Source: an optimization exercise on an open RTL-to-GDS flow (aim: a short achievable clock period and few clock cycles). Production flows keep margins and buffers that such runs may drop.
RTL that was checked went through simulation tests only; none was proved equivalent to the original.
The series may have gaps, and a smaller design here may also do less where the tests do not look.
No functional check of the RTL was part of runs 3 to 5, 7 and 10.

===== design/flow/run.sh =====
#!/bin/bash
# synth_recipe.tcl (not shown) runs the flow's synth.tcl, then flattens the netlist and writes it again
# the make line also repeats each setting of config.mk as NAME=value (left out here)
make -C /OpenROAD-flow-scripts/flow DESIGN_CONFIG=/design/flow/config.mk WORK_HOME=/design/flow/orfs CLKGATE_MAP_FILE= SYNTH_SCRIPT=/design/flow/synth_recipe.tcl finish

===== design/flow/config.mk =====
export PLATFORM = sky130hd
export DESIGN_NAME = cpu
export DESIGN_NICKNAME = cpu
export VERILOG_FILES = /design/flow/design.v
export SDC_FILE = /design/flow/constraint.sdc
export NUM_CORES = 4
export LEC_CHECK = 0
export CAP_MARGIN = 20
export CORE_MARGIN = 2
export CORE_UTILIZATION = 40
export PLACE_DENSITY = 0.6
export SLEW_MARGIN = 20

===== design/flow/design.v =====
`timescale 1ns / 1ps
module cpu(
input clk,
input reset,
input [15:0] din,
output reg [15:0] dout,
output reg dout_valid,
output [15:0] imem_addr,
input [31:0] imem_data,
output halted
    );
 reg [31:0] IR;
 reg [15:0] GPR[31:0];
 reg [15:0] SGPR;
 reg carry,zero,sign,overflow;
 wire [4:0] opcode = IR[31:27];
 reg jump_flag,stop_flag;
 wire decode_x;
 reg [15:0] PC;
 assign imem_addr = PC;
 reg [15:0] data_mem[15:0];
 integer  j;
 wire [15:0] opa = GPR[IR[21:17]];
 wire [15:0] opb = (IR[16] == 1) ? IR[15:0] : GPR[IR[15:11]];
 wire [16:0] sum  = {1'b0,opa} + {1'b0,opb};
 wire [15:0] diff = opa - opb;
 wire [31:0] prod = opa * opb;
 reg  [15:0] alu_res;
 always @(*)
 begin
    case(opcode)
    5'b00000: alu_res = SGPR;
    5'b00001:     alu_res = (IR[16] == 1) ? IR[15:0] : opa;
    5'b00010:     alu_res = sum[15:0];
    5'b00011:     alu_res = diff;
    5'b00100:     alu_res = prod[15:0];
    5'b00101:     alu_res = opa | opb;
    5'b00110:    alu_res = opa & opb;
    5'b00111:    alu_res = opa ^ opb;
    5'b01000:   alu_res = opa ~^ opb;
    5'b01001:   alu_res = ~(opa & opb);
    5'b01010:    alu_res = ~(opa | opb);
    5'b01011:    alu_res = (IR[16] == 1) ? ~(IR[15:0]) : ~opa;
    default:  alu_res = 16'd0;
    endcase
 end
  always @(posedge clk)
  begin
  if(reset) begin
    SGPR<=16'd0;
    for(j=0;j<32;j=j+1)
      GPR[j]<=16'd0;
    carry<=1'b0;
    zero<=1'b1;
    sign<=1'b0;
    overflow<=1'b0;
    dout_valid<=1'b0;
  end
  else
  begin
    dout_valid <= 1'b0;
    if (decode_x)
    begin
    jump_flag <= 0;
    stop_flag <=0;
    if (opcode <= 5'b01011) begin
       if (opcode == 5'b00100) begin
          zero <= ~(|prod);
          sign <= prod[31];
       end
       else begin
          zero <= ~(|alu_res);
          sign <= alu_res[15];
       end
       carry <= (opcode == 5'b00010) ? sum[16] : 1'b0;
       if (opcode == 5'b00010)
          overflow <= (opa[15] == opb[15]) && (alu_res[15] != opa[15]);
       else if (opcode == 5'b00011)
          overflow <= (opa[15] != opb[15]) && (alu_res[15] != opa[15]);
       else
          overflow <= 1'b0;
       if (opcode == 5'b00100)
          SGPR <= prod[31:16];
       GPR[IR[26:22]] <= alu_res;
    end
    case(opcode)
    5'b01101: data_mem[IR[3:0]] <= GPR[IR[21:17]];
    5'b01110: data_mem[IR[3:0]] <= din;
    5'b01111: GPR[IR[26:22]] <= data_mem[IR[3:0]];
    5'b10001: begin
         dout <= data_mem[IR[3:0]];
         dout_valid <= 1'b1;
       end
    5'b10010:        jump_flag <= 1;
    5'b10011:     jump_flag <= carry;
    5'b10100:    jump_flag <= ~carry;
    5'b10101:      jump_flag <= sign;
    5'b10110:     jump_flag <= ~sign;
    5'b10111:      jump_flag <= zero;
    5'b11000:     jump_flag <= ~zero;
    5'b11001:  jump_flag <= overflow;
    5'b11010: jump_flag <= ~overflow;
    5'b11011: stop_flag<=1;
    default: ;
    endcase
    end
  end
  end
 parameter Idle =0,Fetch=1,Decode=2,UpdatePC = 3,SenseHalt=4;
 reg [2:0] cs,ns;
 assign decode_x = (cs == Decode);
 assign halted = (cs == SenseHalt) && stop_flag;
 always@(posedge clk)
    if(reset) cs <=Idle;
    else cs<=ns;
 always@(*)
 begin
    case(cs)
        Idle:      ns = Fetch;
        Fetch:     ns = Decode;
        Decode:    ns = UpdatePC;
        UpdatePC:  ns = SenseHalt;
        SenseHalt: ns = stop_flag ? SenseHalt : Fetch;
        default:   ns = Idle;
    endcase
 end
 always@(posedge clk)
    if(reset) begin
        IR <= 32'd0;
        PC <= 16'd0;
    end
    else begin
        if (cs == Fetch)
            IR <= imem_data;
        if (cs == UpdatePC)
            PC <= jump_flag ? IR[15:0] : PC + 16'd1;
    end
endmodule

===== design/flow/constraint.sdc =====
create_clock -name core_clock -period 11.0 [get_ports {clk}]
set_input_delay 2.2000 -clock core_clock [delete_from_list [all_inputs] [get_ports {clk}]]
set_output_delay 2.2000 -clock core_clock [all_outputs]
set_load 0.01 [all_outputs]

Run 1, signal wires on met2:
Drawn at 2 px/um.
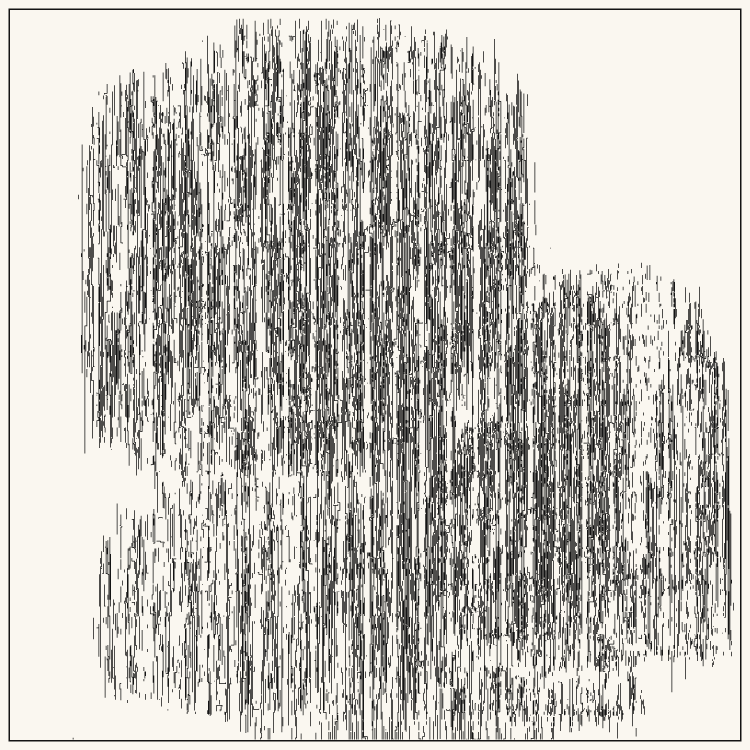
The longest straight run is 127 um. The layer carries 84.3 mm of wire. The wires run mostly vertical. The layer holds 44% of the routed length.

Run 1, M3 wires:
Drawn at 1 px/um.
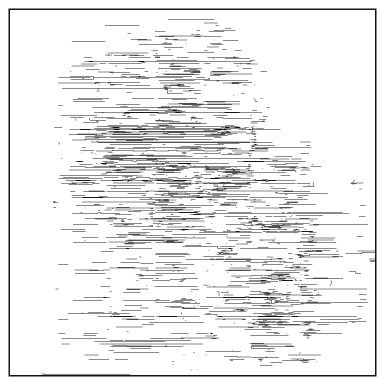
644 nets have wire on it. The wires run mostly horizontal. The longest straight run is 165 um. The layer holds 11% of the routed length.

==> flow_summary.toml, run 1 <==
[status]
status = "complete, no violations"

[synthesis]
avgSynthCellArea_um2 = 12.32
syn_area_um2 = 52130
synthArstFlopShare = 0
synth-compound-area-share = 0.06536
synth_top_cell_area_share = 0.4528
ys_ff_latch = 872
netlist_top_cells_area = "edfxtp_1 45%, mux4_2 15%, fa_1 7.5%, nor2_1 5.6%, ha_1 3.7%"

[sta]
maxSlewViolCount = 0
hold_ws_ps = 466.8
max_freq_mhz = 98.78

[critical_path]
path_max_fanout = 25
reg2regPathDepth = 30
slowest_stage = "dfxtp_4"
crit_path_end = "zero"
critPathLaunchType = "flop"
slowest_delay_ps = 740
cp_data_arrival_time_ps = 10750

[final_layout]
layout.nets = 4680
n_antenna_cell = 1
final_common_cell = "edfxtp_1"
final_core_util = 0.4539
seq_area_frac = 0.4313
clockBufferCount = 107
seq_area_um2 = 25350
inv_count = 297
area_growth_pct = 12.75

[clock_network]
cts_buffers = 93
tritoncts = "built"
clk_latency_ps = 740
cts.reportedPaths.clkPinSlew_ps = 70

[floorplanning]
fp-row-count = 132
dieArea_um2 = 133200

[min_path]
min_path_cells = 2
hp-start = "IR[19]"
hp-class = "reg -> reg"

[placed_design]
placed_cell_area_um2 = 55570
placed_cells = 5928

[global_route]
grt_pass1_wl_mm = 269.3
met3_usage = 0.06630
antenna_found_initial = 9
grtUsageMet1 = 0.3775

[drt]
drt_wl_total_mm = 189.7
drc = 0
Run 1, the metal 4 layer:
Drawn at 1 px/um. Cells faint in the background.
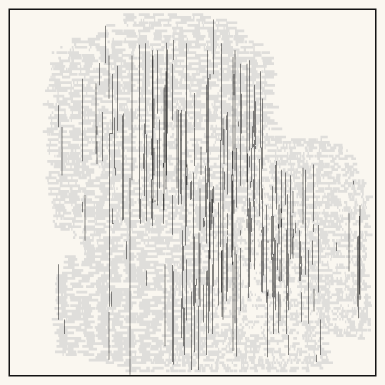
The longest straight run is 197 um. The layer carries 12100 um of wire. The layer holds 6.4% of the routed length. The wires run mostly vertical. 165 nets have wire on it.

Run 1, clock tree branches:
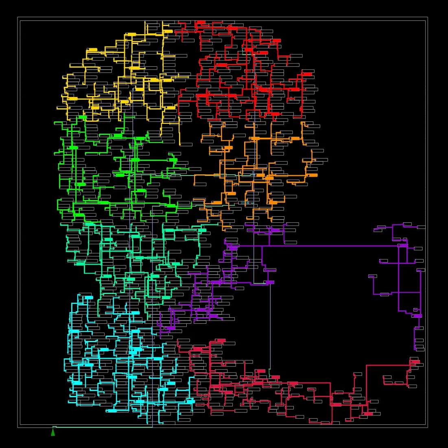

--- run 2 (changed files replaced; the others as in run 1) ---
==> design/flow/design.v <==
`timescale 1ns / 1ps
module cpu(
input clk,
input reset,
input [15:0] din,
output reg [15:0] dout,
output reg dout_valid,
output [15:0] imem_addr,
input [31:0] imem_data,
output halted
    );
 reg [15:0] PC;
 reg [31:0] IR;
 reg        irv;
 reg        halt_r;
 reg [15:0] GPR [0:31];
 reg [15:0] SGPR;
 reg        carry, zero, sign, overflow;
 reg [15:0] data_mem [0:15];
 reg [15:0] din_r;
 reg        mv;
 reg [15:0] mA, mB;
 reg [4:0]  mrd;
 reg        mzero;
 integer j;
 assign imem_addr = PC;
 assign halted    = halt_r;
 wire [4:0]  op    = IR[31:27];
 wire [4:0]  rd    = IR[26:22];
 wire [4:0]  rs1   = IR[21:17];
 wire        mode  = IR[16];
 wire [4:0]  rs2   = IR[15:11];
 wire [15:0] imm   = IR[15:0];
 wire [15:0] opa = GPR[rs1];
 wire [15:0] opb = mode ? imm : GPR[rs2];
 wire is_alu = (op <= 5'b01011);
 wire is_mul = (op == 5'b00100);
 wire rd_a   = is_alu | (op == 5'b01101);
 wire hazard = mv & ((op == 5'b00000) |
                     (rd_a & (rs1 == mrd)) |
                     (rd_a & ~mode & (rs2 == mrd)));
 wire stall_e = irv & hazard;
 wire ex      = irv & ~hazard;
 wire [16:0] sum  = {1'b0, opa} + {1'b0, opb};
 wire [15:0] diff = opa - opb;
 reg  [15:0] alu_res;
 always @(*) begin
    case (op)
    5'b00000: alu_res = SGPR;
    5'b00001:     alu_res = mode ? imm : opa;
    5'b00010:     alu_res = sum[15:0];
    5'b00011:     alu_res = diff;
    5'b00101:      alu_res = opa | opb;
    5'b00110:     alu_res = opa & opb;
    5'b00111:     alu_res = opa ^ opb;
    5'b01000:    alu_res = opa ~^ opb;
    5'b01001:    alu_res = ~(opa & opb);
    5'b01010:     alu_res = ~(opa | opb);
    5'b01011:     alu_res = mode ? ~imm : ~opa;
    default:     alu_res = 16'd0;
    endcase
 end
 wire z_add = ((opa ^ opb) == {opa[14:0] | opb[14:0], 1'b0});
 wire z_sub = (opa == opb);
 wire n_zero = (op == 5'b00010) ? z_add :
               (op == 5'b00011) ? z_sub : ~(|alu_res);
 wire n_sign = alu_res[15];
 wire n_carry = (op == 5'b00010) & sum[16];
 wire n_ovf   = ((op == 5'b00010) & (opa[15] == opb[15]) & (sum[15] != opa[15])) |
                ((op == 5'b00011) & (opa[15] != opb[15]) & (diff[15] != opa[15]));
 wire alu_flags = ex & is_alu & ~is_mul;
 wire f_zero  = alu_flags ? n_zero  : zero;
 wire f_sign  = alu_flags ? n_sign  : sign;
 wire f_carry = alu_flags ? n_carry : carry;
 wire f_ovf   = alu_flags ? n_ovf   : overflow;
 wire [31:0] prod = mA * mB;
 wire [4:0] fop = imem_data[31:27];
 wire f_cond = (fop >= 5'b10011) && (fop <= 5'b11010);
 reg  f_take;
 always @(*) begin
    case (fop)
    5'b10010: f_take = 1'b1;
    5'b10011:  f_take = f_carry;
    5'b10100: f_take = ~f_carry;
    5'b10101:  f_take = f_sign;
    5'b10110: f_take = ~f_sign;
    5'b10111:  f_take = f_zero;
    5'b11000: f_take = ~f_zero;
    5'b11001:  f_take = f_ovf;
    5'b11010: f_take = ~f_ovf;
    default: f_take = 1'b0;
    endcase
 end
 wire f_wait = f_cond & (mv | (irv & is_mul));
 wire acc    = ~halt_r & ~stall_e & ~f_wait;
 always @(posedge clk) begin
    din_r <= din;
    if (reset) begin
       PC     <= 16'd0;
       IR     <= 32'd0;
       irv    <= 1'b0;
       halt_r <= 1'b0;
    end else begin
       if (acc) begin
          IR <= imem_data;
          PC <= f_take ? imem_data[15:0] : PC + 16'd1;
          if (fop == 5'b11011)
             halt_r <= 1'b1;
       end
       irv <= acc | stall_e;
    end
 end
 always @(posedge clk) begin
    mA  <= opa;
    mB  <= opb;
    mrd <= rd;
    mzero <= (opa == 16'd0) | (opb == 16'd0);
    if (reset) begin
       SGPR <= 16'd0;
       for (j = 0; j < 32; j = j + 1)
          GPR[j] <= 16'd0;
       carry      <= 1'b0;
       zero       <= 1'b1;
       sign       <= 1'b0;
       overflow   <= 1'b0;
       dout_valid <= 1'b0;
       mv         <= 1'b0;
    end else begin
       dout_valid <= 1'b0;
       mv <= ex & is_mul;
       if (mv) begin
          GPR[mrd] <= prod[15:0];
          SGPR     <= prod[31:16];
          zero     <= mzero;
          sign     <= prod[31];
          carry    <= 1'b0;
          overflow <= 1'b0;
       end
       if (alu_flags) begin
          GPR[rd]  <= alu_res;
          zero     <= n_zero;
          sign     <= n_sign;
          carry    <= n_carry;
          overflow <= n_ovf;
       end
       if (ex) begin
          case (op)
          5'b01101:  data_mem[IR[3:0]] <= opa;
          5'b01110:  data_mem[IR[3:0]] <= din_r;
          5'b01111:  GPR[rd] <= data_mem[IR[3:0]];
          5'b10001: begin
                dout       <= data_mem[IR[3:0]];
                dout_valid <= 1'b1;
             end
          default: ;
          endcase
       end
    end
 end
endmodule
Run 2, clock tree branches:
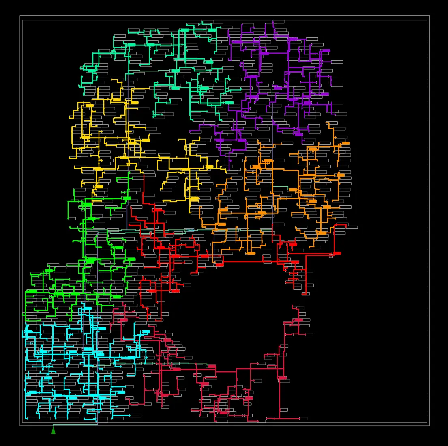
number of buffers created by CTS: 97
H-tree depth: 3
clock tree sinks: 924
root buffer cell: clkbuf_16
Seq cells: 924

Run 2, placed cells, one color a class:
Drawn at 1 px/um.
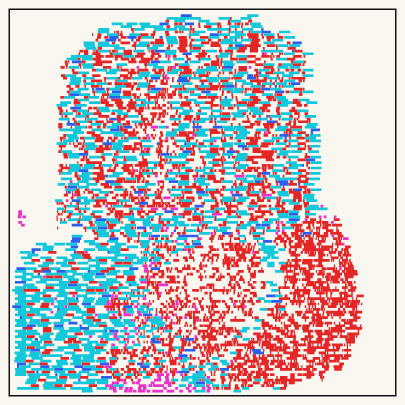
Key: cyan = flops [cells 924, share of their area 43%]; magenta = other buffers and delay cells [cells 208, share of their area 3.1%]; red = combinational and other logic [cells 3712, share of their area 49%]; blue = clock drivers and dummy loads [cells 179, share of their area 5.4%]

==> run 2 against run 1 <==
Critical path depth is 9 lower. Utilization is 0.63 points lower. Worst hold slack worse by 1.4 ps. Critical path type unchanged. Design area is 9.5% higher. Global-route usage is 1.3 points lower. Still clean. Maximum frequency is 28% higher. Register-to-register slack better by 2200 ps. Critical endpoint is now PC[1]. Synthesized cell count is 20% higher. Routed wire length is 7.1% higher.
==> flow_summary.toml, run 2 <==
[synthesis]
synth-compound-area-share = 0.1105
avgSynthCellArea_um2 = 11.43
syn_area_um2 = 58100
ys_ff_latch = 924
synth_top_cell_area_share = 0.4052
netlist_top_cells_area = "edfxtp_1 41%, mux4_2 12%, fa_1 6.8%, dfxtp_1 4.8%, nand2_1 3.8%"

[critical_path]
path_max_fanout = 26
slowest_delay_ps = 690
reg2regPathDepth = 21
cp_data_arrival_time_ps = 8560
slowest_stage = "dfxtp_4"
worstSetupEndpointType = "flop"
critPathLaunchType = "flop"

[final_layout]
seq_area_um2 = 26370
area_growth_pct = 10.81
final_common_cell = "edfxtp_1"
n_antenna_cell = 8
fill_cells = 12970
final_core_util = 0.4476
seq_area_frac = 0.4096
inv_count = 286
layout.nets = 5341
clockBufferCount = 121

[sta]
max_freq_mhz = 126.5
maxSlewViolCount = 0
hold_ws_ps = 465.5

[min_path]
min_path_cells = 2
hp-start = "IR[7]"
hp-class = "reg -> reg"

[global_route]
grt_pass1_wl_mm = 295.6
antenna_found_initial = 11
met3_usage = 0.05518

[placed_design]
dp_hpwl_mm = 141.0
placed_cells = 6744

[clock_network]
tritoncts = "built"
cts.reportedPaths.clkPinSlew_ps = 70
clk_latency_ps = 750

[status]
status = "complete, no violations"

[drt]
drt_wl_total_mm = 203.1

[floorplanning]
dieArea_um2 = 148300
Testbench counts for the RTL of run 2, summed over its fixed seeds: cycles 213,892.
Run 2, signal wires on met2:
Drawn at 1.5 px/um.
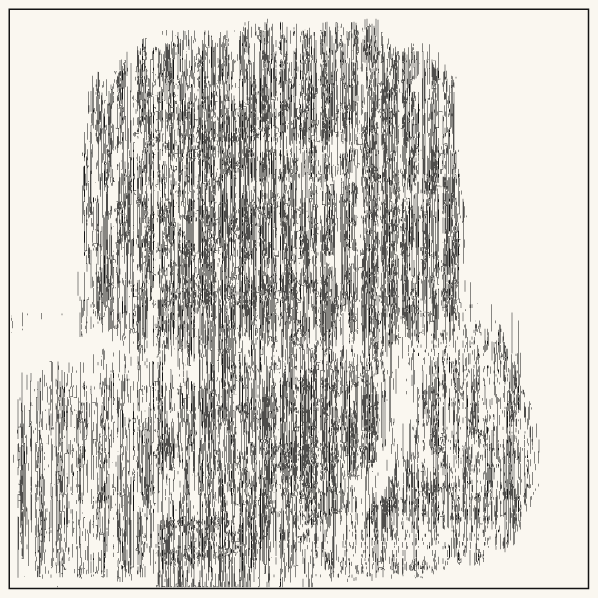
4477 nets have wire on it. The longest straight run is 109 um.

Run 2, M3 wires:
Drawn at 1 px/um.
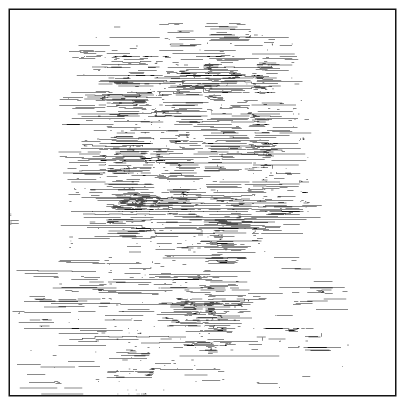
The wires run mostly horizontal. The layer holds 11% of the routed length. The layer carries 22.8 mm of wire.

Run 2, the metal 4 layer:
Drawn at 1 px/um. Cells faint in the background.
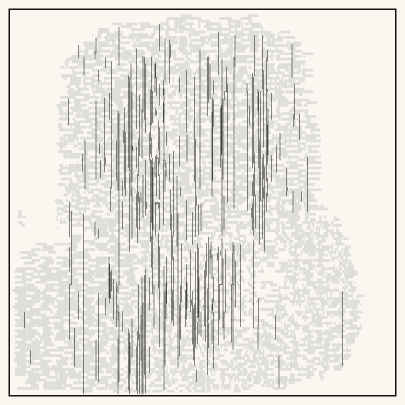

## Run 3: files that changed since run 2, shown whole
removed: design/flow/run.sh
==> design/flow/design.v <==
`timescale 1ns / 1ps
module cpu(
input clk,
input reset,
input [15:0] din,
output reg [15:0] dout,
output reg dout_valid,
output [15:0] imem_addr,
input [31:0] imem_data,
output halted
    );
 integer j;
 reg [15:0] PC;
 reg        halt_r;
 reg        dv;             
 reg [31:0] IR;
 reg        d_pred;         
 reg [15:0] d_pcinc;        
 reg        ev;             
 reg [4:0]  e_rd;
 reg [3:0]  e_addr;
 reg [15:0] ea, eb;         
 reg        e_wr, e_flg, e_mul, e_st, e_stdin, e_ld;
 reg        s_sgpr, s_pa, s_pb, s_na, s_nb, s_add, s_sub, s_or, s_and,
            s_xor, s_xnor, s_nand, s_nor;
 reg [15:0] mA, mB;         
 reg        mv;             
 reg [4:0]  mrd;
 reg        mzero;
 reg [31:0] mr0, mr1, mr2;  
 reg [15:0] GPR [0:31];
 reg [15:0] SGPR;
 reg        carry, zero, sign, overflow;
 reg [15:0] data_mem [0:15];
 reg [15:0] din_r;
 assign imem_addr = PC;
 assign halted    = halt_r;
 wire [16:0] sum  = {1'b0, ea} + {1'b0, eb};
 wire [15:0] diff = ea - eb;
 wire [15:0] ld_data = data_mem[e_addr];
 wire [15:0] log_res =
      ({16{s_sgpr}} & SGPR)      | ({16{s_pa}}  & ea)            |
      ({16{s_pb}}   & eb)        | ({16{s_na}}  & ~ea)           |
      ({16{s_nb}}   & ~eb)       | ({16{s_or}}  & (ea | eb))     |
      ({16{s_and}}  & (ea & eb)) | ({16{s_xor}} & (ea ^ eb))     |
      ({16{s_xnor}} & ~(ea ^ eb))| ({16{s_nand}} & ~(ea & eb))   |
      ({16{s_nor}}  & ~(ea | eb));
 wire [15:0] alu_res = log_res | ({16{s_add}} & sum[15:0]) | ({16{s_sub}} & diff);
 wire [15:0] e_res = e_ld ? ld_data : alu_res;
 wire z_add = ((ea ^ eb) == {ea[14:0] | eb[14:0], 1'b0});
 wire z_sub = (ea == eb);
 wire n_zero  = s_add ? z_add : s_sub ? z_sub : ~(|log_res);
 wire n_sign  = s_add ? sum[15] : s_sub ? diff[15] : log_res[15];
 wire n_carry = s_add & sum[16];
 wire n_ovf   = (s_add & (ea[15] == eb[15]) & (sum[15] != ea[15])) |
                (s_sub & (ea[15] != eb[15]) & (diff[15] != ea[15]));
 wire e_wr_now  = ev & e_wr;
 wire e_flg_now = ev & e_flg;
 wire e_mul_now = ev & e_mul;
 wire [18:0] bz = {2'b00, mB, 1'b0};
 wire [31:0] pp [0:8];
 wire [8:0]  bneg;
 genvar gi;
 generate
   for (gi = 0; gi < 9; gi = gi + 1) begin : g_booth
     wire b2 = bz[2*gi+2], b1 = bz[2*gi+1], b0 = bz[2*gi];
     wire one = b1 ^ b0;
     wire two = (b2 & ~b1 & ~b0) | (~b2 & b1 & b0);
     wire [16:0] mag = ({17{one}} & {1'b0, mA}) | ({17{two}} & {mA, 1'b0});
     wire [31:0] row = ({15'd0, mag} ^ {32{b2}}) << (2*gi);
     assign bneg[gi] = b2;
     if (gi == 0) begin : g_first
       assign pp[gi] = row;
     end else begin : g_rest
       assign pp[gi] = row | ({31'd0, bneg[gi-1]} << (2*gi-2));
     end
   end
 endgenerate
 function [63:0] csa;
   input [31:0] a, b, c;
   begin
     csa[63:32] = a ^ b ^ c;
     csa[31:0]  = {(a[30:0] & b[30:0]) | (a[30:0] & c[30:0]) | (b[30:0] & c[30:0]), 1'b0};
   end
 endfunction
 wire [63:0] l1a = csa(pp[0], pp[1], pp[2]);
 wire [63:0] l1b = csa(pp[3], pp[4], pp[5]);
 wire [63:0] l1c = csa(pp[6], pp[7], pp[8]);
 wire [63:0] l2a = csa(l1a[63:32], l1a[31:0], l1b[63:32]);
 wire [63:0] l2b = csa(l1b[31:0], l1c[63:32], l1c[31:0]);
 wire [63:0] l3a = csa(l2a[63:32], l2a[31:0], l2b[63:32]);
 wire [63:0] l4a  = csa(mr0, mr1, mr2);
 wire [31:0] prod = l4a[63:32] + l4a[31:0];
 wire [4:0]  op   = IR[31:27];
 wire [4:0]  rd   = IR[26:22];
 wire [4:0]  rs1  = IR[21:17];
 wire        mode = IR[16];
 wire [4:0]  rs2  = IR[15:11];
 wire [15:0] imm  = IR[15:0];
 wire d_alu   = (op <= 5'b01011);
 wire d_mul   = (op == 5'b00100);
 wire d_cond  = (op >= 5'b10011) && (op <= 5'b11010);
 wire d_two   = (op >= 5'b00010) && (op <= 5'b01010);           
 wire reads_a = d_two | (op == 5'b01101) |
                (((op == 5'b00001) | (op == 5'b01011)) & ~mode);
 wire reads_b = d_two & ~mode;
 wire stall_d = dv & (
     (e_mul_now & ((reads_a & (rs1 == e_rd)) | (reads_b & (rs2 == e_rd)) |
                   (op == 5'b00000))) |
     (d_cond & (e_mul_now | (mv & ~e_flg_now))));
 wire go_d = dv & ~stall_d;
 wire [15:0] ra = GPR[rs1];
 wire [15:0] rb = GPR[rs2];
 wire [15:0] fa = (e_wr_now & (e_rd == rs1)) ? e_res :
                  (mv & (mrd == rs1)) ? prod[15:0] : ra;
 wire [15:0] fb = (e_wr_now & (e_rd == rs2)) ? e_res :
                  (mv & (mrd == rs2)) ? prod[15:0] : rb;
 wire [15:0] na = fa;
 wire [15:0] nb = mode ? imm : fb;
 wire c_zero  = e_flg_now ? n_zero  : zero;
 wire c_sign  = e_flg_now ? n_sign  : sign;
 wire c_carry = e_flg_now ? n_carry : carry;
 wire c_ovf   = e_flg_now ? n_ovf   : overflow;
 reg  taken;
 always @(*) begin
    case (op)
    5'b10011:  taken = c_carry;
    5'b10100: taken = ~c_carry;
    5'b10101:  taken = c_sign;
    5'b10110: taken = ~c_sign;
    5'b10111:  taken = c_zero;
    5'b11000: taken = ~c_zero;
    5'b11001:  taken = c_ovf;
    5'b11010: taken = ~c_ovf;
    default: taken = 1'b0;
    endcase
 end
 wire mis = go_d & d_cond & (taken != d_pred);
 wire        st_hit  = ev & e_st & (e_addr == IR[3:0]);
 wire [15:0] st_data = e_stdin ? din_r : ea;
 wire [15:0] out_data = st_hit ? st_data : data_mem[IR[3:0]];
 wire [4:0]  fop  = imem_data[31:27];
 wire [15:0] fimm = imem_data[15:0];
 wire f_cond = (fop >= 5'b10011) && (fop <= 5'b11010);
 wire f_pred = (fop == 5'b10010) | (f_cond & (fimm <= PC));
 wire [15:0] pc_inc = PC + 16'd1;
 always @(posedge clk) begin
    din_r <= din;
    if (reset) begin
       PC     <= 16'd0;
       halt_r <= 1'b0;
       dv     <= 1'b0;
    end else if (mis) begin
       PC <= d_pred ? d_pcinc : IR[15:0];
       dv <= 1'b0;
    end else if (~stall_d) begin
       if (~halt_r) begin
          PC     <= f_pred ? fimm : pc_inc;
          IR     <= imem_data;
          d_pred <= f_pred;
          d_pcinc <= pc_inc;
          if (fop == 5'b11011)
             halt_r <= 1'b1;
       end
       dv <= ~halt_r;
    end
 end
 always @(posedge clk) begin
    if (reset)
       ev <= 1'b0;
    else
       ev <= go_d;
    e_rd   <= rd;
    e_addr <= IR[3:0];
    ea     <= na;
    eb     <= nb;
    if (go_d & d_mul) begin
       mA <= na;
       mB <= nb;
    end
    e_wr    <= (d_alt_w(op));
    e_flg   <= d_alu & ~d_mul;
    e_mul   <= d_mul;
    e_st    <= (op == 5'b01101) | (op == 5'b01110);
    e_stdin <= (op == 5'b01110);
    e_ld    <= (op == 5'b01111);
    s_sgpr  <= (op == 5'b00000);
    s_pa    <= (op == 5'b00001) & ~mode;
    s_pb    <= (op == 5'b00001) & mode;
    s_na    <= (op == 5'b01011) & ~mode;
    s_nb    <= (op == 5'b01011) & mode;
    s_add   <= (op == 5'b00010);
    s_sub   <= (op == 5'b00011);
    s_or    <= (op == 5'b00101);
    s_and   <= (op == 5'b00110);
    s_xor   <= (op == 5'b00111);
    s_xnor  <= (op == 5'b01000);
    s_nand  <= (op == 5'b01001);
    s_nor   <= (op == 5'b01010);
 end
 function d_alt_w;
   input [4:0] o;
   d_alt_w = ((o <= 5'b01011) && (o != 5'b00100)) || (o == 5'b01111);
 endfunction
 always @(posedge clk) begin
    if (reset)
       mv <= 1'b0;
    else
       mv <= e_mul_now;
    mrd   <= e_rd;
    mzero <= (mA == 16'd0) | (mB == 16'd0);
    mr0   <= l3a[63:32];
    mr1   <= l3a[31:0];
    mr2   <= l2b[31:0];
 end
 always @(posedge clk) begin
    if (reset) begin
       SGPR <= 16'd0;
       for (j = 0; j < 32; j = j + 1)
          GPR[j] <= 16'd0;
       carry      <= 1'b0;
       zero       <= 1'b1;
       sign       <= 1'b0;
       overflow   <= 1'b0;
       dout_valid <= 1'b0;
    end else begin
       dout_valid <= go_d & (op == 5'b10001);
       if (go_d & (op == 5'b10001))
          dout <= out_data;
       if (mv) begin
          GPR[mrd] <= prod[15:0];
          SGPR     <= prod[31:16];
          zero     <= mzero;
          sign     <= prod[31];
          carry    <= 1'b0;
          overflow <= 1'b0;
       end
       if (e_wr_now)
          GPR[e_rd] <= e_res;
       if (e_flg_now) begin
          zero     <= n_zero;
          sign     <= n_sign;
          carry    <= n_carry;
          overflow <= n_ovf;
       end
       if (ev & e_st)
          data_mem[e_addr] <= st_data;
    end
 end
endmodule
==> design/flow/flow/run.sh <==
#!/bin/bash
# Standard ORFS layout; timing repair aims well below the clock period so the
# design is optimised for the period it can reach, not just for 11 ns.
set -o pipefail
export SETUP_SLACK_MARGIN=8.0
export TNS_END_PERCENT=5
export BUFFER_PORTS_ARGS="-buffer_cell sky130_fd_sc_hd__buf_4"
bash standard.sh > flow_standard.log 2>&1
==> design/flow/standard.sh <==
#!/bin/bash
# synth_recipe.tcl (not shown) runs the flow's synth.tcl, then flattens the netlist and writes it again
# the make line also repeats each setting of config.mk as NAME=value (left out here)
make -C /OpenROAD-flow-scripts/flow DESIGN_CONFIG=/design/flow/config.mk WORK_HOME=/design/flow/orfs CLKGATE_MAP_FILE= SYNTH_SCRIPT=/design/flow/synth_recipe.tcl "${@:-finish}"
==> design/flow/config.mk <==
export PLATFORM = sky130hd
export DESIGN_NAME = cpu
export DESIGN_NICKNAME = cpu
export VERILOG_FILES = /design/flow/design.v
export SDC_FILE = /design/flow/constraint.sdc
export NUM_CORES = 4
export LEC_CHECK = 0
export ABC_CLOCK_PERIOD_IN_PS = 1000
export CAP_MARGIN = 20
export CORE_MARGIN = 2
export CORE_UTILIZATION = 40
export PLACE_DENSITY = 0.6
export SLEW_MARGIN = 20
Run 3, the metal 4 layer:
Drawn at 1 px/um. Cells faint in the background.
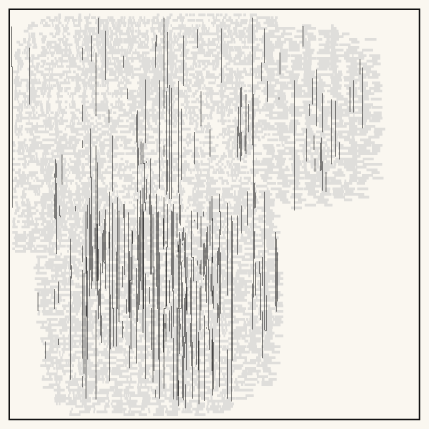
The longest straight run is 203 um. The layer holds 5.3% of the routed length. 181 nets have wire on it. The layer carries 13400 um of wire.

Run 3, signal wires on met2:
Drawn at 1.5 px/um.
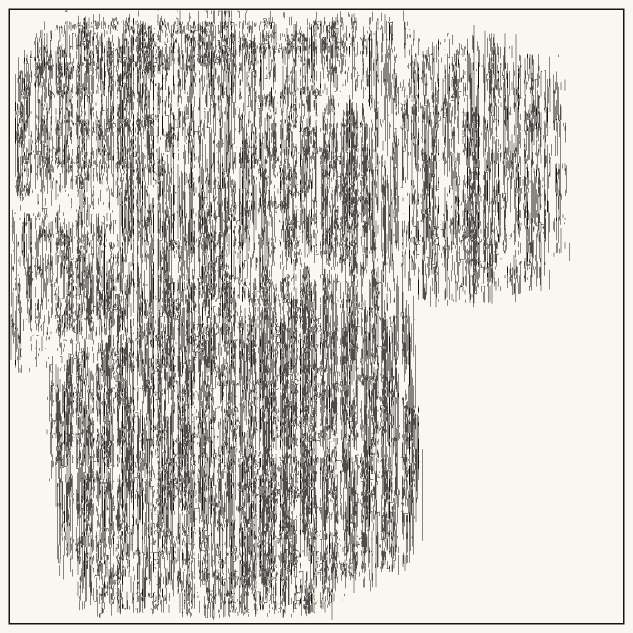
5003 nets have wire on it. The wires run mostly vertical. The layer holds 42% of the routed length.

==> run 3 against run 2 <==
Clock-buffer cell count up 20. Clock skew up 15 ps. Sequential cell count up 154. First-iteration DRC count up 29%. Global-route usage up 1.3 points. Maximum frequency up 90%. Setup slack better by 3700 ps. Cell count up 14%. Sequential share of layout area down 1.4 points.
==> flow_summary.toml, run 3 <==
[status]
status = "complete, no violations"

[final_layout]
clockBufferCount = 141
inv_count = 217
final_core_util = 0.4709
seq_cell_count = 1078
drive_above_1_share = 0.2713
layout.nets = 5896
final_common_cell = "edfxtp_1"
seq_area_frac = 0.3956
area_growth_pct = 16.96
n_antenna_cell = 4

[sta]
maxSlewViolCount = 0
tns_ps = 0
max_freq_mhz = 240.1

[floorplanning]
dieArea_um2 = 167100
dieWidth_um = 408.8

[placed_design]
placed_cells = 7442
io_buffers = 83
dp_hpwl_mm = 156.4

[synthesis]
netlist_top_cells_area = "edfxtp_1 40%, mux4_2 16%, dfxtp_1 6.5%, fa_1 4.1%, o21ai_0 4.0%"
ys_ff_latch = 1078
syn_area_um2 = 65530
synth_top_cell_area_share = 0.3964
synth-compound-area-share = 0.1185
avgSynthCellArea_um2 = 11.75

[critical_path]
critical_path_depth = 15
path_max_fanout = 5
critPathLaunchType = "primary input"
slowest_stage = "or4_4"
reg2regPathDepth = 15
worstSetupEndpointType = "flop"
slowest_delay_ps = 560

[clock_network]
cts_buffers = 114
cts.sinks = 1078
htreeDepth = 3
tritoncts = "built"
root_buffer = "clkbuf_16"
clk_latency_ps = 800

[global_route]
antenna_found_initial = 22
met3_usage = 0.08932
grt_pass1_wl_mm = 346.9

[drt]
drtIter0Drc = 8184
drt_wl_total_mm = 251.7

[min_path]
min_path_cells = 0
hp-start = "IR[23]"
hp-class = "reg -> reg"
Run 3, placed cells, one color a class:
Drawn at 1 px/um.
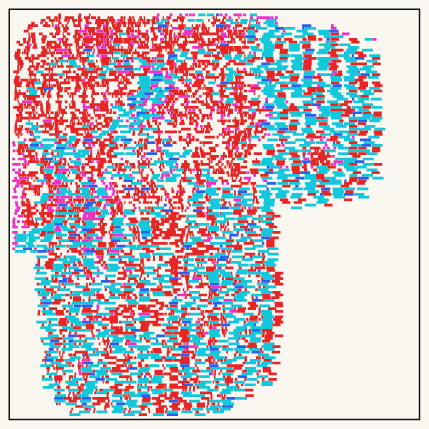
Key: cyan = flops [cells 1078, share of their area 41%]; blue = clock drivers and dummy loads [cells 215, share of their area 5.1%]; red = combinational and other logic [cells 3947, share of their area 48%]; magenta = other buffers and delay cells [cells 454, share of their area 6.2%]

Run 3, M3 wires:
Drawn at 1 px/um.
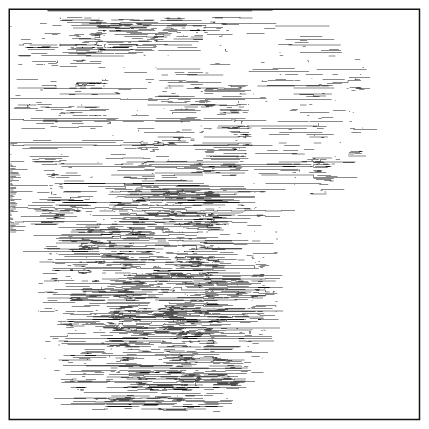
The layer holds 14% of the routed length. The layer carries 35.7 mm of wire. The wires run mostly horizontal. 932 nets have wire on it.

Run 3, clock tree branches:
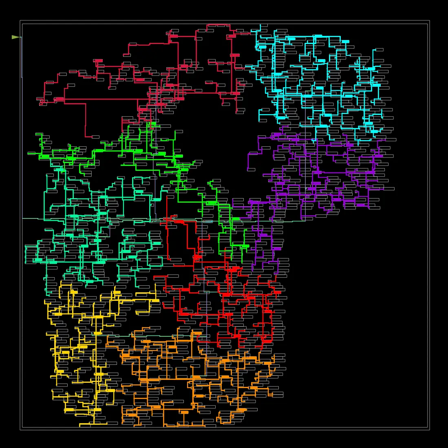

==> run 3 -> run 4 <==
--- a/design/flow/design.v
+++ b/design/flow/design.v
@@ -14,7 +14,6 @@
  reg        halt_r;
  reg        dv;             
  reg [31:0] IR;
- reg        d_pred;         
  reg [15:0] d_pcinc;        
  reg        ev;             
  reg [4:0]  e_rd;
@@ -35,8 +34,10 @@
  reg [15:0] din_r;
  assign imem_addr = PC;
  assign halted    = halt_r;
- wire [16:0] sum  = {1'b0, ea} + {1'b0, eb};
- wire [15:0] diff = ea - eb;
+ wire [15:0] ebx  = eb ^ {16{s_sub}};
+ wire [17:0] asum = {1'b0, ea, 1'b1} + {1'b0, ebx, s_sub};
+ wire [15:0] ares = asum[16:1];
+ wire        s_arith = s_add | s_sub;
  wire [15:0] ld_data = data_mem[e_addr];
  wire [15:0] log_res =
       ({16{s_sgpr}} & SGPR)      | ({16{s_pa}}  & ea)            |
@@ -45,15 +46,14 @@
       ({16{s_and}}  & (ea & eb)) | ({16{s_xor}} & (ea ^ eb))     |
       ({16{s_xnor}} & ~(ea ^ eb))| ({16{s_nand}} & ~(ea & eb))   |
       ({16{s_nor}}  & ~(ea | eb));
- wire [15:0] alu_res = log_res | ({16{s_add}} & sum[15:0]) | ({16{s_sub}} & diff);
+ wire [15:0] alu_res = s_arith ? ares : log_res;
  wire [15:0] e_res = e_ld ? ld_data : alu_res;
  wire z_add = ((ea ^ eb) == {ea[14:0] | eb[14:0], 1'b0});
  wire z_sub = (ea == eb);
  wire n_zero  = s_add ? z_add : s_sub ? z_sub : ~(|log_res);
- wire n_sign  = s_add ? sum[15] : s_sub ? diff[15] : log_res[15];
- wire n_carry = s_add & sum[16];
- wire n_ovf   = (s_add & (ea[15] == eb[15]) & (sum[15] != ea[15])) |
-                (s_sub & (ea[15] != eb[15]) & (diff[15] != ea[15]));
+ wire n_sign  = s_arith ? ares[15] : log_res[15];
+ wire n_carry = s_add & asum[17];
+ wire n_ovf   = s_arith & (ea[15] == ebx[15]) & (ares[15] != ea[15]);
  wire e_wr_now  = ev & e_wr;
  wire e_flg_now = ev & e_flg;
  wire e_mul_now = ev & e_mul;
@@ -135,30 +135,30 @@
     default: taken = 1'b0;
     endcase
  end
- wire mis = go_d & d_cond & (taken != d_pred);
+ wire mis = go_d & d_cond & ~taken;
  wire        st_hit  = ev & e_st & (e_addr == IR[3:0]);
  wire [15:0] st_data = e_stdin ? din_r : ea;
  wire [15:0] out_data = st_hit ? st_data : data_mem[IR[3:0]];
  wire [4:0]  fop  = imem_data[31:27];
  wire [15:0] fimm = imem_data[15:0];
- wire f_cond = (fop >= 5'b10011) && (fop <= 5'b11010);
- wire f_pred = (fop == 5'b10010) | (f_cond & (fimm <= PC));
+ wire f_pred = (fop >= 5'b10010) && (fop <= 5'b11010);
  wire [15:0] pc_inc = PC + 16'd1;
  always @(posedge clk) begin
     din_r <= din;
+    if (~stall_d) begin
+       IR      <= imem_data;
+       d_pcinc <= pc_inc;
+    end
     if (reset) begin
        PC     <= 16'd0;
        halt_r <= 1'b0;
        dv     <= 1'b0;
     end else if (mis) begin
-       PC <= d_pred ? d_pcinc : IR[15:0];
+       PC <= d_pcinc;
        dv <= 1'b0;
     end else if (~stall_d) begin
        if (~halt_r) begin
-          PC     <= f_pred ? fimm : pc_inc;
-          IR     <= imem_data;
-          d_pred <= f_pred;
-          d_pcinc <= pc_inc;
+          PC <= f_pred ? fimm : pc_inc;
           if (fop == 5'b11011)
              halt_r <= 1'b1;
        end
@@ -178,7 +178,7 @@
        mA <= na;
        mB <= nb;
     end
-    e_wr    <= (d_alt_w(op));
+    e_wr    <= d_wr_dec(op);
     e_flg   <= d_alu & ~d_mul;
     e_mul   <= d_mul;
     e_st    <= (op == 5'b01101) | (op == 5'b01110);
@@ -198,9 +198,9 @@
     s_nand  <= (op == 5'b01001);
     s_nor   <= (op == 5'b01010);
  end
- function d_alt_w;
+ function d_wr_dec;
    input [4:0] o;
-   d_alt_w = ((o <= 5'b01011) && (o != 5'b00100)) || (o == 5'b01111);
+   d_wr_dec = ((o <= 5'b01011) && (o != 5'b00100)) || (o == 5'b01111);
  endfunction
  always @(posedge clk) begin
     if (reset)
Run 4, clock tree branches:
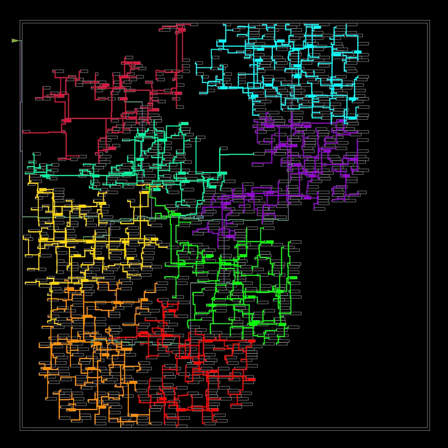
clock tree sinks: 1077
Seq cells: 1077

Run 4, M3 wires:
Drawn at 1 px/um.
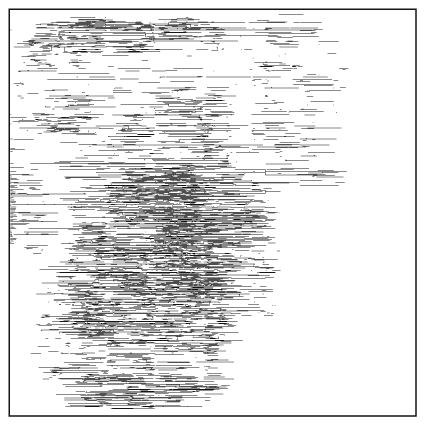
The longest straight run is 186 um. The wires run mostly horizontal.

Run 4, the metal 4 layer:
Drawn at 1 px/um. Cells faint in the background.
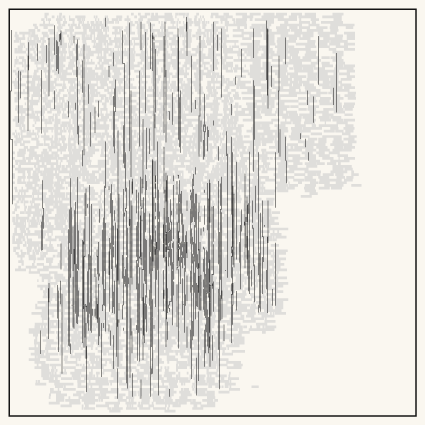
295 nets have wire on it. The wires run mostly vertical. The layer holds 7.1% of the routed length. The layer carries 18500 um of wire. The longest straight run is 173 um.

Run 4, placed cells, one color a class:
Drawn at 1 px/um.
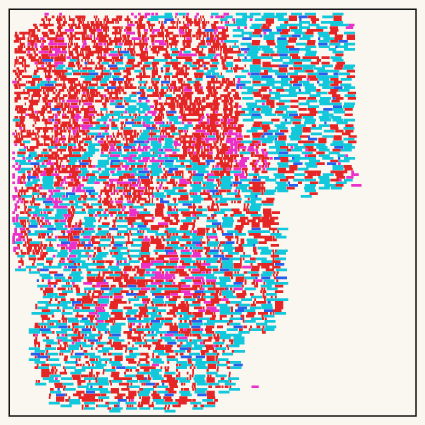
Key: magenta = other buffers and delay cells [cells 548, share of their area 8.7%]; blue = clock drivers and dummy loads [cells 212, share of their area 5.0%]; cyan = flops [cells 1077, share of their area 40%]; red = combinational and other logic [cells 3780, share of their area 46%]

==> run 4 against run 3 <==
The layout now fails its checks (capacitance limit, slew limit). Critical path depth down 9. Register-to-register slack better by 420 ps. Die area is 1.7% lower. Worst hold slack got worse by 18 ps. Sequential share of layout area fell by 0.98 points. Sequential cell count down 1. Synthesized cell count fell by 3.4%. Design area rose by 2.6%. Critical endpoint is now GPR[16][14].
==> flow_summary.toml, run 4 <==
[status]
status = "complete, but fails checks"
so_faults = "capacitance limit, slew limit"

[final_layout]
seq_area_frac = 0.3858
inv_count = 183
layout.nets = 5804
n_antenna_cell = 13
area_growth_pct = 22.06
final_core_util = 0.4908
final_common_cell = "edfxtp_1"
clockBufferCount = 136

[sta]
maxSlewViolCount = 6
tns_ps = 0
hold_ws_ps = 322.2
max_freq_mhz = 258.0

[critical_path]
slowest_stage = "nand2_1"
slowest_delay_ps = 700
worstSetupEndpointType = "flop"
critical_path_depth = 6
reg2regPathDepth = 15
critPathLaunchType = "primary input"

[job]
maxCapViolCount = 1

[clock_network]
root_buffer = "clkbuf_16"
clk_latency_ps = 800
tritoncts = "built"
htreeDepth = 3
cts_buffers = 113

[global_route]
grt_pass1_wl_mm = 334.6
met3_usage = 0.08669
antenna_found_initial = 13

[synthesis]
avgSynthCellArea_um2 = 11.95
syn_area_um2 = 64420
synth-compound-area-share = 0.1098
netlist_top_cells_area = "edfxtp_1 40%, mux4_2 17%, dfxtp_1 6.6%, fa_1 4.1%, o21ai_0 4.0%"
ys_ff_latch = 1077

[min_path]
hp-class = "reg -> reg"
min_path_cells = 0
hp-start = "IR[24]"

[placed_design]
dp_hpwl_mm = 147.2
placed_cells = 7239

[floorplanning]
dieWidth_um = 405.3
dieArea_um2 = 164300

[drt]
drtIter0Drc = 9200
==> run 4 -> run 5 <==
--- a/design/flow/design.v
+++ b/design/flow/design.v
@@ -26,17 +26,18 @@
  reg        mv;             
  reg [4:0]  mrd;
  reg        mzero;
- reg [31:0] mr0, mr1, mr2;  
+ reg [31:0] mr0, mr1, mr2, mr3;  
  reg [15:0] GPR [0:31];
  reg [15:0] SGPR;
  reg        carry, zero, sign, overflow;
  reg [15:0] data_mem [0:15];
  reg [15:0] din_r;
+ reg        reset_r;        
  assign imem_addr = PC;
  assign halted    = halt_r;
- wire [15:0] ebx  = eb ^ {16{s_sub}};
- wire [17:0] asum = {1'b0, ea, 1'b1} + {1'b0, ebx, s_sub};
- wire [15:0] ares = asum[16:1];
+ wire [16:0] sum  = {1'b0, ea} + {1'b0, eb};
+ wire [16:0] dif  = {1'b0, ea} - {1'b0, eb};
+ wire [15:0] ares = s_sub ? dif[15:0] : sum[15:0];
  wire        s_arith = s_add | s_sub;
  wire [15:0] ld_data = data_mem[e_addr];
  wire [15:0] log_res =
@@ -51,9 +52,10 @@
  wire z_add = ((ea ^ eb) == {ea[14:0] | eb[14:0], 1'b0});
  wire z_sub = (ea == eb);
  wire n_zero  = s_add ? z_add : s_sub ? z_sub : ~(|log_res);
- wire n_sign  = s_arith ? ares[15] : log_res[15];
- wire n_carry = s_add & asum[17];
- wire n_ovf   = s_arith & (ea[15] == ebx[15]) & (ares[15] != ea[15]);
+ wire n_sign  = s_add ? sum[15] : s_sub ? dif[15] : log_res[15];
+ wire n_carry = s_add & sum[16];
+ wire n_ovf   = (s_add & (ea[15] == eb[15]) & (sum[15] != ea[15])) |
+                (s_sub & (ea[15] != eb[15]) & (dif[15] != ea[15]));
  wire e_wr_now  = ev & e_wr;
  wire e_flg_now = ev & e_flg;
  wire e_mul_now = ev & e_mul;
@@ -88,8 +90,8 @@
  wire [63:0] l1c = csa(pp[6], pp[7], pp[8]);
  wire [63:0] l2a = csa(l1a[63:32], l1a[31:0], l1b[63:32]);
  wire [63:0] l2b = csa(l1b[31:0], l1c[63:32], l1c[31:0]);
- wire [63:0] l3a = csa(l2a[63:32], l2a[31:0], l2b[63:32]);
- wire [63:0] l4a  = csa(mr0, mr1, mr2);
+ wire [63:0] l3a  = csa(mr0, mr1, mr2);
+ wire [63:0] l4a  = csa(l3a[63:32], l3a[31:0], mr3);
  wire [31:0] prod = l4a[63:32] + l4a[31:0];
  wire [4:0]  op   = IR[31:27];
  wire [4:0]  rd   = IR[26:22];
@@ -209,12 +211,14 @@
        mv <= e_mul_now;
     mrd   <= e_rd;
     mzero <= (mA == 16'd0) | (mB == 16'd0);
-    mr0   <= l3a[63:32];
-    mr1   <= l3a[31:0];
-    mr2   <= l2b[31:0];
- end
- always @(posedge clk) begin
-    if (reset) begin
+    mr0   <= l2a[63:32];
+    mr1   <= l2a[31:0];
+    mr2   <= l2b[63:32];
+    mr3   <= l2b[31:0];
+ end
+ always @(posedge clk) begin
+    reset_r <= reset;
+    if (reset_r) begin
        SGPR <= 16'd0;
        for (j = 0; j < 32; j = j + 1)
           GPR[j] <= 16'd0;
@@ -222,11 +226,7 @@
        zero       <= 1'b1;
        sign       <= 1'b0;
        overflow   <= 1'b0;
-       dout_valid <= 1'b0;
     end else begin
-       dout_valid <= go_d & (op == 5'b10001);
-       if (go_d & (op == 5'b10001))
-          dout <= out_data;
        if (mv) begin
           GPR[mrd] <= prod[15:0];
           SGPR     <= prod[31:16];
@@ -243,8 +243,15 @@
           carry    <= n_carry;
           overflow <= n_ovf;
        end
-       if (ev & e_st)
-          data_mem[e_addr] <= st_data;
-    end
+    end
+ end
+ always @(posedge clk) begin
+    if (ev & e_st)
+       data_mem[e_addr] <= st_data;
+    dout <= out_data;    
+    if (reset)
+       dout_valid <= 1'b0;
+    else
+       dout_valid <= go_d & (op == 5'b10001);
  end
 endmodule
==> design/flow/config.mk (replaced) <==
export PLATFORM = sky130hd
export DESIGN_NAME = cpu
export DESIGN_NICKNAME = cpu
export VERILOG_FILES = /design/flow/design.v
export SDC_FILE = /design/flow/constraint.sdc
export NUM_CORES = 4
export LEC_CHECK = 0
export ABC_CLOCK_PERIOD_IN_PS = 1000
export CAP_MARGIN = 35
export CORE_MARGIN = 2
export CORE_UTILIZATION = 55
export CTS_CLUSTER_DIAMETER = 100
export CTS_CLUSTER_SIZE = 30
export PLACE_DENSITY = 0.7
export SLEW_MARGIN = 35
==> run 5 against run 4 <==
The run now fails in 5_2_route. Area after synthesis down 2.8%. Synthesized cell count shrank 2.2%. Global-route usage grew 9.0 points.
==> flow_summary.toml, run 5 <==
[placed_design]
placed_cells = 6511
gp_congestion = 0.9773
dp_hpwl_mm = 142.4

[synthesis]
synth_top_family_by_area = "multiplexers"
synth_ff_type = "edfxtp_1"
ys_types = 89
avgSynthCellArea_um2 = 11.88
ys_ff_latch = 1080
netlist_top_cells_area = "edfxtp_1 41%, mux4_2 14%, dfxtp_1 7.4%, fa_1 4.3%, o21ai_0 4.0%"
yosysMostFrequentCell = "edfxtp_1"
syn_area_um2 = 62630
synth_top_area_cell = "edfxtp_1"
ys_seq_area_frac = 0.4807
synth-compound-area-share = 0.1233
syn-instance-count = 5274

[floorplanning]
dieWidth_um = 341.5
fp-row-count = 123
die_h_um = 341.5

[global_route]
track_usage = 0.3708
grt_pass1_wl_mm = 313.8
antenna_found_initial = 18
grt_overflow = 0
met3_usage = 0.1573
grtUsageMet1 = 0.4963
first_global_vias = 45380

[status]
error_line = "[ERROR DRT-1231] Pin _8397_/A does not have access point"
status = "did not finish"
stop_stage = "5_2_route"

[clock_network]
htreeDepth = 2
cts_buffers = 45
ctsHoldBuffers = 0
cts.sinks = 1080
root_buffer = "clkbuf_16"

[sta]
worst_endpoint = "dout[14]"
==> run 5 -> run 6 <==
--- a/design/flow/design.v
+++ b/design/flow/design.v
@@ -248,7 +248,8 @@
  always @(posedge clk) begin
     if (ev & e_st)
        data_mem[e_addr] <= st_data;
-    dout <= out_data;    
+    if (go_d & (op == 5'b10001))
+       dout <= out_data;
     if (reset)
        dout_valid <= 1'b0;
     else
==> design/flow/config.mk (replaced) <==
export PLATFORM = sky130hd
export DESIGN_NAME = cpu
export DESIGN_NICKNAME = cpu
export VERILOG_FILES = /design/flow/design.v
export SDC_FILE = /design/flow/constraint.sdc
export NUM_CORES = 4
export LEC_CHECK = 0
export ABC_CLOCK_PERIOD_IN_PS = 1000
export CAP_MARGIN = 20
export CORE_MARGIN = 2
export CORE_UTILIZATION = 40
export PLACE_DENSITY = 0.6
export SLEW_MARGIN = 20
Run 6, clock tree branches:
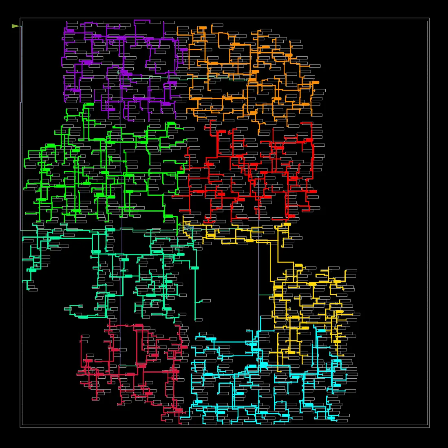
clock tree sinks: 1096
Seq cells: 1096

Run 6, signal wires on met2:
Drawn at 1.5 px/um.
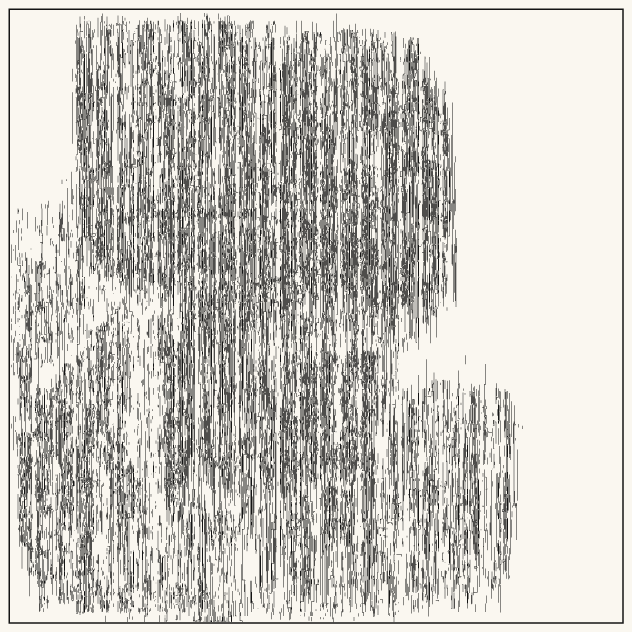
The longest straight run is 140 um. The wires run mostly vertical. The layer holds 43% of the routed length. 4853 nets have wire on it.

==> run 6 against run 5 <==
The run now finishes clean. Area after synthesis rose by 4.4%. Global-route usage fell by 8.8 points. Synthesized cell count rose by 4.0%.
==> flow_summary.toml, run 6 <==
[synthesis]
yosysMostFrequentCell = "edfxtp_1"
yosys_warnings = 1
ys_types = 86
synth-compound-area-share = 0.1134
syn_area_um2 = 65360
synth_edf_count = 864
ys_seq_area_frac = 0.4680
synth_top_area_cell = "edfxtp_1"
ys_ff_latch = 1096
synthSimpleGateAreaFrac = 0.09080
avgSynthCellArea_um2 = 11.92
synth_ff_type = "edfxtp_1"
synth_top_family_by_area = "multiplexers"
syn-instance-count = 5485
netlist_top_cells_area = "edfxtp_1 40%, mux4_2 17%, dfxtp_1 7.1%, fa_1 4.1%, o21ai_0 4.1%"

[global_route]
first_global_vias = 48860
grt_overflow = 0
grt_pass1_wl_mm = 346.5
grtUsageMet1 = 0.3817
antenna_found_initial = 13
track_usage = 0.2828
met3_usage = 0.08426

[clock_network]
post-cts-setup-buffer-count = 122
ctsHoldBuffers = 0
htreeDepth = 3
root_buffer = "clkbuf_16"
cts_buffers = 114

[placed_design]
dp_hpwl_mm = 149.4
placed_cells = 7384
gp_congestion = 0.9384

[status]
status = "complete, no violations"

[final_layout]
inv_count = 151

[critical_path]
crit_chain = "buf_6"

[floorplanning]
ios = 84
fp-row-count = 148
dieWidth_um = 408.2
die_h_um = 408.2
Testbench counts for the RTL of run 6, summed over its fixed seeds: cycles 218,010.
Run 6, the metal 4 layer:
Drawn at 1 px/um. Cells faint in the background.
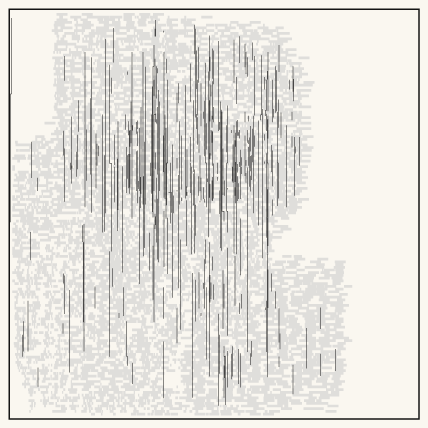
The longest straight run is 184 um. The layer holds 5.8% of the routed length. The wires run mostly vertical.

Run 6, M3 wires:
Drawn at 1 px/um.
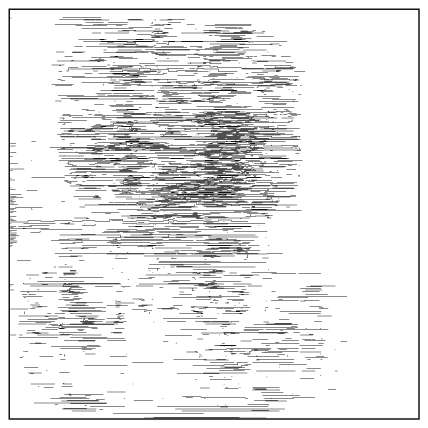
The layer carries 33.3 mm of wire. The wires run mostly horizontal. The longest straight run is 164 um. The layer holds 14% of the routed length.

Run 6, placed cells, one color a class:
Drawn at 1 px/um.
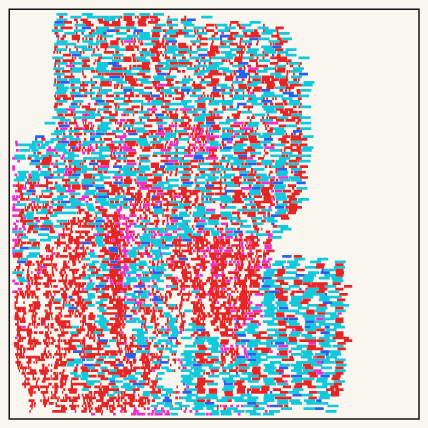

==> run 7: a larger rewrite; changed files in full <==
==> design/flow/design.v <==
`timescale 1ns / 1ps
module cpu(
input clk,
input reset,
input [15:0] din,
output reg [15:0] dout,
output reg dout_valid,
output [15:0] imem_addr,
input [31:0] imem_data,
output halted
    );
 integer j;
 function [16:0] ks16;
   input [15:0] a, b;
   input        cin;
   reg   [15:0] g, p, gg, pp;
   integer i, d;
   begin
     g = a & b;
     p = a ^ b;
     gg = g;
     pp = p;
     gg[0] = g[0] | (p[0] & cin);
     for (d = 1; d < 16; d = d * 2)
       for (i = 15; i >= d; i = i - 1) begin
         gg[i] = gg[i] | (pp[i] & gg[i-d]);
         pp[i] = pp[i] & pp[i-d];
       end
     ks16[0] = p[0] ^ cin;
     for (i = 1; i < 16; i = i + 1)
       ks16[i] = p[i] ^ gg[i-1];
     ks16[16] = gg[15];
   end
 endfunction
 function [31:0] ks32;
   input [31:0] a, b;
   reg   [31:0] g, p, gg, pp;
   integer i, d;
   begin
     g = a & b;
     p = a ^ b;
     gg = g;
     pp = p;
     for (d = 1; d < 32; d = d * 2)
       for (i = 31; i >= d; i = i - 1) begin
         gg[i] = gg[i] | (pp[i] & gg[i-d]);
         pp[i] = pp[i] & pp[i-d];
       end
     ks32[0] = p[0];
     for (i = 1; i < 32; i = i + 1)
       ks32[i] = p[i] ^ gg[i-1];
   end
 endfunction
 function [63:0] csa;
   input [31:0] a, b, c;
   begin
     csa[63:32] = a ^ b ^ c;
     csa[31:0]  = {(a[30:0] & b[30:0]) | (a[30:0] & c[30:0]) | (b[30:0] & c[30:0]), 1'b0};
   end
 endfunction
 reg [15:0] PC;
 reg        halt_r;
 reg        dv;             
 reg [31:0] IR;
 reg [15:0] d_pcinc;        
 reg        ev;             
 reg [4:0]  e_rd;
 reg [3:0]  e_addr;
 reg [15:0] ea, eb;         
 reg        e_wr, e_flg, e_mul, e_st, e_stdin, e_ld;
 reg        s_sgpr, s_pa, s_pb, s_na, s_nb, s_add, s_sub, s_or, s_and,
            s_xor, s_xnor, s_nand, s_nor;
 reg [15:0] mA, mB;         
 reg        wv;             
 reg        mv;             
 reg [4:0]  w_rd;
 reg [15:0] w_data;
 reg        mzero;
 reg [31:0] mr0, mr1, mr2;  
 reg [15:0] GPR [0:31];
 reg [15:0] SGPR;
 reg        carry, zero, sign, overflow;
 reg [255:0] dmem;         
 reg [15:0] din_r;
 reg        reset_r;        
 assign imem_addr = PC;
 assign halted    = halt_r;
 wire [16:0] sum = ks16(ea, eb, 1'b0);
 wire [16:0] dif = ks16(ea, ~eb, 1'b1);      
 wire [15:0] ld_data = dmem[16*e_addr +: 16];
 wire [15:0] log_res =
      ({16{s_sgpr}} & SGPR)      | ({16{s_pa}}  & ea)            |
      ({16{s_pb}}   & eb)        | ({16{s_na}}  & ~ea)           |
      ({16{s_nb}}   & ~eb)       | ({16{s_or}}  & (ea | eb))     |
      ({16{s_and}}  & (ea & eb)) | ({16{s_xor}} & (ea ^ eb))     |
      ({16{s_xnor}} & ~(ea ^ eb))| ({16{s_nand}} & ~(ea & eb))   |
      ({16{s_nor}}  & ~(ea | eb));
 wire [15:0] e_res = s_add ? sum[15:0] : s_sub ? dif[15:0] :
                     e_ld ? ld_data : log_res;
 wire z_add = ((ea ^ eb) == {ea[14:0] | eb[14:0], 1'b0});
 wire z_sub = (ea == eb);
 wire n_zero  = s_add ? z_add : s_sub ? z_sub : ~(|log_res);
 wire n_sign  = s_add ? sum[15] : s_sub ? dif[15] : log_res[15];
 wire n_carry = s_add & sum[16];
 wire n_ovf   = (s_add & (ea[15] == eb[15]) & (sum[15] != ea[15])) |
                (s_sub & (ea[15] != eb[15]) & (dif[15] != ea[15]));
 wire e_wr_now  = ev & e_wr;
 wire e_flg_now = ev & e_flg;
 wire e_mul_now = ev & e_mul;
 wire [18:0] bz = {2'b00, mB, 1'b0};
 wire [31:0] pp [0:8];
 wire [8:0]  bneg;
 genvar gi;
 generate
   for (gi = 0; gi < 9; gi = gi + 1) begin : g_booth
     wire b2 = bz[2*gi+2], b1 = bz[2*gi+1], b0 = bz[2*gi];
     wire one = b1 ^ b0;
     wire two = (b2 & ~b1 & ~b0) | (~b2 & b1 & b0);
     wire [16:0] mag = ({17{one}} & {1'b0, mA}) | ({17{two}} & {mA, 1'b0});
     wire [31:0] row = ({15'd0, mag} ^ {32{b2}}) << (2*gi);
     assign bneg[gi] = b2;
     if (gi == 0) begin : g_first
       assign pp[gi] = row;
     end else begin : g_rest
       assign pp[gi] = row | ({31'd0, bneg[gi-1]} << (2*gi-2));
     end
   end
 endgenerate
 wire [63:0] l1a = csa(pp[0], pp[1], pp[2]);
 wire [63:0] l1b = csa(pp[3], pp[4], pp[5]);
 wire [63:0] l1c = csa(pp[6], pp[7], pp[8]);
 wire [63:0] l2a = csa(l1a[63:32], l1a[31:0], l1b[63:32]);
 wire [63:0] l2b = csa(l1b[31:0], l1c[63:32], l1c[31:0]);
 wire [63:0] l3a = csa(l2a[63:32], l2a[31:0], l2b[63:32]);
 wire [63:0] l4a  = csa(mr0, mr1, mr2);
 wire [31:0] prod = ks32(l4a[63:32], l4a[31:0]);
 wire [15:0] w_res = mv ? prod[15:0] : w_data;
 wire [4:0]  op   = IR[31:27];
 wire [4:0]  rd   = IR[26:22];
 wire [4:0]  rs1  = IR[21:17];
 wire        mode = IR[16];
 wire [4:0]  rs2  = IR[15:11];
 wire [15:0] imm  = IR[15:0];
 wire d_alu   = (op <= 5'b01011);
 wire d_mul   = (op == 5'b00100);
 wire d_cond  = (op >= 5'b10011) && (op <= 5'b11010);
 wire d_two   = (op >= 5'b00010) && (op <= 5'b01010);           
 wire reads_a = d_two | (op == 5'b01101) |
                (((op == 5'b00001) | (op == 5'b01011)) & ~mode);
 wire reads_b = d_two & ~mode;
 wire d_wr    = (d_alu & ~d_mul) | (op == 5'b01111);
 wire stall_d = dv & (
     (e_mul_now & ((reads_a & (rs1 == e_rd)) | (reads_b & (rs2 == e_rd)) |
                   (op == 5'b00000))) |
     (d_cond & (e_mul_now | (mv & ~e_flg_now))));
 wire go_d = dv & ~stall_d;
 wire e_fa = e_wr_now & (e_rd == rs1);
 wire e_fb = e_wr_now & (e_rd == rs2) & ~mode;
 wire w_fa = wv & (w_rd == rs1);
 wire w_fb = wv & (w_rd == rs2);
 wire [15:0] ra = GPR[rs1];
 wire [15:0] rb = GPR[rs2];
 wire [15:0] na_early = w_fa ? w_res : ra;
 wire [15:0] nb_early = mode ? imm : w_fb ? w_res : rb;
 wire [15:0] na = e_fa ? e_res : na_early;
 wire [15:0] nb = e_fb ? e_res : nb_early;
 wire c_zero  = e_flg_now ? n_zero  : zero;
 wire c_sign  = e_flg_now ? n_sign  : sign;
 wire c_carry = e_flg_now ? n_carry : carry;
 wire c_ovf   = e_flg_now ? n_ovf   : overflow;
 reg  taken;
 always @(*) begin
    case (op)
    5'b10011:  taken = c_carry;
    5'b10100: taken = ~c_carry;
    5'b10101:  taken = c_sign;
    5'b10110: taken = ~c_sign;
    5'b10111:  taken = c_zero;
    5'b11000: taken = ~c_zero;
    5'b11001:  taken = c_ovf;
    5'b11010: taken = ~c_ovf;
    default: taken = 1'b0;
    endcase
 end
 wire mis = go_d & d_cond & ~taken;
 wire        st_hit   = ev & e_st & (e_addr == IR[3:0]);
 wire [15:0] st_data  = e_stdin ? din_r : ea;
 wire [15:0] out_data = st_hit ? st_data : dmem[16*IR[3:0] +: 16];
 wire [4:0]  fop    = imem_data[31:27];
 wire [15:0] fimm   = imem_data[15:0];
 wire        f_pred = (fop >= 5'b10010) && (fop <= 5'b11010);
 wire [15:0] pc_inc = PC + 16'd1;
 always @(posedge clk) begin
    din_r <= din;
    if (~stall_d) begin
       IR      <= imem_data;
       d_pcinc <= pc_inc;
    end
    if (reset) begin
       PC     <= 16'd0;
       halt_r <= 1'b0;
       dv     <= 1'b0;
    end else if (mis) begin
       PC <= d_pcinc;
       dv <= 1'b0;
    end else if (~stall_d) begin
       if (~halt_r) begin
          PC <= f_pred ? fimm : pc_inc;
          if (fop == 5'b11011)
             halt_r <= 1'b1;
       end
       dv <= ~halt_r;
    end
 end
 always @(posedge clk) begin
    if (reset)
       ev <= 1'b0;
    else
       ev <= go_d;
    e_rd   <= rd;
    e_addr <= IR[3:0];
    ea     <= na;
    eb     <= nb;
    if (go_d & d_mul) begin
       mA <= na;
       mB <= nb;
    end
    e_wr    <= d_wr;
    e_flg   <= d_alu & ~d_mul;
    e_mul   <= d_mul;
    e_st    <= (op == 5'b01101) | (op == 5'b01110);
    e_stdin <= (op == 5'b01110);
    e_ld    <= (op == 5'b01111);
    s_sgpr  <= (op == 5'b00000);
    s_pa    <= (op == 5'b00001) & ~mode;
    s_pb    <= (op == 5'b00001) & mode;
    s_na    <= (op == 5'b01011) & ~mode;
    s_nb    <= (op == 5'b01011) & mode;
    s_add   <= (op == 5'b00010);
    s_sub   <= (op == 5'b00011);
    s_or    <= (op == 5'b00101);
    s_and   <= (op == 5'b00110);
    s_xor   <= (op == 5'b00111);
    s_xnor  <= (op == 5'b01000);
    s_nand  <= (op == 5'b01001);
    s_nor   <= (op == 5'b01010);
 end
 always @(posedge clk) begin
    if (reset) begin
       wv <= 1'b0;
       mv <= 1'b0;
    end else begin
       wv <= e_wr_now | e_mul_now;
       mv <= e_mul_now;
    end
    w_rd   <= e_rd;
    w_data <= e_res;
    mzero  <= (mA == 16'd0) | (mB == 16'd0);
    mr0    <= l3a[63:32];
    mr1    <= l3a[31:0];
    mr2    <= l2b[31:0];
 end
 always @(posedge clk) begin
    reset_r <= reset;
    if (reset_r) begin
       SGPR <= 16'd0;
       for (j = 0; j < 32; j = j + 1)
          GPR[j] <= 16'd0;
       carry      <= 1'b0;
       zero       <= 1'b1;
       sign       <= 1'b0;
       overflow   <= 1'b0;
    end else begin
       if (wv)
          GPR[w_rd] <= w_res;
       if (mv) begin
          SGPR     <= prod[31:16];
          zero     <= mzero;
          sign     <= prod[31];
          carry    <= 1'b0;
          overflow <= 1'b0;
       end
       if (e_flg_now) begin
          zero     <= n_zero;
          sign     <= n_sign;
          carry    <= n_carry;
          overflow <= n_ovf;
       end
    end
 end
 always @(posedge clk) begin
    for (j = 0; j < 16; j = j + 1)
       if (ev & e_st & (e_addr == j))
          dmem[16*j +: 16] <= st_data;
    dout <= out_data;    
    if (reset)
       dout_valid <= 1'b0;
    else
       dout_valid <= go_d & (op == 5'b10001);
 end
endmodule
==> design/flow/flow/run.sh <==
#!/bin/bash
# Standard ORFS layout; timing repair aims well below the clock period so the
# design is optimised for the period it can reach, not just for 11 ns.
set -o pipefail
export SETUP_SLACK_MARGIN=8.0
export TNS_END_PERCENT=100
export BUFFER_PORTS_ARGS="-buffer_cell sky130_fd_sc_hd__buf_4"
bash standard.sh > flow_standard.log 2>&1
==> design/flow/config.mk <==
export PLATFORM = sky130hd
export DESIGN_NAME = cpu
export DESIGN_NICKNAME = cpu
export VERILOG_FILES = /design/flow/design.v
export SDC_FILE = /design/flow/constraint.sdc
export NUM_CORES = 4
export LEC_CHECK = 0
export ABC_CLOCK_PERIOD_IN_PS = 1000
export CAP_MARGIN = 35
export CORE_MARGIN = 2
export CORE_UTILIZATION = 50
export PLACE_DENSITY = 0.65
export SLEW_MARGIN = 35
Run 7, placed cells, one color a class:
Drawn at 1 px/um.
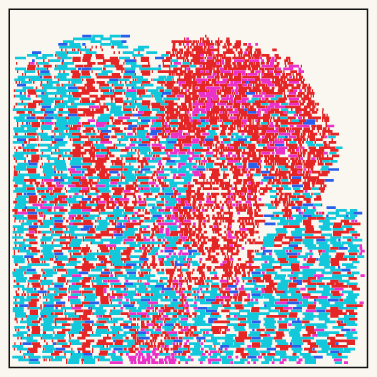
Key: magenta = other buffers and delay cells [cells 634, share of their area 10%]; red = combinational and other logic [cells 3495, share of their area 44%]; cyan = flops [cells 1095, share of their area 40%]; blue = clock drivers and dummy loads [cells 215, share of their area 5.1%]

Run 7, clock tree branches:
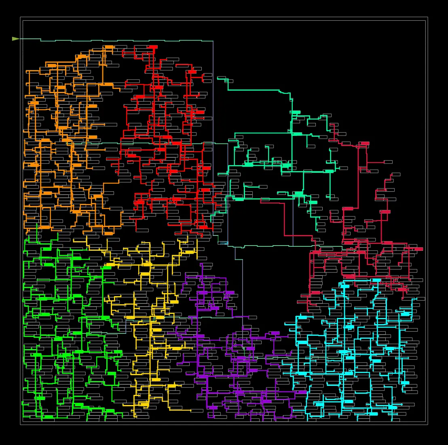
Seq cells: 1095
number of buffers created by CTS: 114
clock tree sinks: 1095

Run 7, the metal 4 layer:
Drawn at 1.5 px/um. Cells faint in the background.
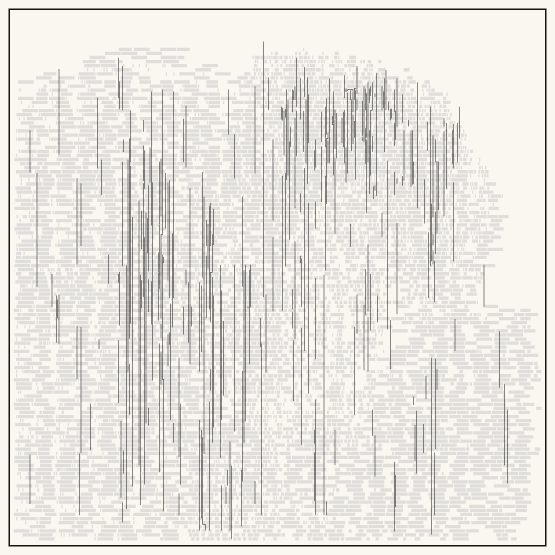
217 nets have wire on it. The layer holds 5.9% of the routed length.

Run 7, M3 wires:
Drawn at 1.5 px/um.
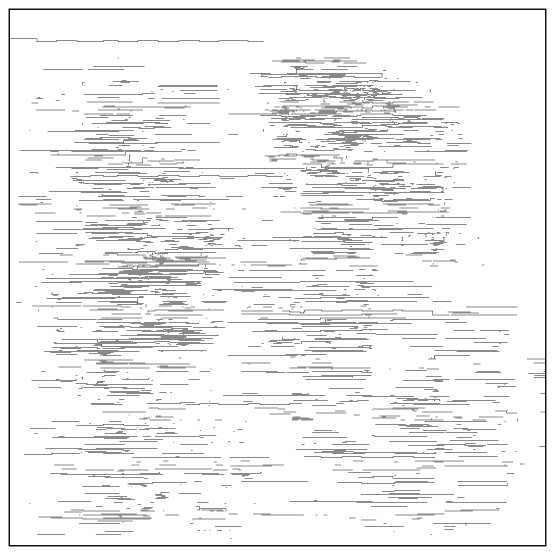
The longest straight run is 96.1 um. 831 nets have wire on it. The wires run mostly horizontal. The layer carries 22.1 mm of wire.

==> run 7 against run 6 <==
Utilization increased by 16 points. Sequential share of layout area shrank 0.71 points. Worst hold slack worse by 3.8 ps. Sequential cell count shrank 1. Still clean on timing, DRC and antenna. Area after synthesis is 4.8% lower. Via count fell by 8.7%. Highest routed layer unchanged.
==> flow_summary.toml, run 7 <==
[synthesis]
synthSimpleGateAreaFrac = 0.1015
ys_seq_area_frac = 0.4889
netlist_top_cells_area = "edfxtp_1 41%, mux4_2 17%, dfxtp_1 7.9%, nor2_1 4.8%, fa_1 4.3%"
synth_ff_type = "edfxtp_1"
synth_top_area_cell = "edfxtp_1"
syn-instance-count = 5044
ys_ff_latch = 1095
yosysMostFrequentCell = "edfxtp_1"
synth_top_family_by_area = "multiplexers"
ys_types = 85
avgSynthCellArea_um2 = 12.33
syn_area_um2 = 62200
synth-compound-area-share = 0.07917
synth_edf_count = 848
yosys_warnings = 1

[global_route]
antenna_found_initial = 3
grt_pass1_wl_mm = 298.3
met3_usage = 0.05483
track_usage = 0.3186
grt_overflow = 0
grtUsageMet1 = 0.4326
first_global_vias = 44490

[drt]
drc = 0
drtIter0Drc = 6273
dr_wl_met2_mm = 98.64

[clock_network]
ctsHoldBuffers = 0
root_buffer = "clkbuf_16"
htreeDepth = 3
post-cts-setup-buffer-count = 212

[sta]
hold_viol = 0

[placed_design]
placed_cells = 6446
dp_hpwl_mm = 124.0
gp_congestion = 0.9612

[final_layout]
inv_count = 205
final_cell_mix = "848 x edfxtp_1, 699 x nor2_1, 480 x mux4_2"

[critical_path]
crit_chain = "inv_2, ha_4, or4_4, or3_4, a221oi_4, buf_12, o21a_4, a2111oi_4, a211oi_2, mux2i_1, o211ai_2, nor2_4, buf_12, buf_16, buf_6, mux2i_1"
r2r_end = "PC[11]"
crit_path_end = "PC[11]"
critical_path_depth = 16

[floorplanning]
ios = 84
dieWidth_um = 356.7
die_h_um = 356.7

[status]
status = "complete, no violations"
Run 7, signal wires on met2:
Drawn at 2 px/um.
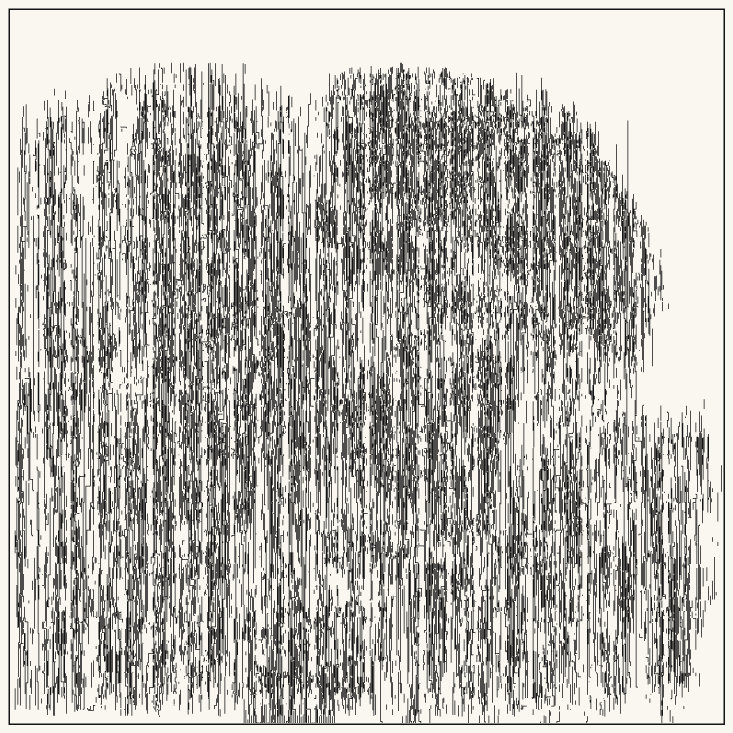

==> run 7 -> run 8 <==
--- a/design/flow/design.v
+++ b/design/flow/design.v
@@ -66,7 +66,10 @@
  reg        ev;             
  reg [4:0]  e_rd;
  reg [3:0]  e_addr;
- reg [15:0] ea, eb;         
+ reg [15:0] aA, aB;         
+ reg [15:0] sA, sB;         
+ reg [15:0] lA, lB;         
+ reg [15:0] stA;            
  reg        e_wr, e_flg, e_mul, e_st, e_stdin, e_ld;
  reg        s_sgpr, s_pa, s_pb, s_na, s_nb, s_add, s_sub, s_or, s_and,
             s_xor, s_xnor, s_nand, s_nor;
@@ -85,25 +88,24 @@
  reg        reset_r;        
  assign imem_addr = PC;
  assign halted    = halt_r;
- wire [16:0] sum = ks16(ea, eb, 1'b0);
- wire [16:0] dif = ks16(ea, ~eb, 1'b1);      
+ wire [16:0] sum = ks16(aA, aB, 1'b0);
+ wire [16:0] dif = ks16(sA, ~sB, 1'b1);      
  wire [15:0] ld_data = dmem[16*e_addr +: 16];
  wire [15:0] log_res =
-      ({16{s_sgpr}} & SGPR)      | ({16{s_pa}}  & ea)            |
-      ({16{s_pb}}   & eb)        | ({16{s_na}}  & ~ea)           |
-      ({16{s_nb}}   & ~eb)       | ({16{s_or}}  & (ea | eb))     |
-      ({16{s_and}}  & (ea & eb)) | ({16{s_xor}} & (ea ^ eb))     |
-      ({16{s_xnor}} & ~(ea ^ eb))| ({16{s_nand}} & ~(ea & eb))   |
-      ({16{s_nor}}  & ~(ea | eb));
- wire [15:0] e_res = s_add ? sum[15:0] : s_sub ? dif[15:0] :
-                     e_ld ? ld_data : log_res;
- wire z_add = ((ea ^ eb) == {ea[14:0] | eb[14:0], 1'b0});
- wire z_sub = (ea == eb);
+      ({16{s_sgpr}} & SGPR)      | ({16{s_pa}}  & lA)            |
+      ({16{s_pb}}   & lB)        | ({16{s_na}}  & ~lA)           |
+      ({16{s_nb}}   & ~lB)       | ({16{s_or}}  & (lA | lB))     |
+      ({16{s_and}}  & (lA & lB)) | ({16{s_xor}} & (lA ^ lB))     |
+      ({16{s_xnor}} & ~(lA ^ lB))| ({16{s_nand}} & ~(lA & lB))   |
+      ({16{s_nor}}  & ~(lA | lB));
+ wire [15:0] e_res = sum[15:0] | dif[15:0] | log_res | ({16{e_ld}} & ld_data);
+ wire z_add = ((aA ^ aB) == {aA[14:0] | aB[14:0], 1'b0});
+ wire z_sub = (sA == sB);
  wire n_zero  = s_add ? z_add : s_sub ? z_sub : ~(|log_res);
- wire n_sign  = s_add ? sum[15] : s_sub ? dif[15] : log_res[15];
- wire n_carry = s_add & sum[16];
- wire n_ovf   = (s_add & (ea[15] == eb[15]) & (sum[15] != ea[15])) |
-                (s_sub & (ea[15] != eb[15]) & (dif[15] != ea[15]));
+ wire n_sign  = sum[15] | dif[15] | log_res[15];
+ wire n_carry = sum[16];
+ wire n_ovf   = ((aA[15] == aB[15]) & (sum[15] != aA[15])) |
+                ((sA[15] != sB[15]) & (dif[15] != sA[15]));
  wire e_wr_now  = ev & e_wr;
  wire e_flg_now = ev & e_flg;
  wire e_mul_now = ev & e_mul;
@@ -149,6 +151,8 @@
                 (((op == 5'b00001) | (op == 5'b01011)) & ~mode);
  wire reads_b = d_two & ~mode;
  wire d_wr    = (d_alu & ~d_mul) | (op == 5'b01111);
+ wire d_log   = (op == 5'b00001) | (op == 5'b01011) |
+                ((op >= 5'b00101) && (op <= 5'b01010));
  wire stall_d = dv & (
      (e_mul_now & ((reads_a & (rs1 == e_rd)) | (reads_b & (rs2 == e_rd)) |
                    (op == 5'b00000))) |
@@ -184,7 +188,7 @@
  end
  wire mis = go_d & d_cond & ~taken;
  wire        st_hit   = ev & e_st & (e_addr == IR[3:0]);
- wire [15:0] st_data  = e_stdin ? din_r : ea;
+ wire [15:0] st_data  = stA | ({16{e_stdin}} & din_r);
  wire [15:0] out_data = st_hit ? st_data : dmem[16*IR[3:0] +: 16];
  wire [4:0]  fop    = imem_data[31:27];
  wire [15:0] fimm   = imem_data[15:0];
@@ -219,12 +223,15 @@
        ev <= go_d;
     e_rd   <= rd;
     e_addr <= IR[3:0];
-    ea     <= na;
-    eb     <= nb;
-    if (go_d & d_mul) begin
-       mA <= na;
-       mB <= nb;
-    end
+    aA     <= (go_d & (op == 5'b00010)) ? na : 16'd0;
+    aB     <= (go_d & (op == 5'b00010)) ? nb : 16'd0;
+    sA     <= (go_d & (op == 5'b00011)) ? na : 16'd0;
+    sB     <= (go_d & (op == 5'b00011)) ? nb : 16'd0;
+    lA     <= (go_d & d_log) ? na : 16'd0;
+    lB     <= (go_d & d_log) ? nb : 16'd0;
+    stA    <= (go_d & (op == 5'b01101)) ? na : 16'd0;
+    mA     <= (go_d & d_mul) ? na : 16'd0;
+    mB     <= (go_d & d_mul) ? nb : 16'd0;
     e_wr    <= d_wr;
     e_flg   <= d_alu & ~d_mul;
     e_mul   <= d_mul;
--- a/design/flow/config.mk
+++ b/design/flow/config.mk
@@ -9,5 +9,7 @@
 export CAP_MARGIN = 35
 export CORE_MARGIN = 2
 export CORE_UTILIZATION = 50
+export CTS_CLUSTER_DIAMETER = 100
+export CTS_CLUSTER_SIZE = 20
 export PLACE_DENSITY = 0.65
 export SLEW_MARGIN = 35
Run 8, signal wires on met2:
Drawn at 2 px/um.
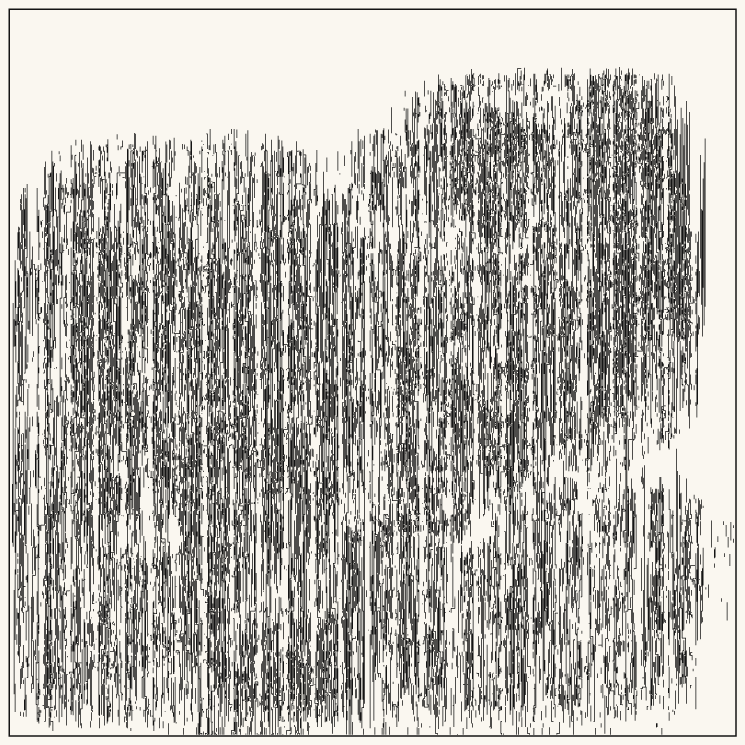
The layer carries 104 mm of wire. 5056 nets have wire on it. The layer holds 46% of the routed length. The longest straight run is 211 um.

Run 8, M3 wires:
Drawn at 1 px/um.
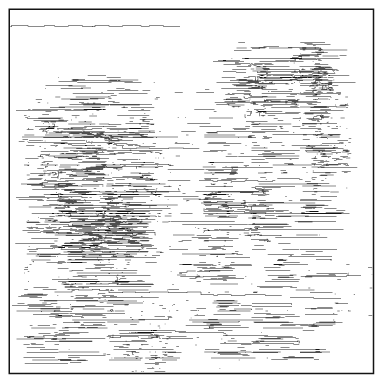
The longest straight run is 106 um. The layer carries 26.0 mm of wire. The layer holds 12% of the routed length. 884 nets have wire on it.

Run 8, the metal 4 layer:
Drawn at 1 px/um. Cells faint in the background.
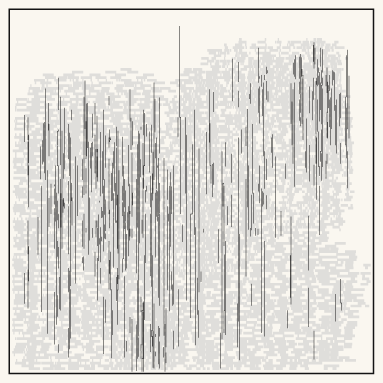
The layer carries 15800 um of wire. The wires run mostly vertical.

Run 8, clock tree branches:
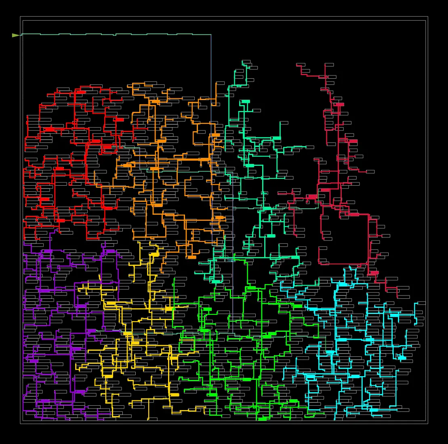
clock tree sinks: 1175
number of buffers created by CTS: 69
Seq cells: 1175

==> run 8 against run 7 <==
Still clean on timing, DRC and antenna. Cell count grew 1.8%. Via count is 3.7% higher. Worst hold slack improved by 3.8 ps. First-iteration DRC count up 7.6%.
==> flow_summary.toml, run 8 <==
[global_route]
grtUsageMet1 = 0.4240
first_global_vias = 45390
met3_usage = 0.06171
grt_pass1_wl_mm = 309.3

[synthesis]
synth_edf_count = 816
synth_top_family_by_area = "multiplexers"
ys_ff_latch = 1175
yosys_warnings = 1
synth_top_area_cell = "edfxtp_1"
synthSimpleGateAreaFrac = 0.1017
synth-compound-area-share = 0.08130
syn-instance-count = 5238
syn_area_um2 = 64310

[clock_network]
ctsHoldBuffers = 0
htreeDepth = 3
post-cts-setup-buffer-count = 176
root_buffer = "clkbuf_16"

[drt]
drc = 0
drtIter0Drc = 6749
dr_wl_met2_mm = 104.0

[critical_path]
r2r_end = "PC[4]"
crit_chain = "buf_6"
crit_path_end = "imem_addr[3]"

[final_layout]
inv_count = 245
final_cell_mix = "834 x nor2_1, 816 x edfxtp_1, 476 x mux4_2"

[min_path]
hp-class = "reg -> reg"

[sta]
hold_viol = 0

[placed_design]
gp_congestion = 0.8947
placed_cells = 6663
dp_hpwl_mm = 126.3

[floorplanning]
ios = 84
dieWidth_um = 362.6
die_h_um = 362.6

[status]
status = "complete, no violations"
Testbench counts for the RTL of run 8, summed over its fixed seeds: cycles 218,010.
Run 8, placed cells, one color a class:
Drawn at 1 px/um.
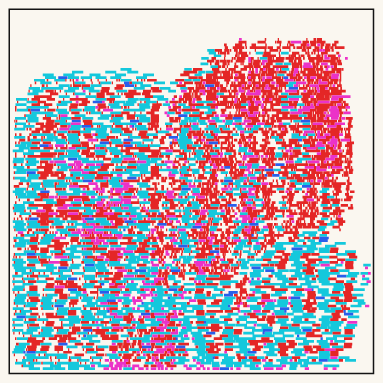

==> run 8 -> run 9 <==
--- a/design/flow/config.mk
+++ b/design/flow/config.mk
@@ -9,7 +9,5 @@
 export CAP_MARGIN = 35
 export CORE_MARGIN = 2
 export CORE_UTILIZATION = 50
-export CTS_CLUSTER_DIAMETER = 100
-export CTS_CLUSTER_SIZE = 20
 export PLACE_DENSITY = 0.65
 export SLEW_MARGIN = 35
Run 9, placed cells, one color a class:
Drawn at 1 px/um.
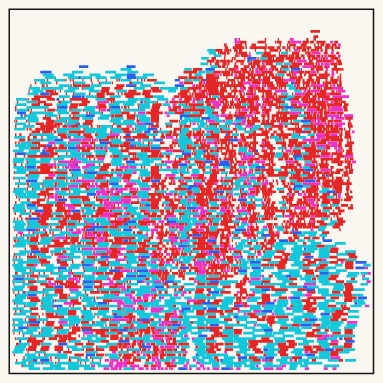
Key: blue = clock drivers and dummy loads [cells 225, share of their area 5.2%]; red = combinational and other logic [cells 3619, share of their area 44%]; cyan = flops [cells 1175, share of their area 41%]; magenta = other buffers and delay cells [cells 621, share of their area 10%]

Run 9, signal wires on met2:
Drawn at 2 px/um.
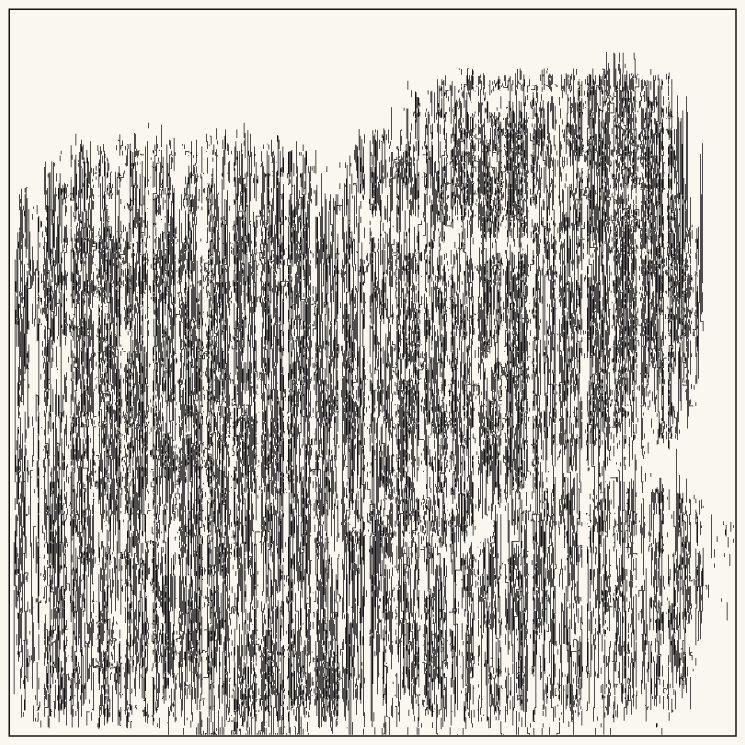
The wires run mostly vertical. The layer holds 46% of the routed length.

==> run 9 against run 8 <==
Still clean on timing, DRC and antenna. Setup slack lost 78 ps. Register-to-register slack is essentially flat. Clock skew grew 29 ps. Routed wire length grew 1.3%. Sequential cell count is the same. Design area grew 2.4%. Non-clock buffer count shrank 16. Sequential share of layout area shrank 0.95 points. Largest cell class unchanged.
==> flow_summary.toml, run 9 <==
[critical_path]
crit_chain = "buf_6"
r2r_end = "SGPR[15]"
worstSetupPathType = "reg -> out"
critPathLaunchType = "flop"
crit_path_end = "imem_addr[3]"

[synthesis]
synthSimpleGateAreaFrac = 0.1017
ys_ff_latch = 1175
ys_top_cells_by_count = "894 x nor2_1, 816 x edfxtp_1, 476 x mux4_2, 359 x dfxtp_1, 337 x clkbuf_1"
synth-compound-area-share = 0.08130
syn-instance-count = 5238
synth_top_area_cell = "edfxtp_1"
yosys_warnings = 1
synth_top_family_by_area = "multiplexers"
synthArstFlopShare = 0
synth_edf_count = 816
syn_area_um2 = 64310

[global_route]
met3_usage = 0.06614
grt_pass1_wl_mm = 311.4
grtUsageMet1 = 0.4251
first_global_vias = 45960

[drt]
via_per_inst = 6.652
drc = 0
drtIter0Drc = 6649
dr_wl_met2_mm = 104.5

[placed_design]
dp_hpwl_mm = 126.3
placed_cells = 6663
pre_cts_ws_ps = 6739
gp_congestion = 0.8947

[final_layout]
final_cell_mix = "844 x nor2_1, 816 x edfxtp_1, 476 x mux4_2"
final_common_cell = "nor2_1"
inv_count = 245
seq_cell_count = 1175

[min_path]
hp-class = "reg -> reg"

[sta]
maxSlewViolCount = 0
hold_viol = 0
fin_crit_ps = 3483

[clock_network]
clock_tree.buffer_depth = 3
cts.sinks = 1175
root_buffer = "clkbuf_16"
htreeDepth = 3
post-cts-setup-buffer-count = 172
ctsHoldBuffers = 0

[floorplanning]
ios = 84
dieWidth_um = 362.6
die_h_um = 362.6

[status]
status = "complete, no violations"
Run 9, the metal 4 layer:
Drawn at 1 px/um. Cells faint in the background.
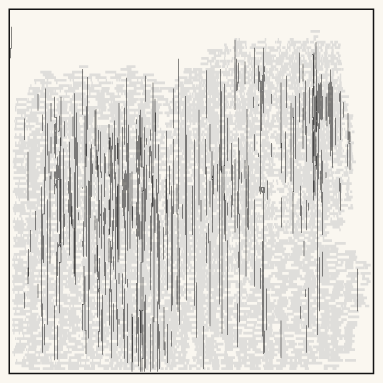
The wires run mostly vertical. The layer holds 7.6% of the routed length. The longest straight run is 182 um. The layer carries 17300 um of wire. 285 nets have wire on it.

Run 9, clock tree branches:
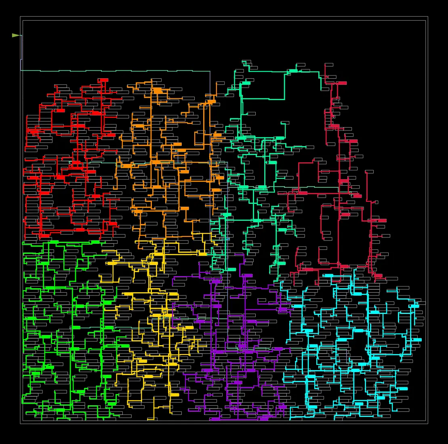
number of buffers created by CTS: 119

Run 9, M3 wires:
Drawn at 1 px/um.
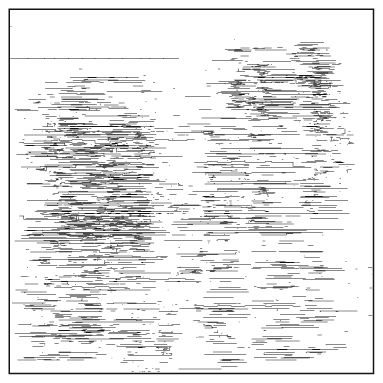

==> run 9 -> run 10 <==
--- a/design/flow/design.v
+++ b/design/flow/design.v
@@ -63,6 +63,7 @@
  reg        dv;             
  reg [31:0] IR;
  reg [15:0] d_pcinc;        
+ reg        d_same;         
  reg        ev;             
  reg [4:0]  e_rd;
  reg [3:0]  e_addr;
@@ -106,6 +107,7 @@
  wire n_carry = sum[16];
  wire n_ovf   = ((aA[15] == aB[15]) & (sum[15] != aA[15])) |
                 ((sA[15] != sB[15]) & (dif[15] != sA[15]));
+ wire mz_now = (mA == 16'd0) | (mB == 16'd0);    
  wire e_wr_now  = ev & e_wr;
  wire e_flg_now = ev & e_flg;
  wire e_mul_now = ev & e_mul;
@@ -146,6 +148,7 @@
  wire d_alu   = (op <= 5'b01011);
  wire d_mul   = (op == 5'b00100);
  wire d_cond  = (op >= 5'b10011) && (op <= 5'b11010);
+ wire d_sgn   = (op == 5'b10101) | (op == 5'b10110);
  wire d_two   = (op >= 5'b00010) && (op <= 5'b01010);           
  wire reads_a = d_two | (op == 5'b01101) |
                 (((op == 5'b00001) | (op == 5'b01011)) & ~mode);
@@ -156,7 +159,7 @@
  wire stall_d = dv & (
      (e_mul_now & ((reads_a & (rs1 == e_rd)) | (reads_b & (rs2 == e_rd)) |
                    (op == 5'b00000))) |
-     (d_cond & (e_mul_now | (mv & ~e_flg_now))));
+     (d_sgn & (e_mul_now | (mv & ~e_flg_now))));
  wire go_d = dv & ~stall_d;
  wire e_fa = e_wr_now & (e_rd == rs1);
  wire e_fb = e_wr_now & (e_rd == rs2) & ~mode;
@@ -168,10 +171,11 @@
  wire [15:0] nb_early = mode ? imm : w_fb ? w_res : rb;
  wire [15:0] na = e_fa ? e_res : na_early;
  wire [15:0] nb = e_fb ? e_res : nb_early;
- wire c_zero  = e_flg_now ? n_zero  : zero;
+ wire mul_flg = e_mul_now | (mv & ~e_flg_now);
+ wire c_zero  = e_flg_now ? n_zero  : e_mul_now ? mz_now : mv ? mzero : zero;
  wire c_sign  = e_flg_now ? n_sign  : sign;
- wire c_carry = e_flg_now ? n_carry : carry;
- wire c_ovf   = e_flg_now ? n_ovf   : overflow;
+ wire c_carry = e_flg_now ? n_carry : ~mul_flg & carry;
+ wire c_ovf   = e_flg_now ? n_ovf   : ~mul_flg & overflow;
  reg  taken;
  always @(*) begin
     case (op)
@@ -186,7 +190,7 @@
     default: taken = 1'b0;
     endcase
  end
- wire mis = go_d & d_cond & ~taken;
+ wire mis = go_d & d_cond & ~taken & ~d_same;
  wire        st_hit   = ev & e_st & (e_addr == IR[3:0]);
  wire [15:0] st_data  = stA | ({16{e_stdin}} & din_r);
  wire [15:0] out_data = st_hit ? st_data : dmem[16*IR[3:0] +: 16];
@@ -194,11 +198,13 @@
  wire [15:0] fimm   = imem_data[15:0];
  wire        f_pred = (fop >= 5'b10010) && (fop <= 5'b11010);
  wire [15:0] pc_inc = PC + 16'd1;
+ wire        f_same = (fimm == pc_inc);
  always @(posedge clk) begin
     din_r <= din;
     if (~stall_d) begin
        IR      <= imem_data;
        d_pcinc <= pc_inc;
+       d_same  <= f_same;
     end
     if (reset) begin
        PC     <= 16'd0;
@@ -262,7 +268,7 @@
     end
     w_rd   <= e_rd;
     w_data <= e_res;
-    mzero  <= (mA == 16'd0) | (mB == 16'd0);
+    mzero  <= mz_now;
     mr0    <= l3a[63:32];
     mr1    <= l3a[31:0];
     mr2    <= l2b[31:0];
--- a/design/flow/config.mk
+++ b/design/flow/config.mk
@@ -9,5 +9,7 @@
 export CAP_MARGIN = 35
 export CORE_MARGIN = 2
 export CORE_UTILIZATION = 50
+export CTS_CLUSTER_DIAMETER = 100
+export CTS_CLUSTER_SIZE = 20
 export PLACE_DENSITY = 0.65
 export SLEW_MARGIN = 35
Run 10, M3 wires:
Drawn at 1 px/um.
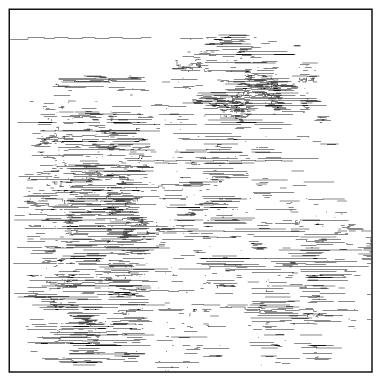
The longest straight run is 101 um. The layer holds 11% of the routed length. 789 nets have wire on it. The layer carries 24.3 mm of wire. The wires run mostly horizontal.

Run 10, signal wires on met2:
Drawn at 2 px/um.
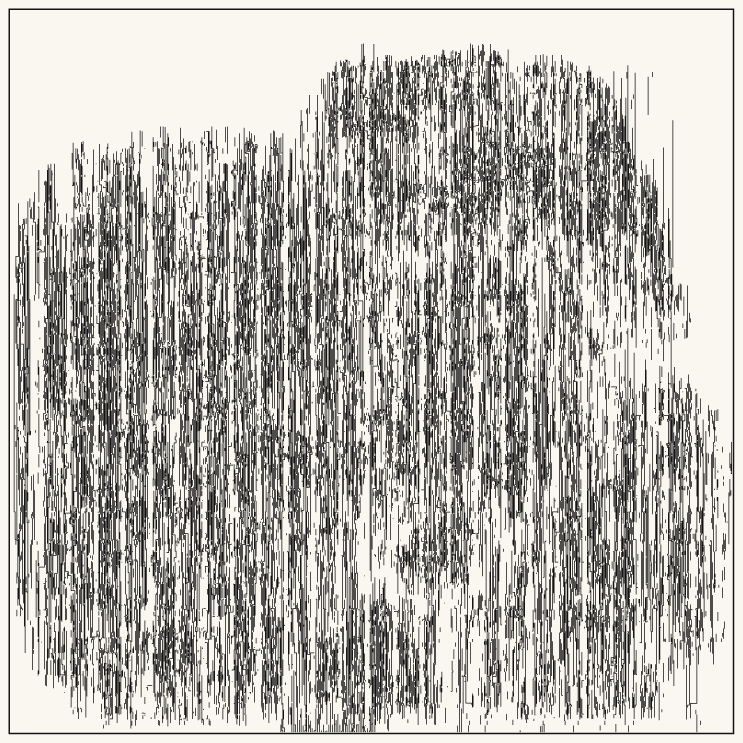
The layer carries 103 mm of wire. The wires run mostly vertical. The layer holds 47% of the routed length. 4839 nets have wire on it. The longest straight run is 109 um.

Run 10, placed cells, one color a class:
Drawn at 1 px/um.
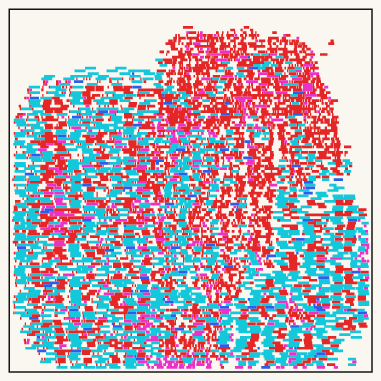
Key: magenta = other buffers and delay cells [cells 543, share of their area 9.0%]; red = combinational and other logic [cells 3530, share of their area 45%]; blue = clock drivers and dummy loads [cells 108, share of their area 2.7%]; cyan = flops [cells 1176, share of their area 43%]

Run 10, the metal 4 layer:
Drawn at 1 px/um. Cells faint in the background.
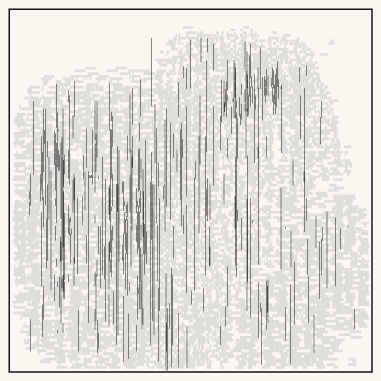
The layer carries 13600 um of wire. The wires run mostly vertical. The layer holds 6.2% of the routed length.

==> run 10 against run 9 <==
Still clean on timing, DRC and antenna. Non-clock buffer count decreased by 78. Clock skew decreased by 20 ps. First-iteration DRC count decreased by 5.4%.
==> flow_summary.toml, run 10 <==
[synthesis]
yosys_warnings = 1
synth_top_family_by_area = "multiplexers"
syn_area_um2 = 63860
synth_edf_count = 817
syn-instance-count = 5154
synthSimpleGateAreaFrac = 0.09971
ys_top_cells_by_count = "874 x nor2_1, 817 x edfxtp_1, 480 x mux4_2, 359 x dfxtp_1, 346 x clkbuf_1"
ys_ff_latch = 1176
synth-compound-area-share = 0.08335
synthArstFlopShare = 0
synth_top_area_cell = "edfxtp_1"

[clock_network]
htreeDepth = 3
ctsHoldBuffers = 0
root_buffer = "clkbuf_16"
cts_buffers = 69
cts.sinks = 1176
post-cts-setup-buffer-count = 127
clock_tree.buffer_depth = 3

[critical_path]
critPathLaunchType = "flop"
crit_path_end = "PC[6]"
crit_chain = "inv_1, ha_1, and3_4, nand3_2, a211oi_4, o31ai_2, buf_4, xnor2_2, a2111oi_0, or4_1, a221o_2, buf_12, buf_16, o21ai_4, o41ai_4"
cp_data_arrival_time_ps = 4210
slowest_stage = "or4_1"
worstSetupPathType = "reg -> reg"
slowest_delay_ps = 520

[global_route]
first_global_vias = 45140
grt_pass1_wl_mm = 306.2
met3_usage = 0.05730
grtUsageMet1 = 0.4216

[placed_design]
gp_congestion = 0.9352
pre_cts_ws_ps = 6195
placed_cells = 6609

[drt]
dr_wl_met2_mm = 102.6
via_per_inst = 6.678
drc = 0

[floorplanning]
ios = 84
die_h_um = 361.4

[final_layout]
seq_cell_count = 1176
inv_count = 238
final_common_cell = "nor2_1"
largest_reg_flops = 512

[sta]
hold_viol = 0
post-route-period-util = 0.3307
hold_ws_ps = 350.8
maxSlewViolCount = 0

[status]
status = "complete, no violations"
Run 10, clock tree branches:
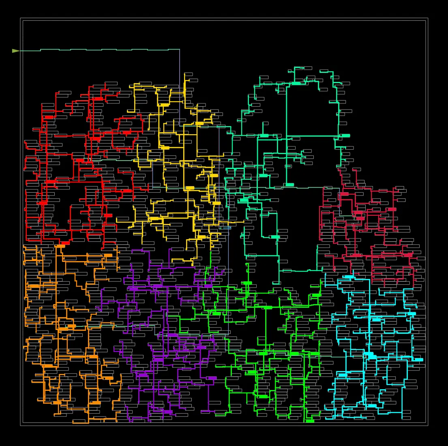

==> run 10 -> run 11 <==
--- a/design/flow/design.v
+++ b/design/flow/design.v
@@ -63,7 +63,6 @@
  reg        dv;             
  reg [31:0] IR;
  reg [15:0] d_pcinc;        
- reg        d_same;         
  reg        ev;             
  reg [4:0]  e_rd;
  reg [3:0]  e_addr;
@@ -75,6 +74,9 @@
  reg        s_sgpr, s_pa, s_pb, s_na, s_nb, s_add, s_sub, s_or, s_and,
             s_xor, s_xnor, s_nand, s_nor;
  reg [15:0] mA, mB;         
+ reg        e_br;           
+ reg [4:0]  e_op;
+ reg [15:0] e_pcinc;
  reg        wv;             
  reg        mv;             
  reg [4:0]  w_rd;
@@ -107,7 +109,21 @@
  wire n_carry = sum[16];
  wire n_ovf   = ((aA[15] == aB[15]) & (sum[15] != aA[15])) |
                 ((sA[15] != sB[15]) & (dif[15] != sA[15]));
- wire mz_now = (mA == 16'd0) | (mB == 16'd0);    
+ reg  e_taken;
+ always @(*) begin
+    case (e_op)
+    5'b10011:  e_taken = carry;
+    5'b10100: e_taken = ~carry;
+    5'b10101:  e_taken = sign;
+    5'b10110: e_taken = ~sign;
+    5'b10111:  e_taken = zero;
+    5'b11000: e_taken = ~zero;
+    5'b11001:  e_taken = overflow;
+    5'b11010: e_taken = ~overflow;
+    default: e_taken = 1'b1;
+    endcase
+ end
+ wire e_mis = ev & e_br & ~e_taken;
  wire e_wr_now  = ev & e_wr;
  wire e_flg_now = ev & e_flg;
  wire e_mul_now = ev & e_mul;
@@ -148,7 +164,6 @@
  wire d_alu   = (op <= 5'b01011);
  wire d_mul   = (op == 5'b00100);
  wire d_cond  = (op >= 5'b10011) && (op <= 5'b11010);
- wire d_sgn   = (op == 5'b10101) | (op == 5'b10110);
  wire d_two   = (op >= 5'b00010) && (op <= 5'b01010);           
  wire reads_a = d_two | (op == 5'b01101) |
                 (((op == 5'b00001) | (op == 5'b01011)) & ~mode);
@@ -159,8 +174,10 @@
  wire stall_d = dv & (
      (e_mul_now & ((reads_a & (rs1 == e_rd)) | (reads_b & (rs2 == e_rd)) |
                    (op == 5'b00000))) |
-     (d_sgn & (e_mul_now | (mv & ~e_flg_now))));
- wire go_d = dv & ~stall_d;
+     (d_cond & (e_mul_now | (mv & ~e_flg_now))));
+ wire d_zc    = (op == 5'b10111) | (op == 5'b11000);
+ wire defer_d = d_cond & e_flg_now & ~(d_zc & s_sub);
+ wire go_d    = dv & ~stall_d & ~e_mis;
  wire e_fa = e_wr_now & (e_rd == rs1);
  wire e_fb = e_wr_now & (e_rd == rs2) & ~mode;
  wire w_fa = wv & (w_rd == rs1);
@@ -171,26 +188,22 @@
  wire [15:0] nb_early = mode ? imm : w_fb ? w_res : rb;
  wire [15:0] na = e_fa ? e_res : na_early;
  wire [15:0] nb = e_fb ? e_res : nb_early;
- wire mul_flg = e_mul_now | (mv & ~e_flg_now);
- wire c_zero  = e_flg_now ? n_zero  : e_mul_now ? mz_now : mv ? mzero : zero;
- wire c_sign  = e_flg_now ? n_sign  : sign;
- wire c_carry = e_flg_now ? n_carry : ~mul_flg & carry;
- wire c_ovf   = e_flg_now ? n_ovf   : ~mul_flg & overflow;
+ wire z_d = e_flg_now ? z_sub : zero;
  reg  taken;
  always @(*) begin
     case (op)
-    5'b10011:  taken = c_carry;
-    5'b10100: taken = ~c_carry;
-    5'b10101:  taken = c_sign;
-    5'b10110: taken = ~c_sign;
-    5'b10111:  taken = c_zero;
-    5'b11000: taken = ~c_zero;
-    5'b11001:  taken = c_ovf;
-    5'b11010: taken = ~c_ovf;
+    5'b10011:  taken = carry;
+    5'b10100: taken = ~carry;
+    5'b10101:  taken = sign;
+    5'b10110: taken = ~sign;
+    5'b10111:  taken = z_d;
+    5'b11000: taken = ~z_d;
+    5'b11001:  taken = overflow;
+    5'b11010: taken = ~overflow;
     default: taken = 1'b0;
     endcase
  end
- wire mis = go_d & d_cond & ~taken & ~d_same;
+ wire mis = go_d & d_cond & ~defer_d & ~taken;
  wire        st_hit   = ev & e_st & (e_addr == IR[3:0]);
  wire [15:0] st_data  = stA | ({16{e_stdin}} & din_r);
  wire [15:0] out_data = st_hit ? st_data : dmem[16*IR[3:0] +: 16];
@@ -198,28 +211,30 @@
  wire [15:0] fimm   = imem_data[15:0];
  wire        f_pred = (fop >= 5'b10010) && (fop <= 5'b11010);
  wire [15:0] pc_inc = PC + 16'd1;
- wire        f_same = (fimm == pc_inc);
+ wire f_hold = dv & defer_d & (fop == 5'b11011);
  always @(posedge clk) begin
     din_r <= din;
     if (~stall_d) begin
        IR      <= imem_data;
        d_pcinc <= pc_inc;
-       d_same  <= f_same;
     end
     if (reset) begin
        PC     <= 16'd0;
        halt_r <= 1'b0;
        dv     <= 1'b0;
+    end else if (e_mis) begin
+       PC <= e_pcinc;
+       dv <= 1'b0;
     end else if (mis) begin
        PC <= d_pcinc;
        dv <= 1'b0;
     end else if (~stall_d) begin
-       if (~halt_r) begin
+       if (~halt_r & ~f_hold) begin
           PC <= f_pred ? fimm : pc_inc;
           if (fop == 5'b11011)
              halt_r <= 1'b1;
        end
-       dv <= ~halt_r;
+       dv <= ~halt_r & ~f_hold;
     end
  end
  always @(posedge clk) begin
@@ -229,6 +244,9 @@
        ev <= go_d;
     e_rd   <= rd;
     e_addr <= IR[3:0];
+    e_br   <= go_d & defer_d;
+    e_op   <= op;
+    e_pcinc <= d_pcinc;
     aA     <= (go_d & (op == 5'b00010)) ? na : 16'd0;
     aB     <= (go_d & (op == 5'b00010)) ? nb : 16'd0;
     sA     <= (go_d & (op == 5'b00011)) ? na : 16'd0;
@@ -268,7 +286,7 @@
     end
     w_rd   <= e_rd;
     w_data <= e_res;
-    mzero  <= mz_now;
+    mzero  <= (mA == 16'd0) | (mB == 16'd0);
     mr0    <= l3a[63:32];
     mr1    <= l3a[31:0];
     mr2    <= l2b[31:0];
--- a/design/flow/config.mk
+++ b/design/flow/config.mk
@@ -9,7 +9,5 @@
 export CAP_MARGIN = 35
 export CORE_MARGIN = 2
 export CORE_UTILIZATION = 50
-export CTS_CLUSTER_DIAMETER = 100
-export CTS_CLUSTER_SIZE = 20
 export PLACE_DENSITY = 0.65
 export SLEW_MARGIN = 35
Run 11, clock tree branches:
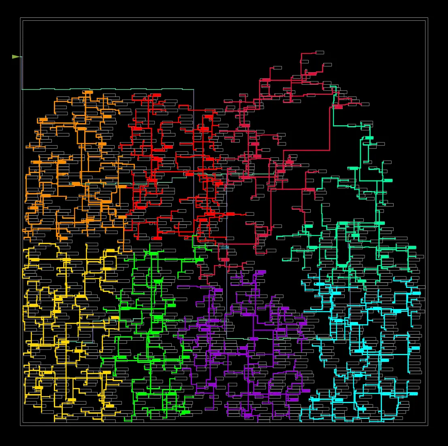
clock tree sinks: 1197
Seq cells: 1197

Run 11, signal wires on met2:
Drawn at 2 px/um.
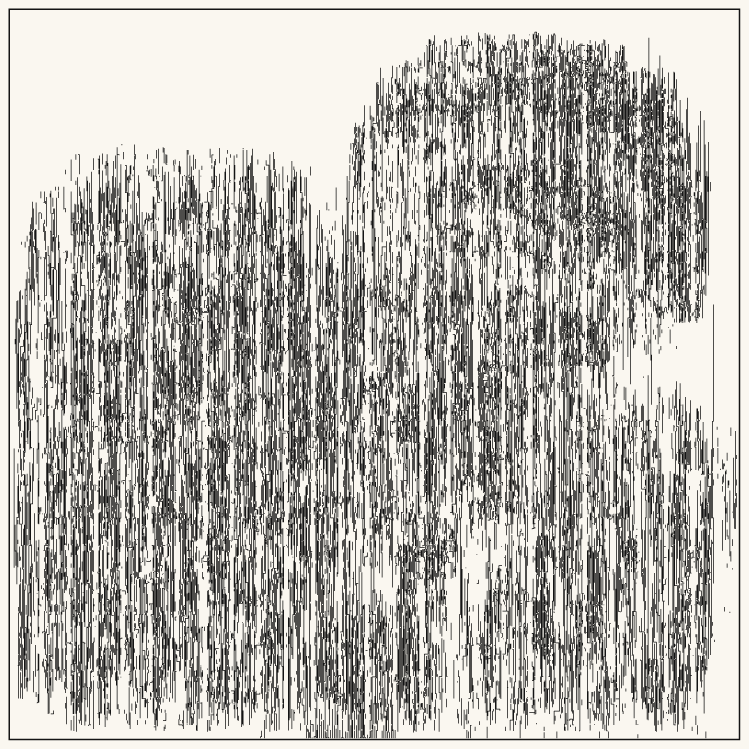
The wires run mostly vertical. The layer carries 103 mm of wire.

Run 11, placed cells, one color a class:
Drawn at 1 px/um.
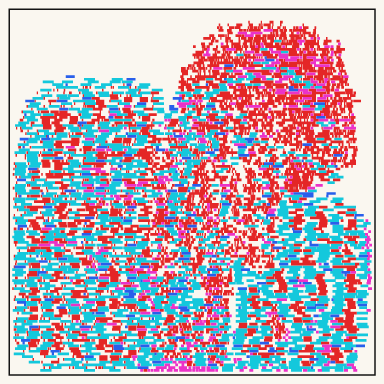
Key: magenta = other buffers and delay cells [cells 508, share of their area 8.4%]; cyan = flops [cells 1197, share of their area 42%]; red = combinational and other logic [cells 3663, share of their area 44%]; blue = clock drivers and dummy loads [cells 223, share of their area 5.3%]

Run 11, the metal 4 layer:
Drawn at 1 px/um. Cells faint in the background.
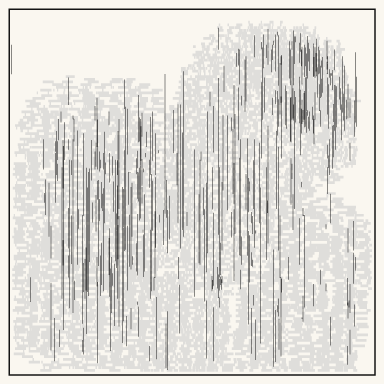
The layer carries 15800 um of wire. The wires run mostly vertical. The layer holds 7.0% of the routed length. 264 nets have wire on it.

==> run 11 against run 10 <==
Die area increased by 1.7%. Critical endpoint is now imem_addr[8]. Design area is 3.3% higher. Critical path type is now reg -> out. Utilization grew 1.1 points. First-iteration DRC count is 6.8% higher. Still clean on timing, DRC and antenna. Highest routed layer unchanged. Via count increased by 2.9%.
==> flow_summary.toml, run 11 <==
[status]
status = "complete, no violations"

[final_layout]
final_cell_mix = "872 x nor2_1, 816 x edfxtp_1, 479 x mux4_2"
largest_reg_flops = 512
inv_count = 253
final_common_cell = "nor2_1"

[placed_design]
placed_cells = 6804
pre_cts_ws_ps = 6488
placed_cell_area_um2 = 67410
gp_congestion = 0.9470

[critical_path]
slowest_stage = "dfxtp_4"
crit_path_end = "imem_addr[8]"
slowest_delay_ps = 370
worstSetupPathType = "reg -> out"
cp_data_arrival_time_ps = 1240
crit_chain = "buf_6"
critPathLaunchType = "flop"

[global_route]
met3_usage = 0.07032
grt_pass1_wl_mm = 313.7
first_global_vias = 45880
grtUsageMet1 = 0.4258

[synthesis]
syn_area_um2 = 64930
synthArstFlopShare = 0
synth_edf_count = 816
ys_types = 92
synth_top_family_by_area = "multiplexers"
synthSimpleGateAreaFrac = 0.1039
synth-compound-area-share = 0.07856
ys_top_cells_by_count = "907 x nor2_1, 816 x edfxtp_1, 479 x mux4_2, 381 x dfxtp_1"
yosys_warnings = 1
ys_ff_latch = 1197
synth_top_area_cell = "edfxtp_1"

[sta]
post-route-period-util = 0.3129
maxSlewViolCount = 0
hold_viol = 0
hold_ws_ps = 342.0

[clock_network]
post-cts-setup-buffer-count = 107
root_buffer = "clkbuf_16"
cts_buffers = 119
ctsHoldBuffers = 0

[floorplanning]
fp-row-count = 132
ios = 84
die_h_um = 364.4

[drt]
via_per_inst = 6.580
dr_wl_met2_mm = 103.4
Testbench counts for the RTL of run 11, summed over its fixed seeds: cycles 218,753.
Run 11, M3 wires:
Drawn at 1 px/um.
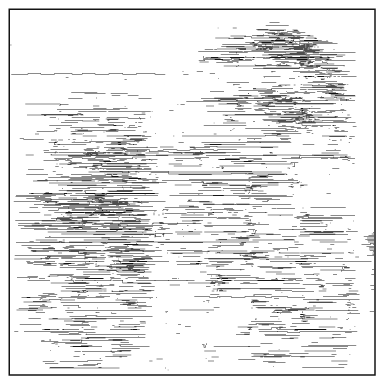

==> run 11 -> run 12 <==
--- a/design/flow/config.mk
+++ b/design/flow/config.mk
@@ -9,5 +9,7 @@
 export CAP_MARGIN = 35
 export CORE_MARGIN = 2
 export CORE_UTILIZATION = 50
+export CTS_CLUSTER_DIAMETER = 100
+export CTS_CLUSTER_SIZE = 20
 export PLACE_DENSITY = 0.65
 export SLEW_MARGIN = 35
Run 12, M3 wires:
Drawn at 1 px/um.
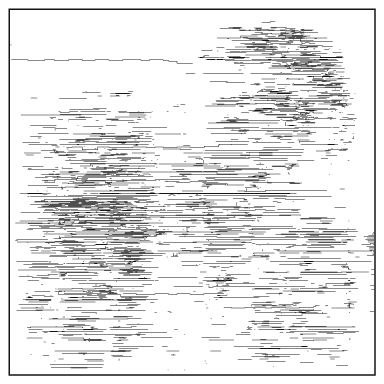
The wires run mostly horizontal. The longest straight run is 191 um. 846 nets have wire on it. The layer holds 12% of the routed length. The layer carries 27.6 mm of wire.

Run 12, placed cells, one color a class:
Drawn at 1 px/um.
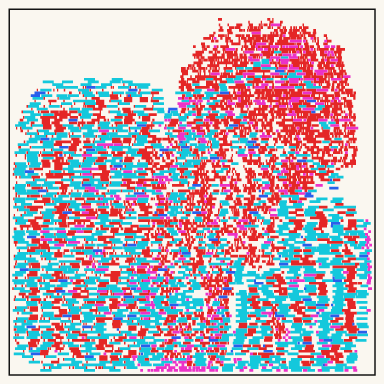
Key: magenta = other buffers and delay cells [cells 522, share of their area 8.9%]; red = combinational and other logic [cells 3663, share of their area 45%]; blue = clock drivers and dummy loads [cells 111, share of their area 2.7%]; cyan = flops [cells 1197, share of their area 43%]

Run 12, the metal 4 layer:
Drawn at 1 px/um. Cells faint in the background.
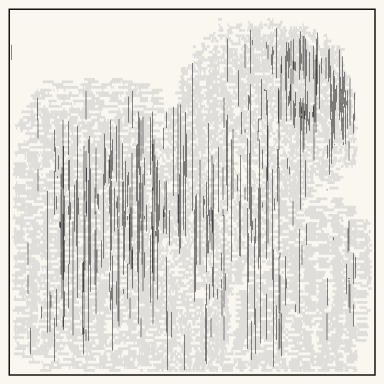
The longest straight run is 188 um. The layer holds 7.0% of the routed length. 261 nets have wire on it. The layer carries 15800 um of wire. The wires run mostly vertical.

Run 12, clock tree branches:
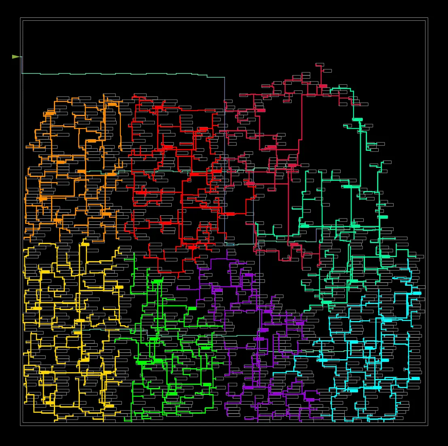
number of buffers created by CTS: 70

==> run 12 against run 11 <==
Non-clock buffer count is 14 higher. Sequential cell count stayed put. Sequential share of layout area is 1.0 points higher. Via count is 0.94% lower. Global-route usage is 0.25 points lower. Clock skew is 3.9 ps lower. Critical path depth stayed put. Register-to-register slack better by 50 ps. Critical path type unchanged.
==> flow_summary.toml, run 12 <==
[critical_path]
slowest_delay_ps = 390
worstSetupPathType = "reg -> out"
crit_path_end = "dout_valid"

[sta]
post-route-period-util = 0.3094
hold_ws_ps = 346.9
maxSlewViolCount = 0

[synthesis]
ys_top_cells_by_count = "907 x nor2_1, 816 x edfxtp_1, 479 x mux4_2, 381 x dfxtp_1"
ys_ff_latch = 1197
synth_top_area_cell = "edfxtp_1"
synth_top_family_by_area = "multiplexers"
synth-compound-area-share = 0.07856
yosys_warnings = 1
ys_types = 92
synthArstFlopShare = 0
syn_area_um2 = 64930

[placed_design]
placed_cells = 6804
placed_cell_area_um2 = 67410

[clock_network]
cts.sinks = 1197
post-cts-setup-buffer-count = 123
ctsHoldBuffers = 0

[global_route]
first_global_vias = 45470
grtUsageMet1 = 0.4185
grt_pass1_wl_mm = 311.0
met3_usage = 0.07766

[floorplanning]
ios = 84
die_h_um = 364.4

[drt]
via_per_inst = 6.606
dr_wl_met2_mm = 102.5

[final_layout]
seq_cell_count = 1197
final_common_cell = "nor2_1"
inv_count = 253

[status]
status = "complete, no violations"
==> run 12 -> run 13 <==
--- a/design/flow/config.mk
+++ b/design/flow/config.mk
@@ -11,5 +11,6 @@
 export CORE_UTILIZATION = 50
 export CTS_CLUSTER_DIAMETER = 100
 export CTS_CLUSTER_SIZE = 20
+export GPL_TIMING_DRIVEN = 1
 export PLACE_DENSITY = 0.65
 export SLEW_MARGIN = 35
Run 13, signal wires on met2:
Drawn at 2 px/um.
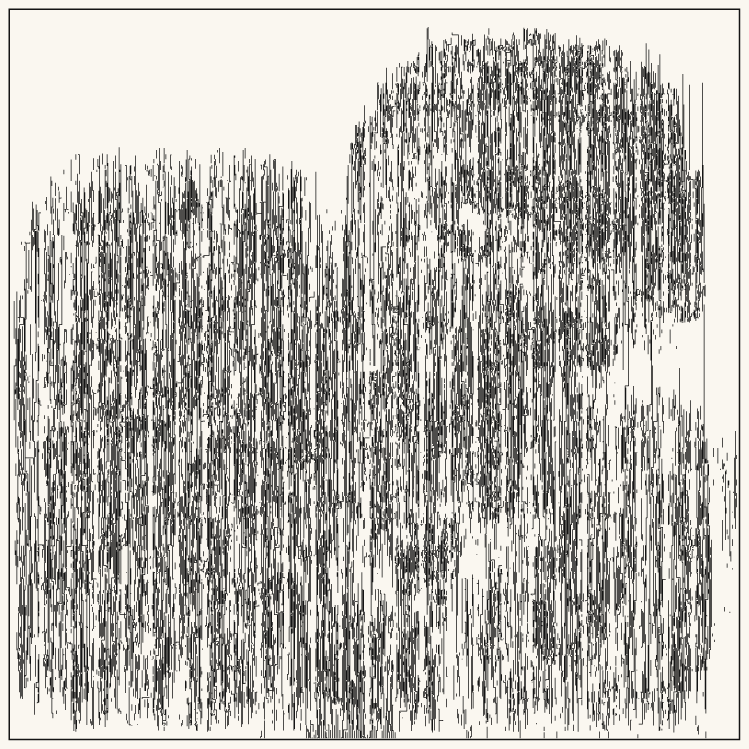
4969 nets have wire on it. The longest straight run is 107 um. The wires run mostly vertical. The layer holds 45% of the routed length.

==> run 13 against run 12 <==
Critical path depth is the same. Area after synthesis is the same. Cell count unchanged. Setup slack did not move. Sequential cell count is the same. Routed wire length unchanged. Register-to-register slack about the same. Non-clock buffer count did not move. Clock skew did not move. Clock-buffer cell count unchanged. Largest cell class unchanged.
==> flow_summary.toml, run 13 <==
[status]
status = "complete, no violations"

[global_route]
met3_usage = 0.07766
first_global_vias = 45470
grtUsageMet1 = 0.4185
grt_pass1_wl_mm = 311.0

[synthesis]
synth_top_family_by_area = "multiplexers"
synth-compound-area-share = 0.07856
syn_area_um2 = 64930
ys_top_cells_by_count = "907 x nor2_1, 816 x edfxtp_1, 479 x mux4_2, 381 x dfxtp_1"
ys_ff_latch = 1197
synth_top_area_cell = "edfxtp_1"
ys_types = 92
yosys_warnings = 1
synthArstFlopShare = 0

[placed_design]
placed_cell_area_um2 = 67410
placed_cells = 6804

[final_layout]
inv_count = 253
final_common_cell = "nor2_1"

[drt]
dr_wl_met2_mm = 102.5

[floorplanning]
ios = 84
die_h_um = 364.4

[clock_network]
cts_buffers = 70
ctsHoldBuffers = 0

[critical_path]
slowest_delay_ps = 390
crit_path_end = "dout_valid"
worstSetupPathType = "reg -> out"

[sta]
maxSlewViolCount = 0
hold_ws_ps = 346.9

[port drivers added, routing unchanged]
The flow's constraints put no driver on any port. The routed layouts listed below were extracted and timed again, unchanged, in two steps. Step 1 sets driving cells, clkbuf_16 on the clock port and buf_2 on the other inputs (assumed; they add their load-dependent delay and slew). Step 2 adds t to the input delays and takes it off the output delays; t is the mean of the earliest and latest rising clock arrival at the registers after step 1. Input paths then give back, and output paths get back, about the clock's delay inside the block. Slacks: ideal ports / drivers / drivers and shift; pairs: ideal ports / drivers.
run | shift t [ns] | setup slack, ns | slew at the worst register clock pin (ns)
run 1 | 0.793 | 0.877 / 0.877 / 0.877 | 0.07 / 0.07
run 2 | 0.810 | 3.097 / 3.097 / 3.097 | 0.07 / 0.07
run 3 | 0.859 | 6.834 / 6.837 / 5.985 | 0.07 / 0.07
run 4 | 0.857 | 7.125 / 7.025 / 6.168 | 0.07 / 0.07
run 6 | 0.851 | 7.144 / 7.067 / 6.919 | 0.07 / 0.07
run 7 | 0.819 | 7.259 / 7.259 / 7.110 | 0.07 / 0.07
run 8 | 0.750 | 7.595 / 7.514 / 7.120 | 0.09 / 0.09
run 9 | 0.839 | 7.517 / 7.438 / 7.132 | 0.07 / 0.07
run 10 | 0.760 | 7.363 / 7.363 / 7.083 | 0.10 / 0.10
run 11 | 0.826 | 7.558 / 7.484 / 7.295 | 0.07 / 0.07
run 12 | 0.782 | 7.597 / 7.521 / 7.313 | 0.10 / 0.10
run 13 | 0.782 | 7.597 / 7.521 / 7.313 | 0.10 / 0.10
The setup slack of run 4, which loses most, moves by -0.100 ns with the drivers and by -0.957 ns with both steps.
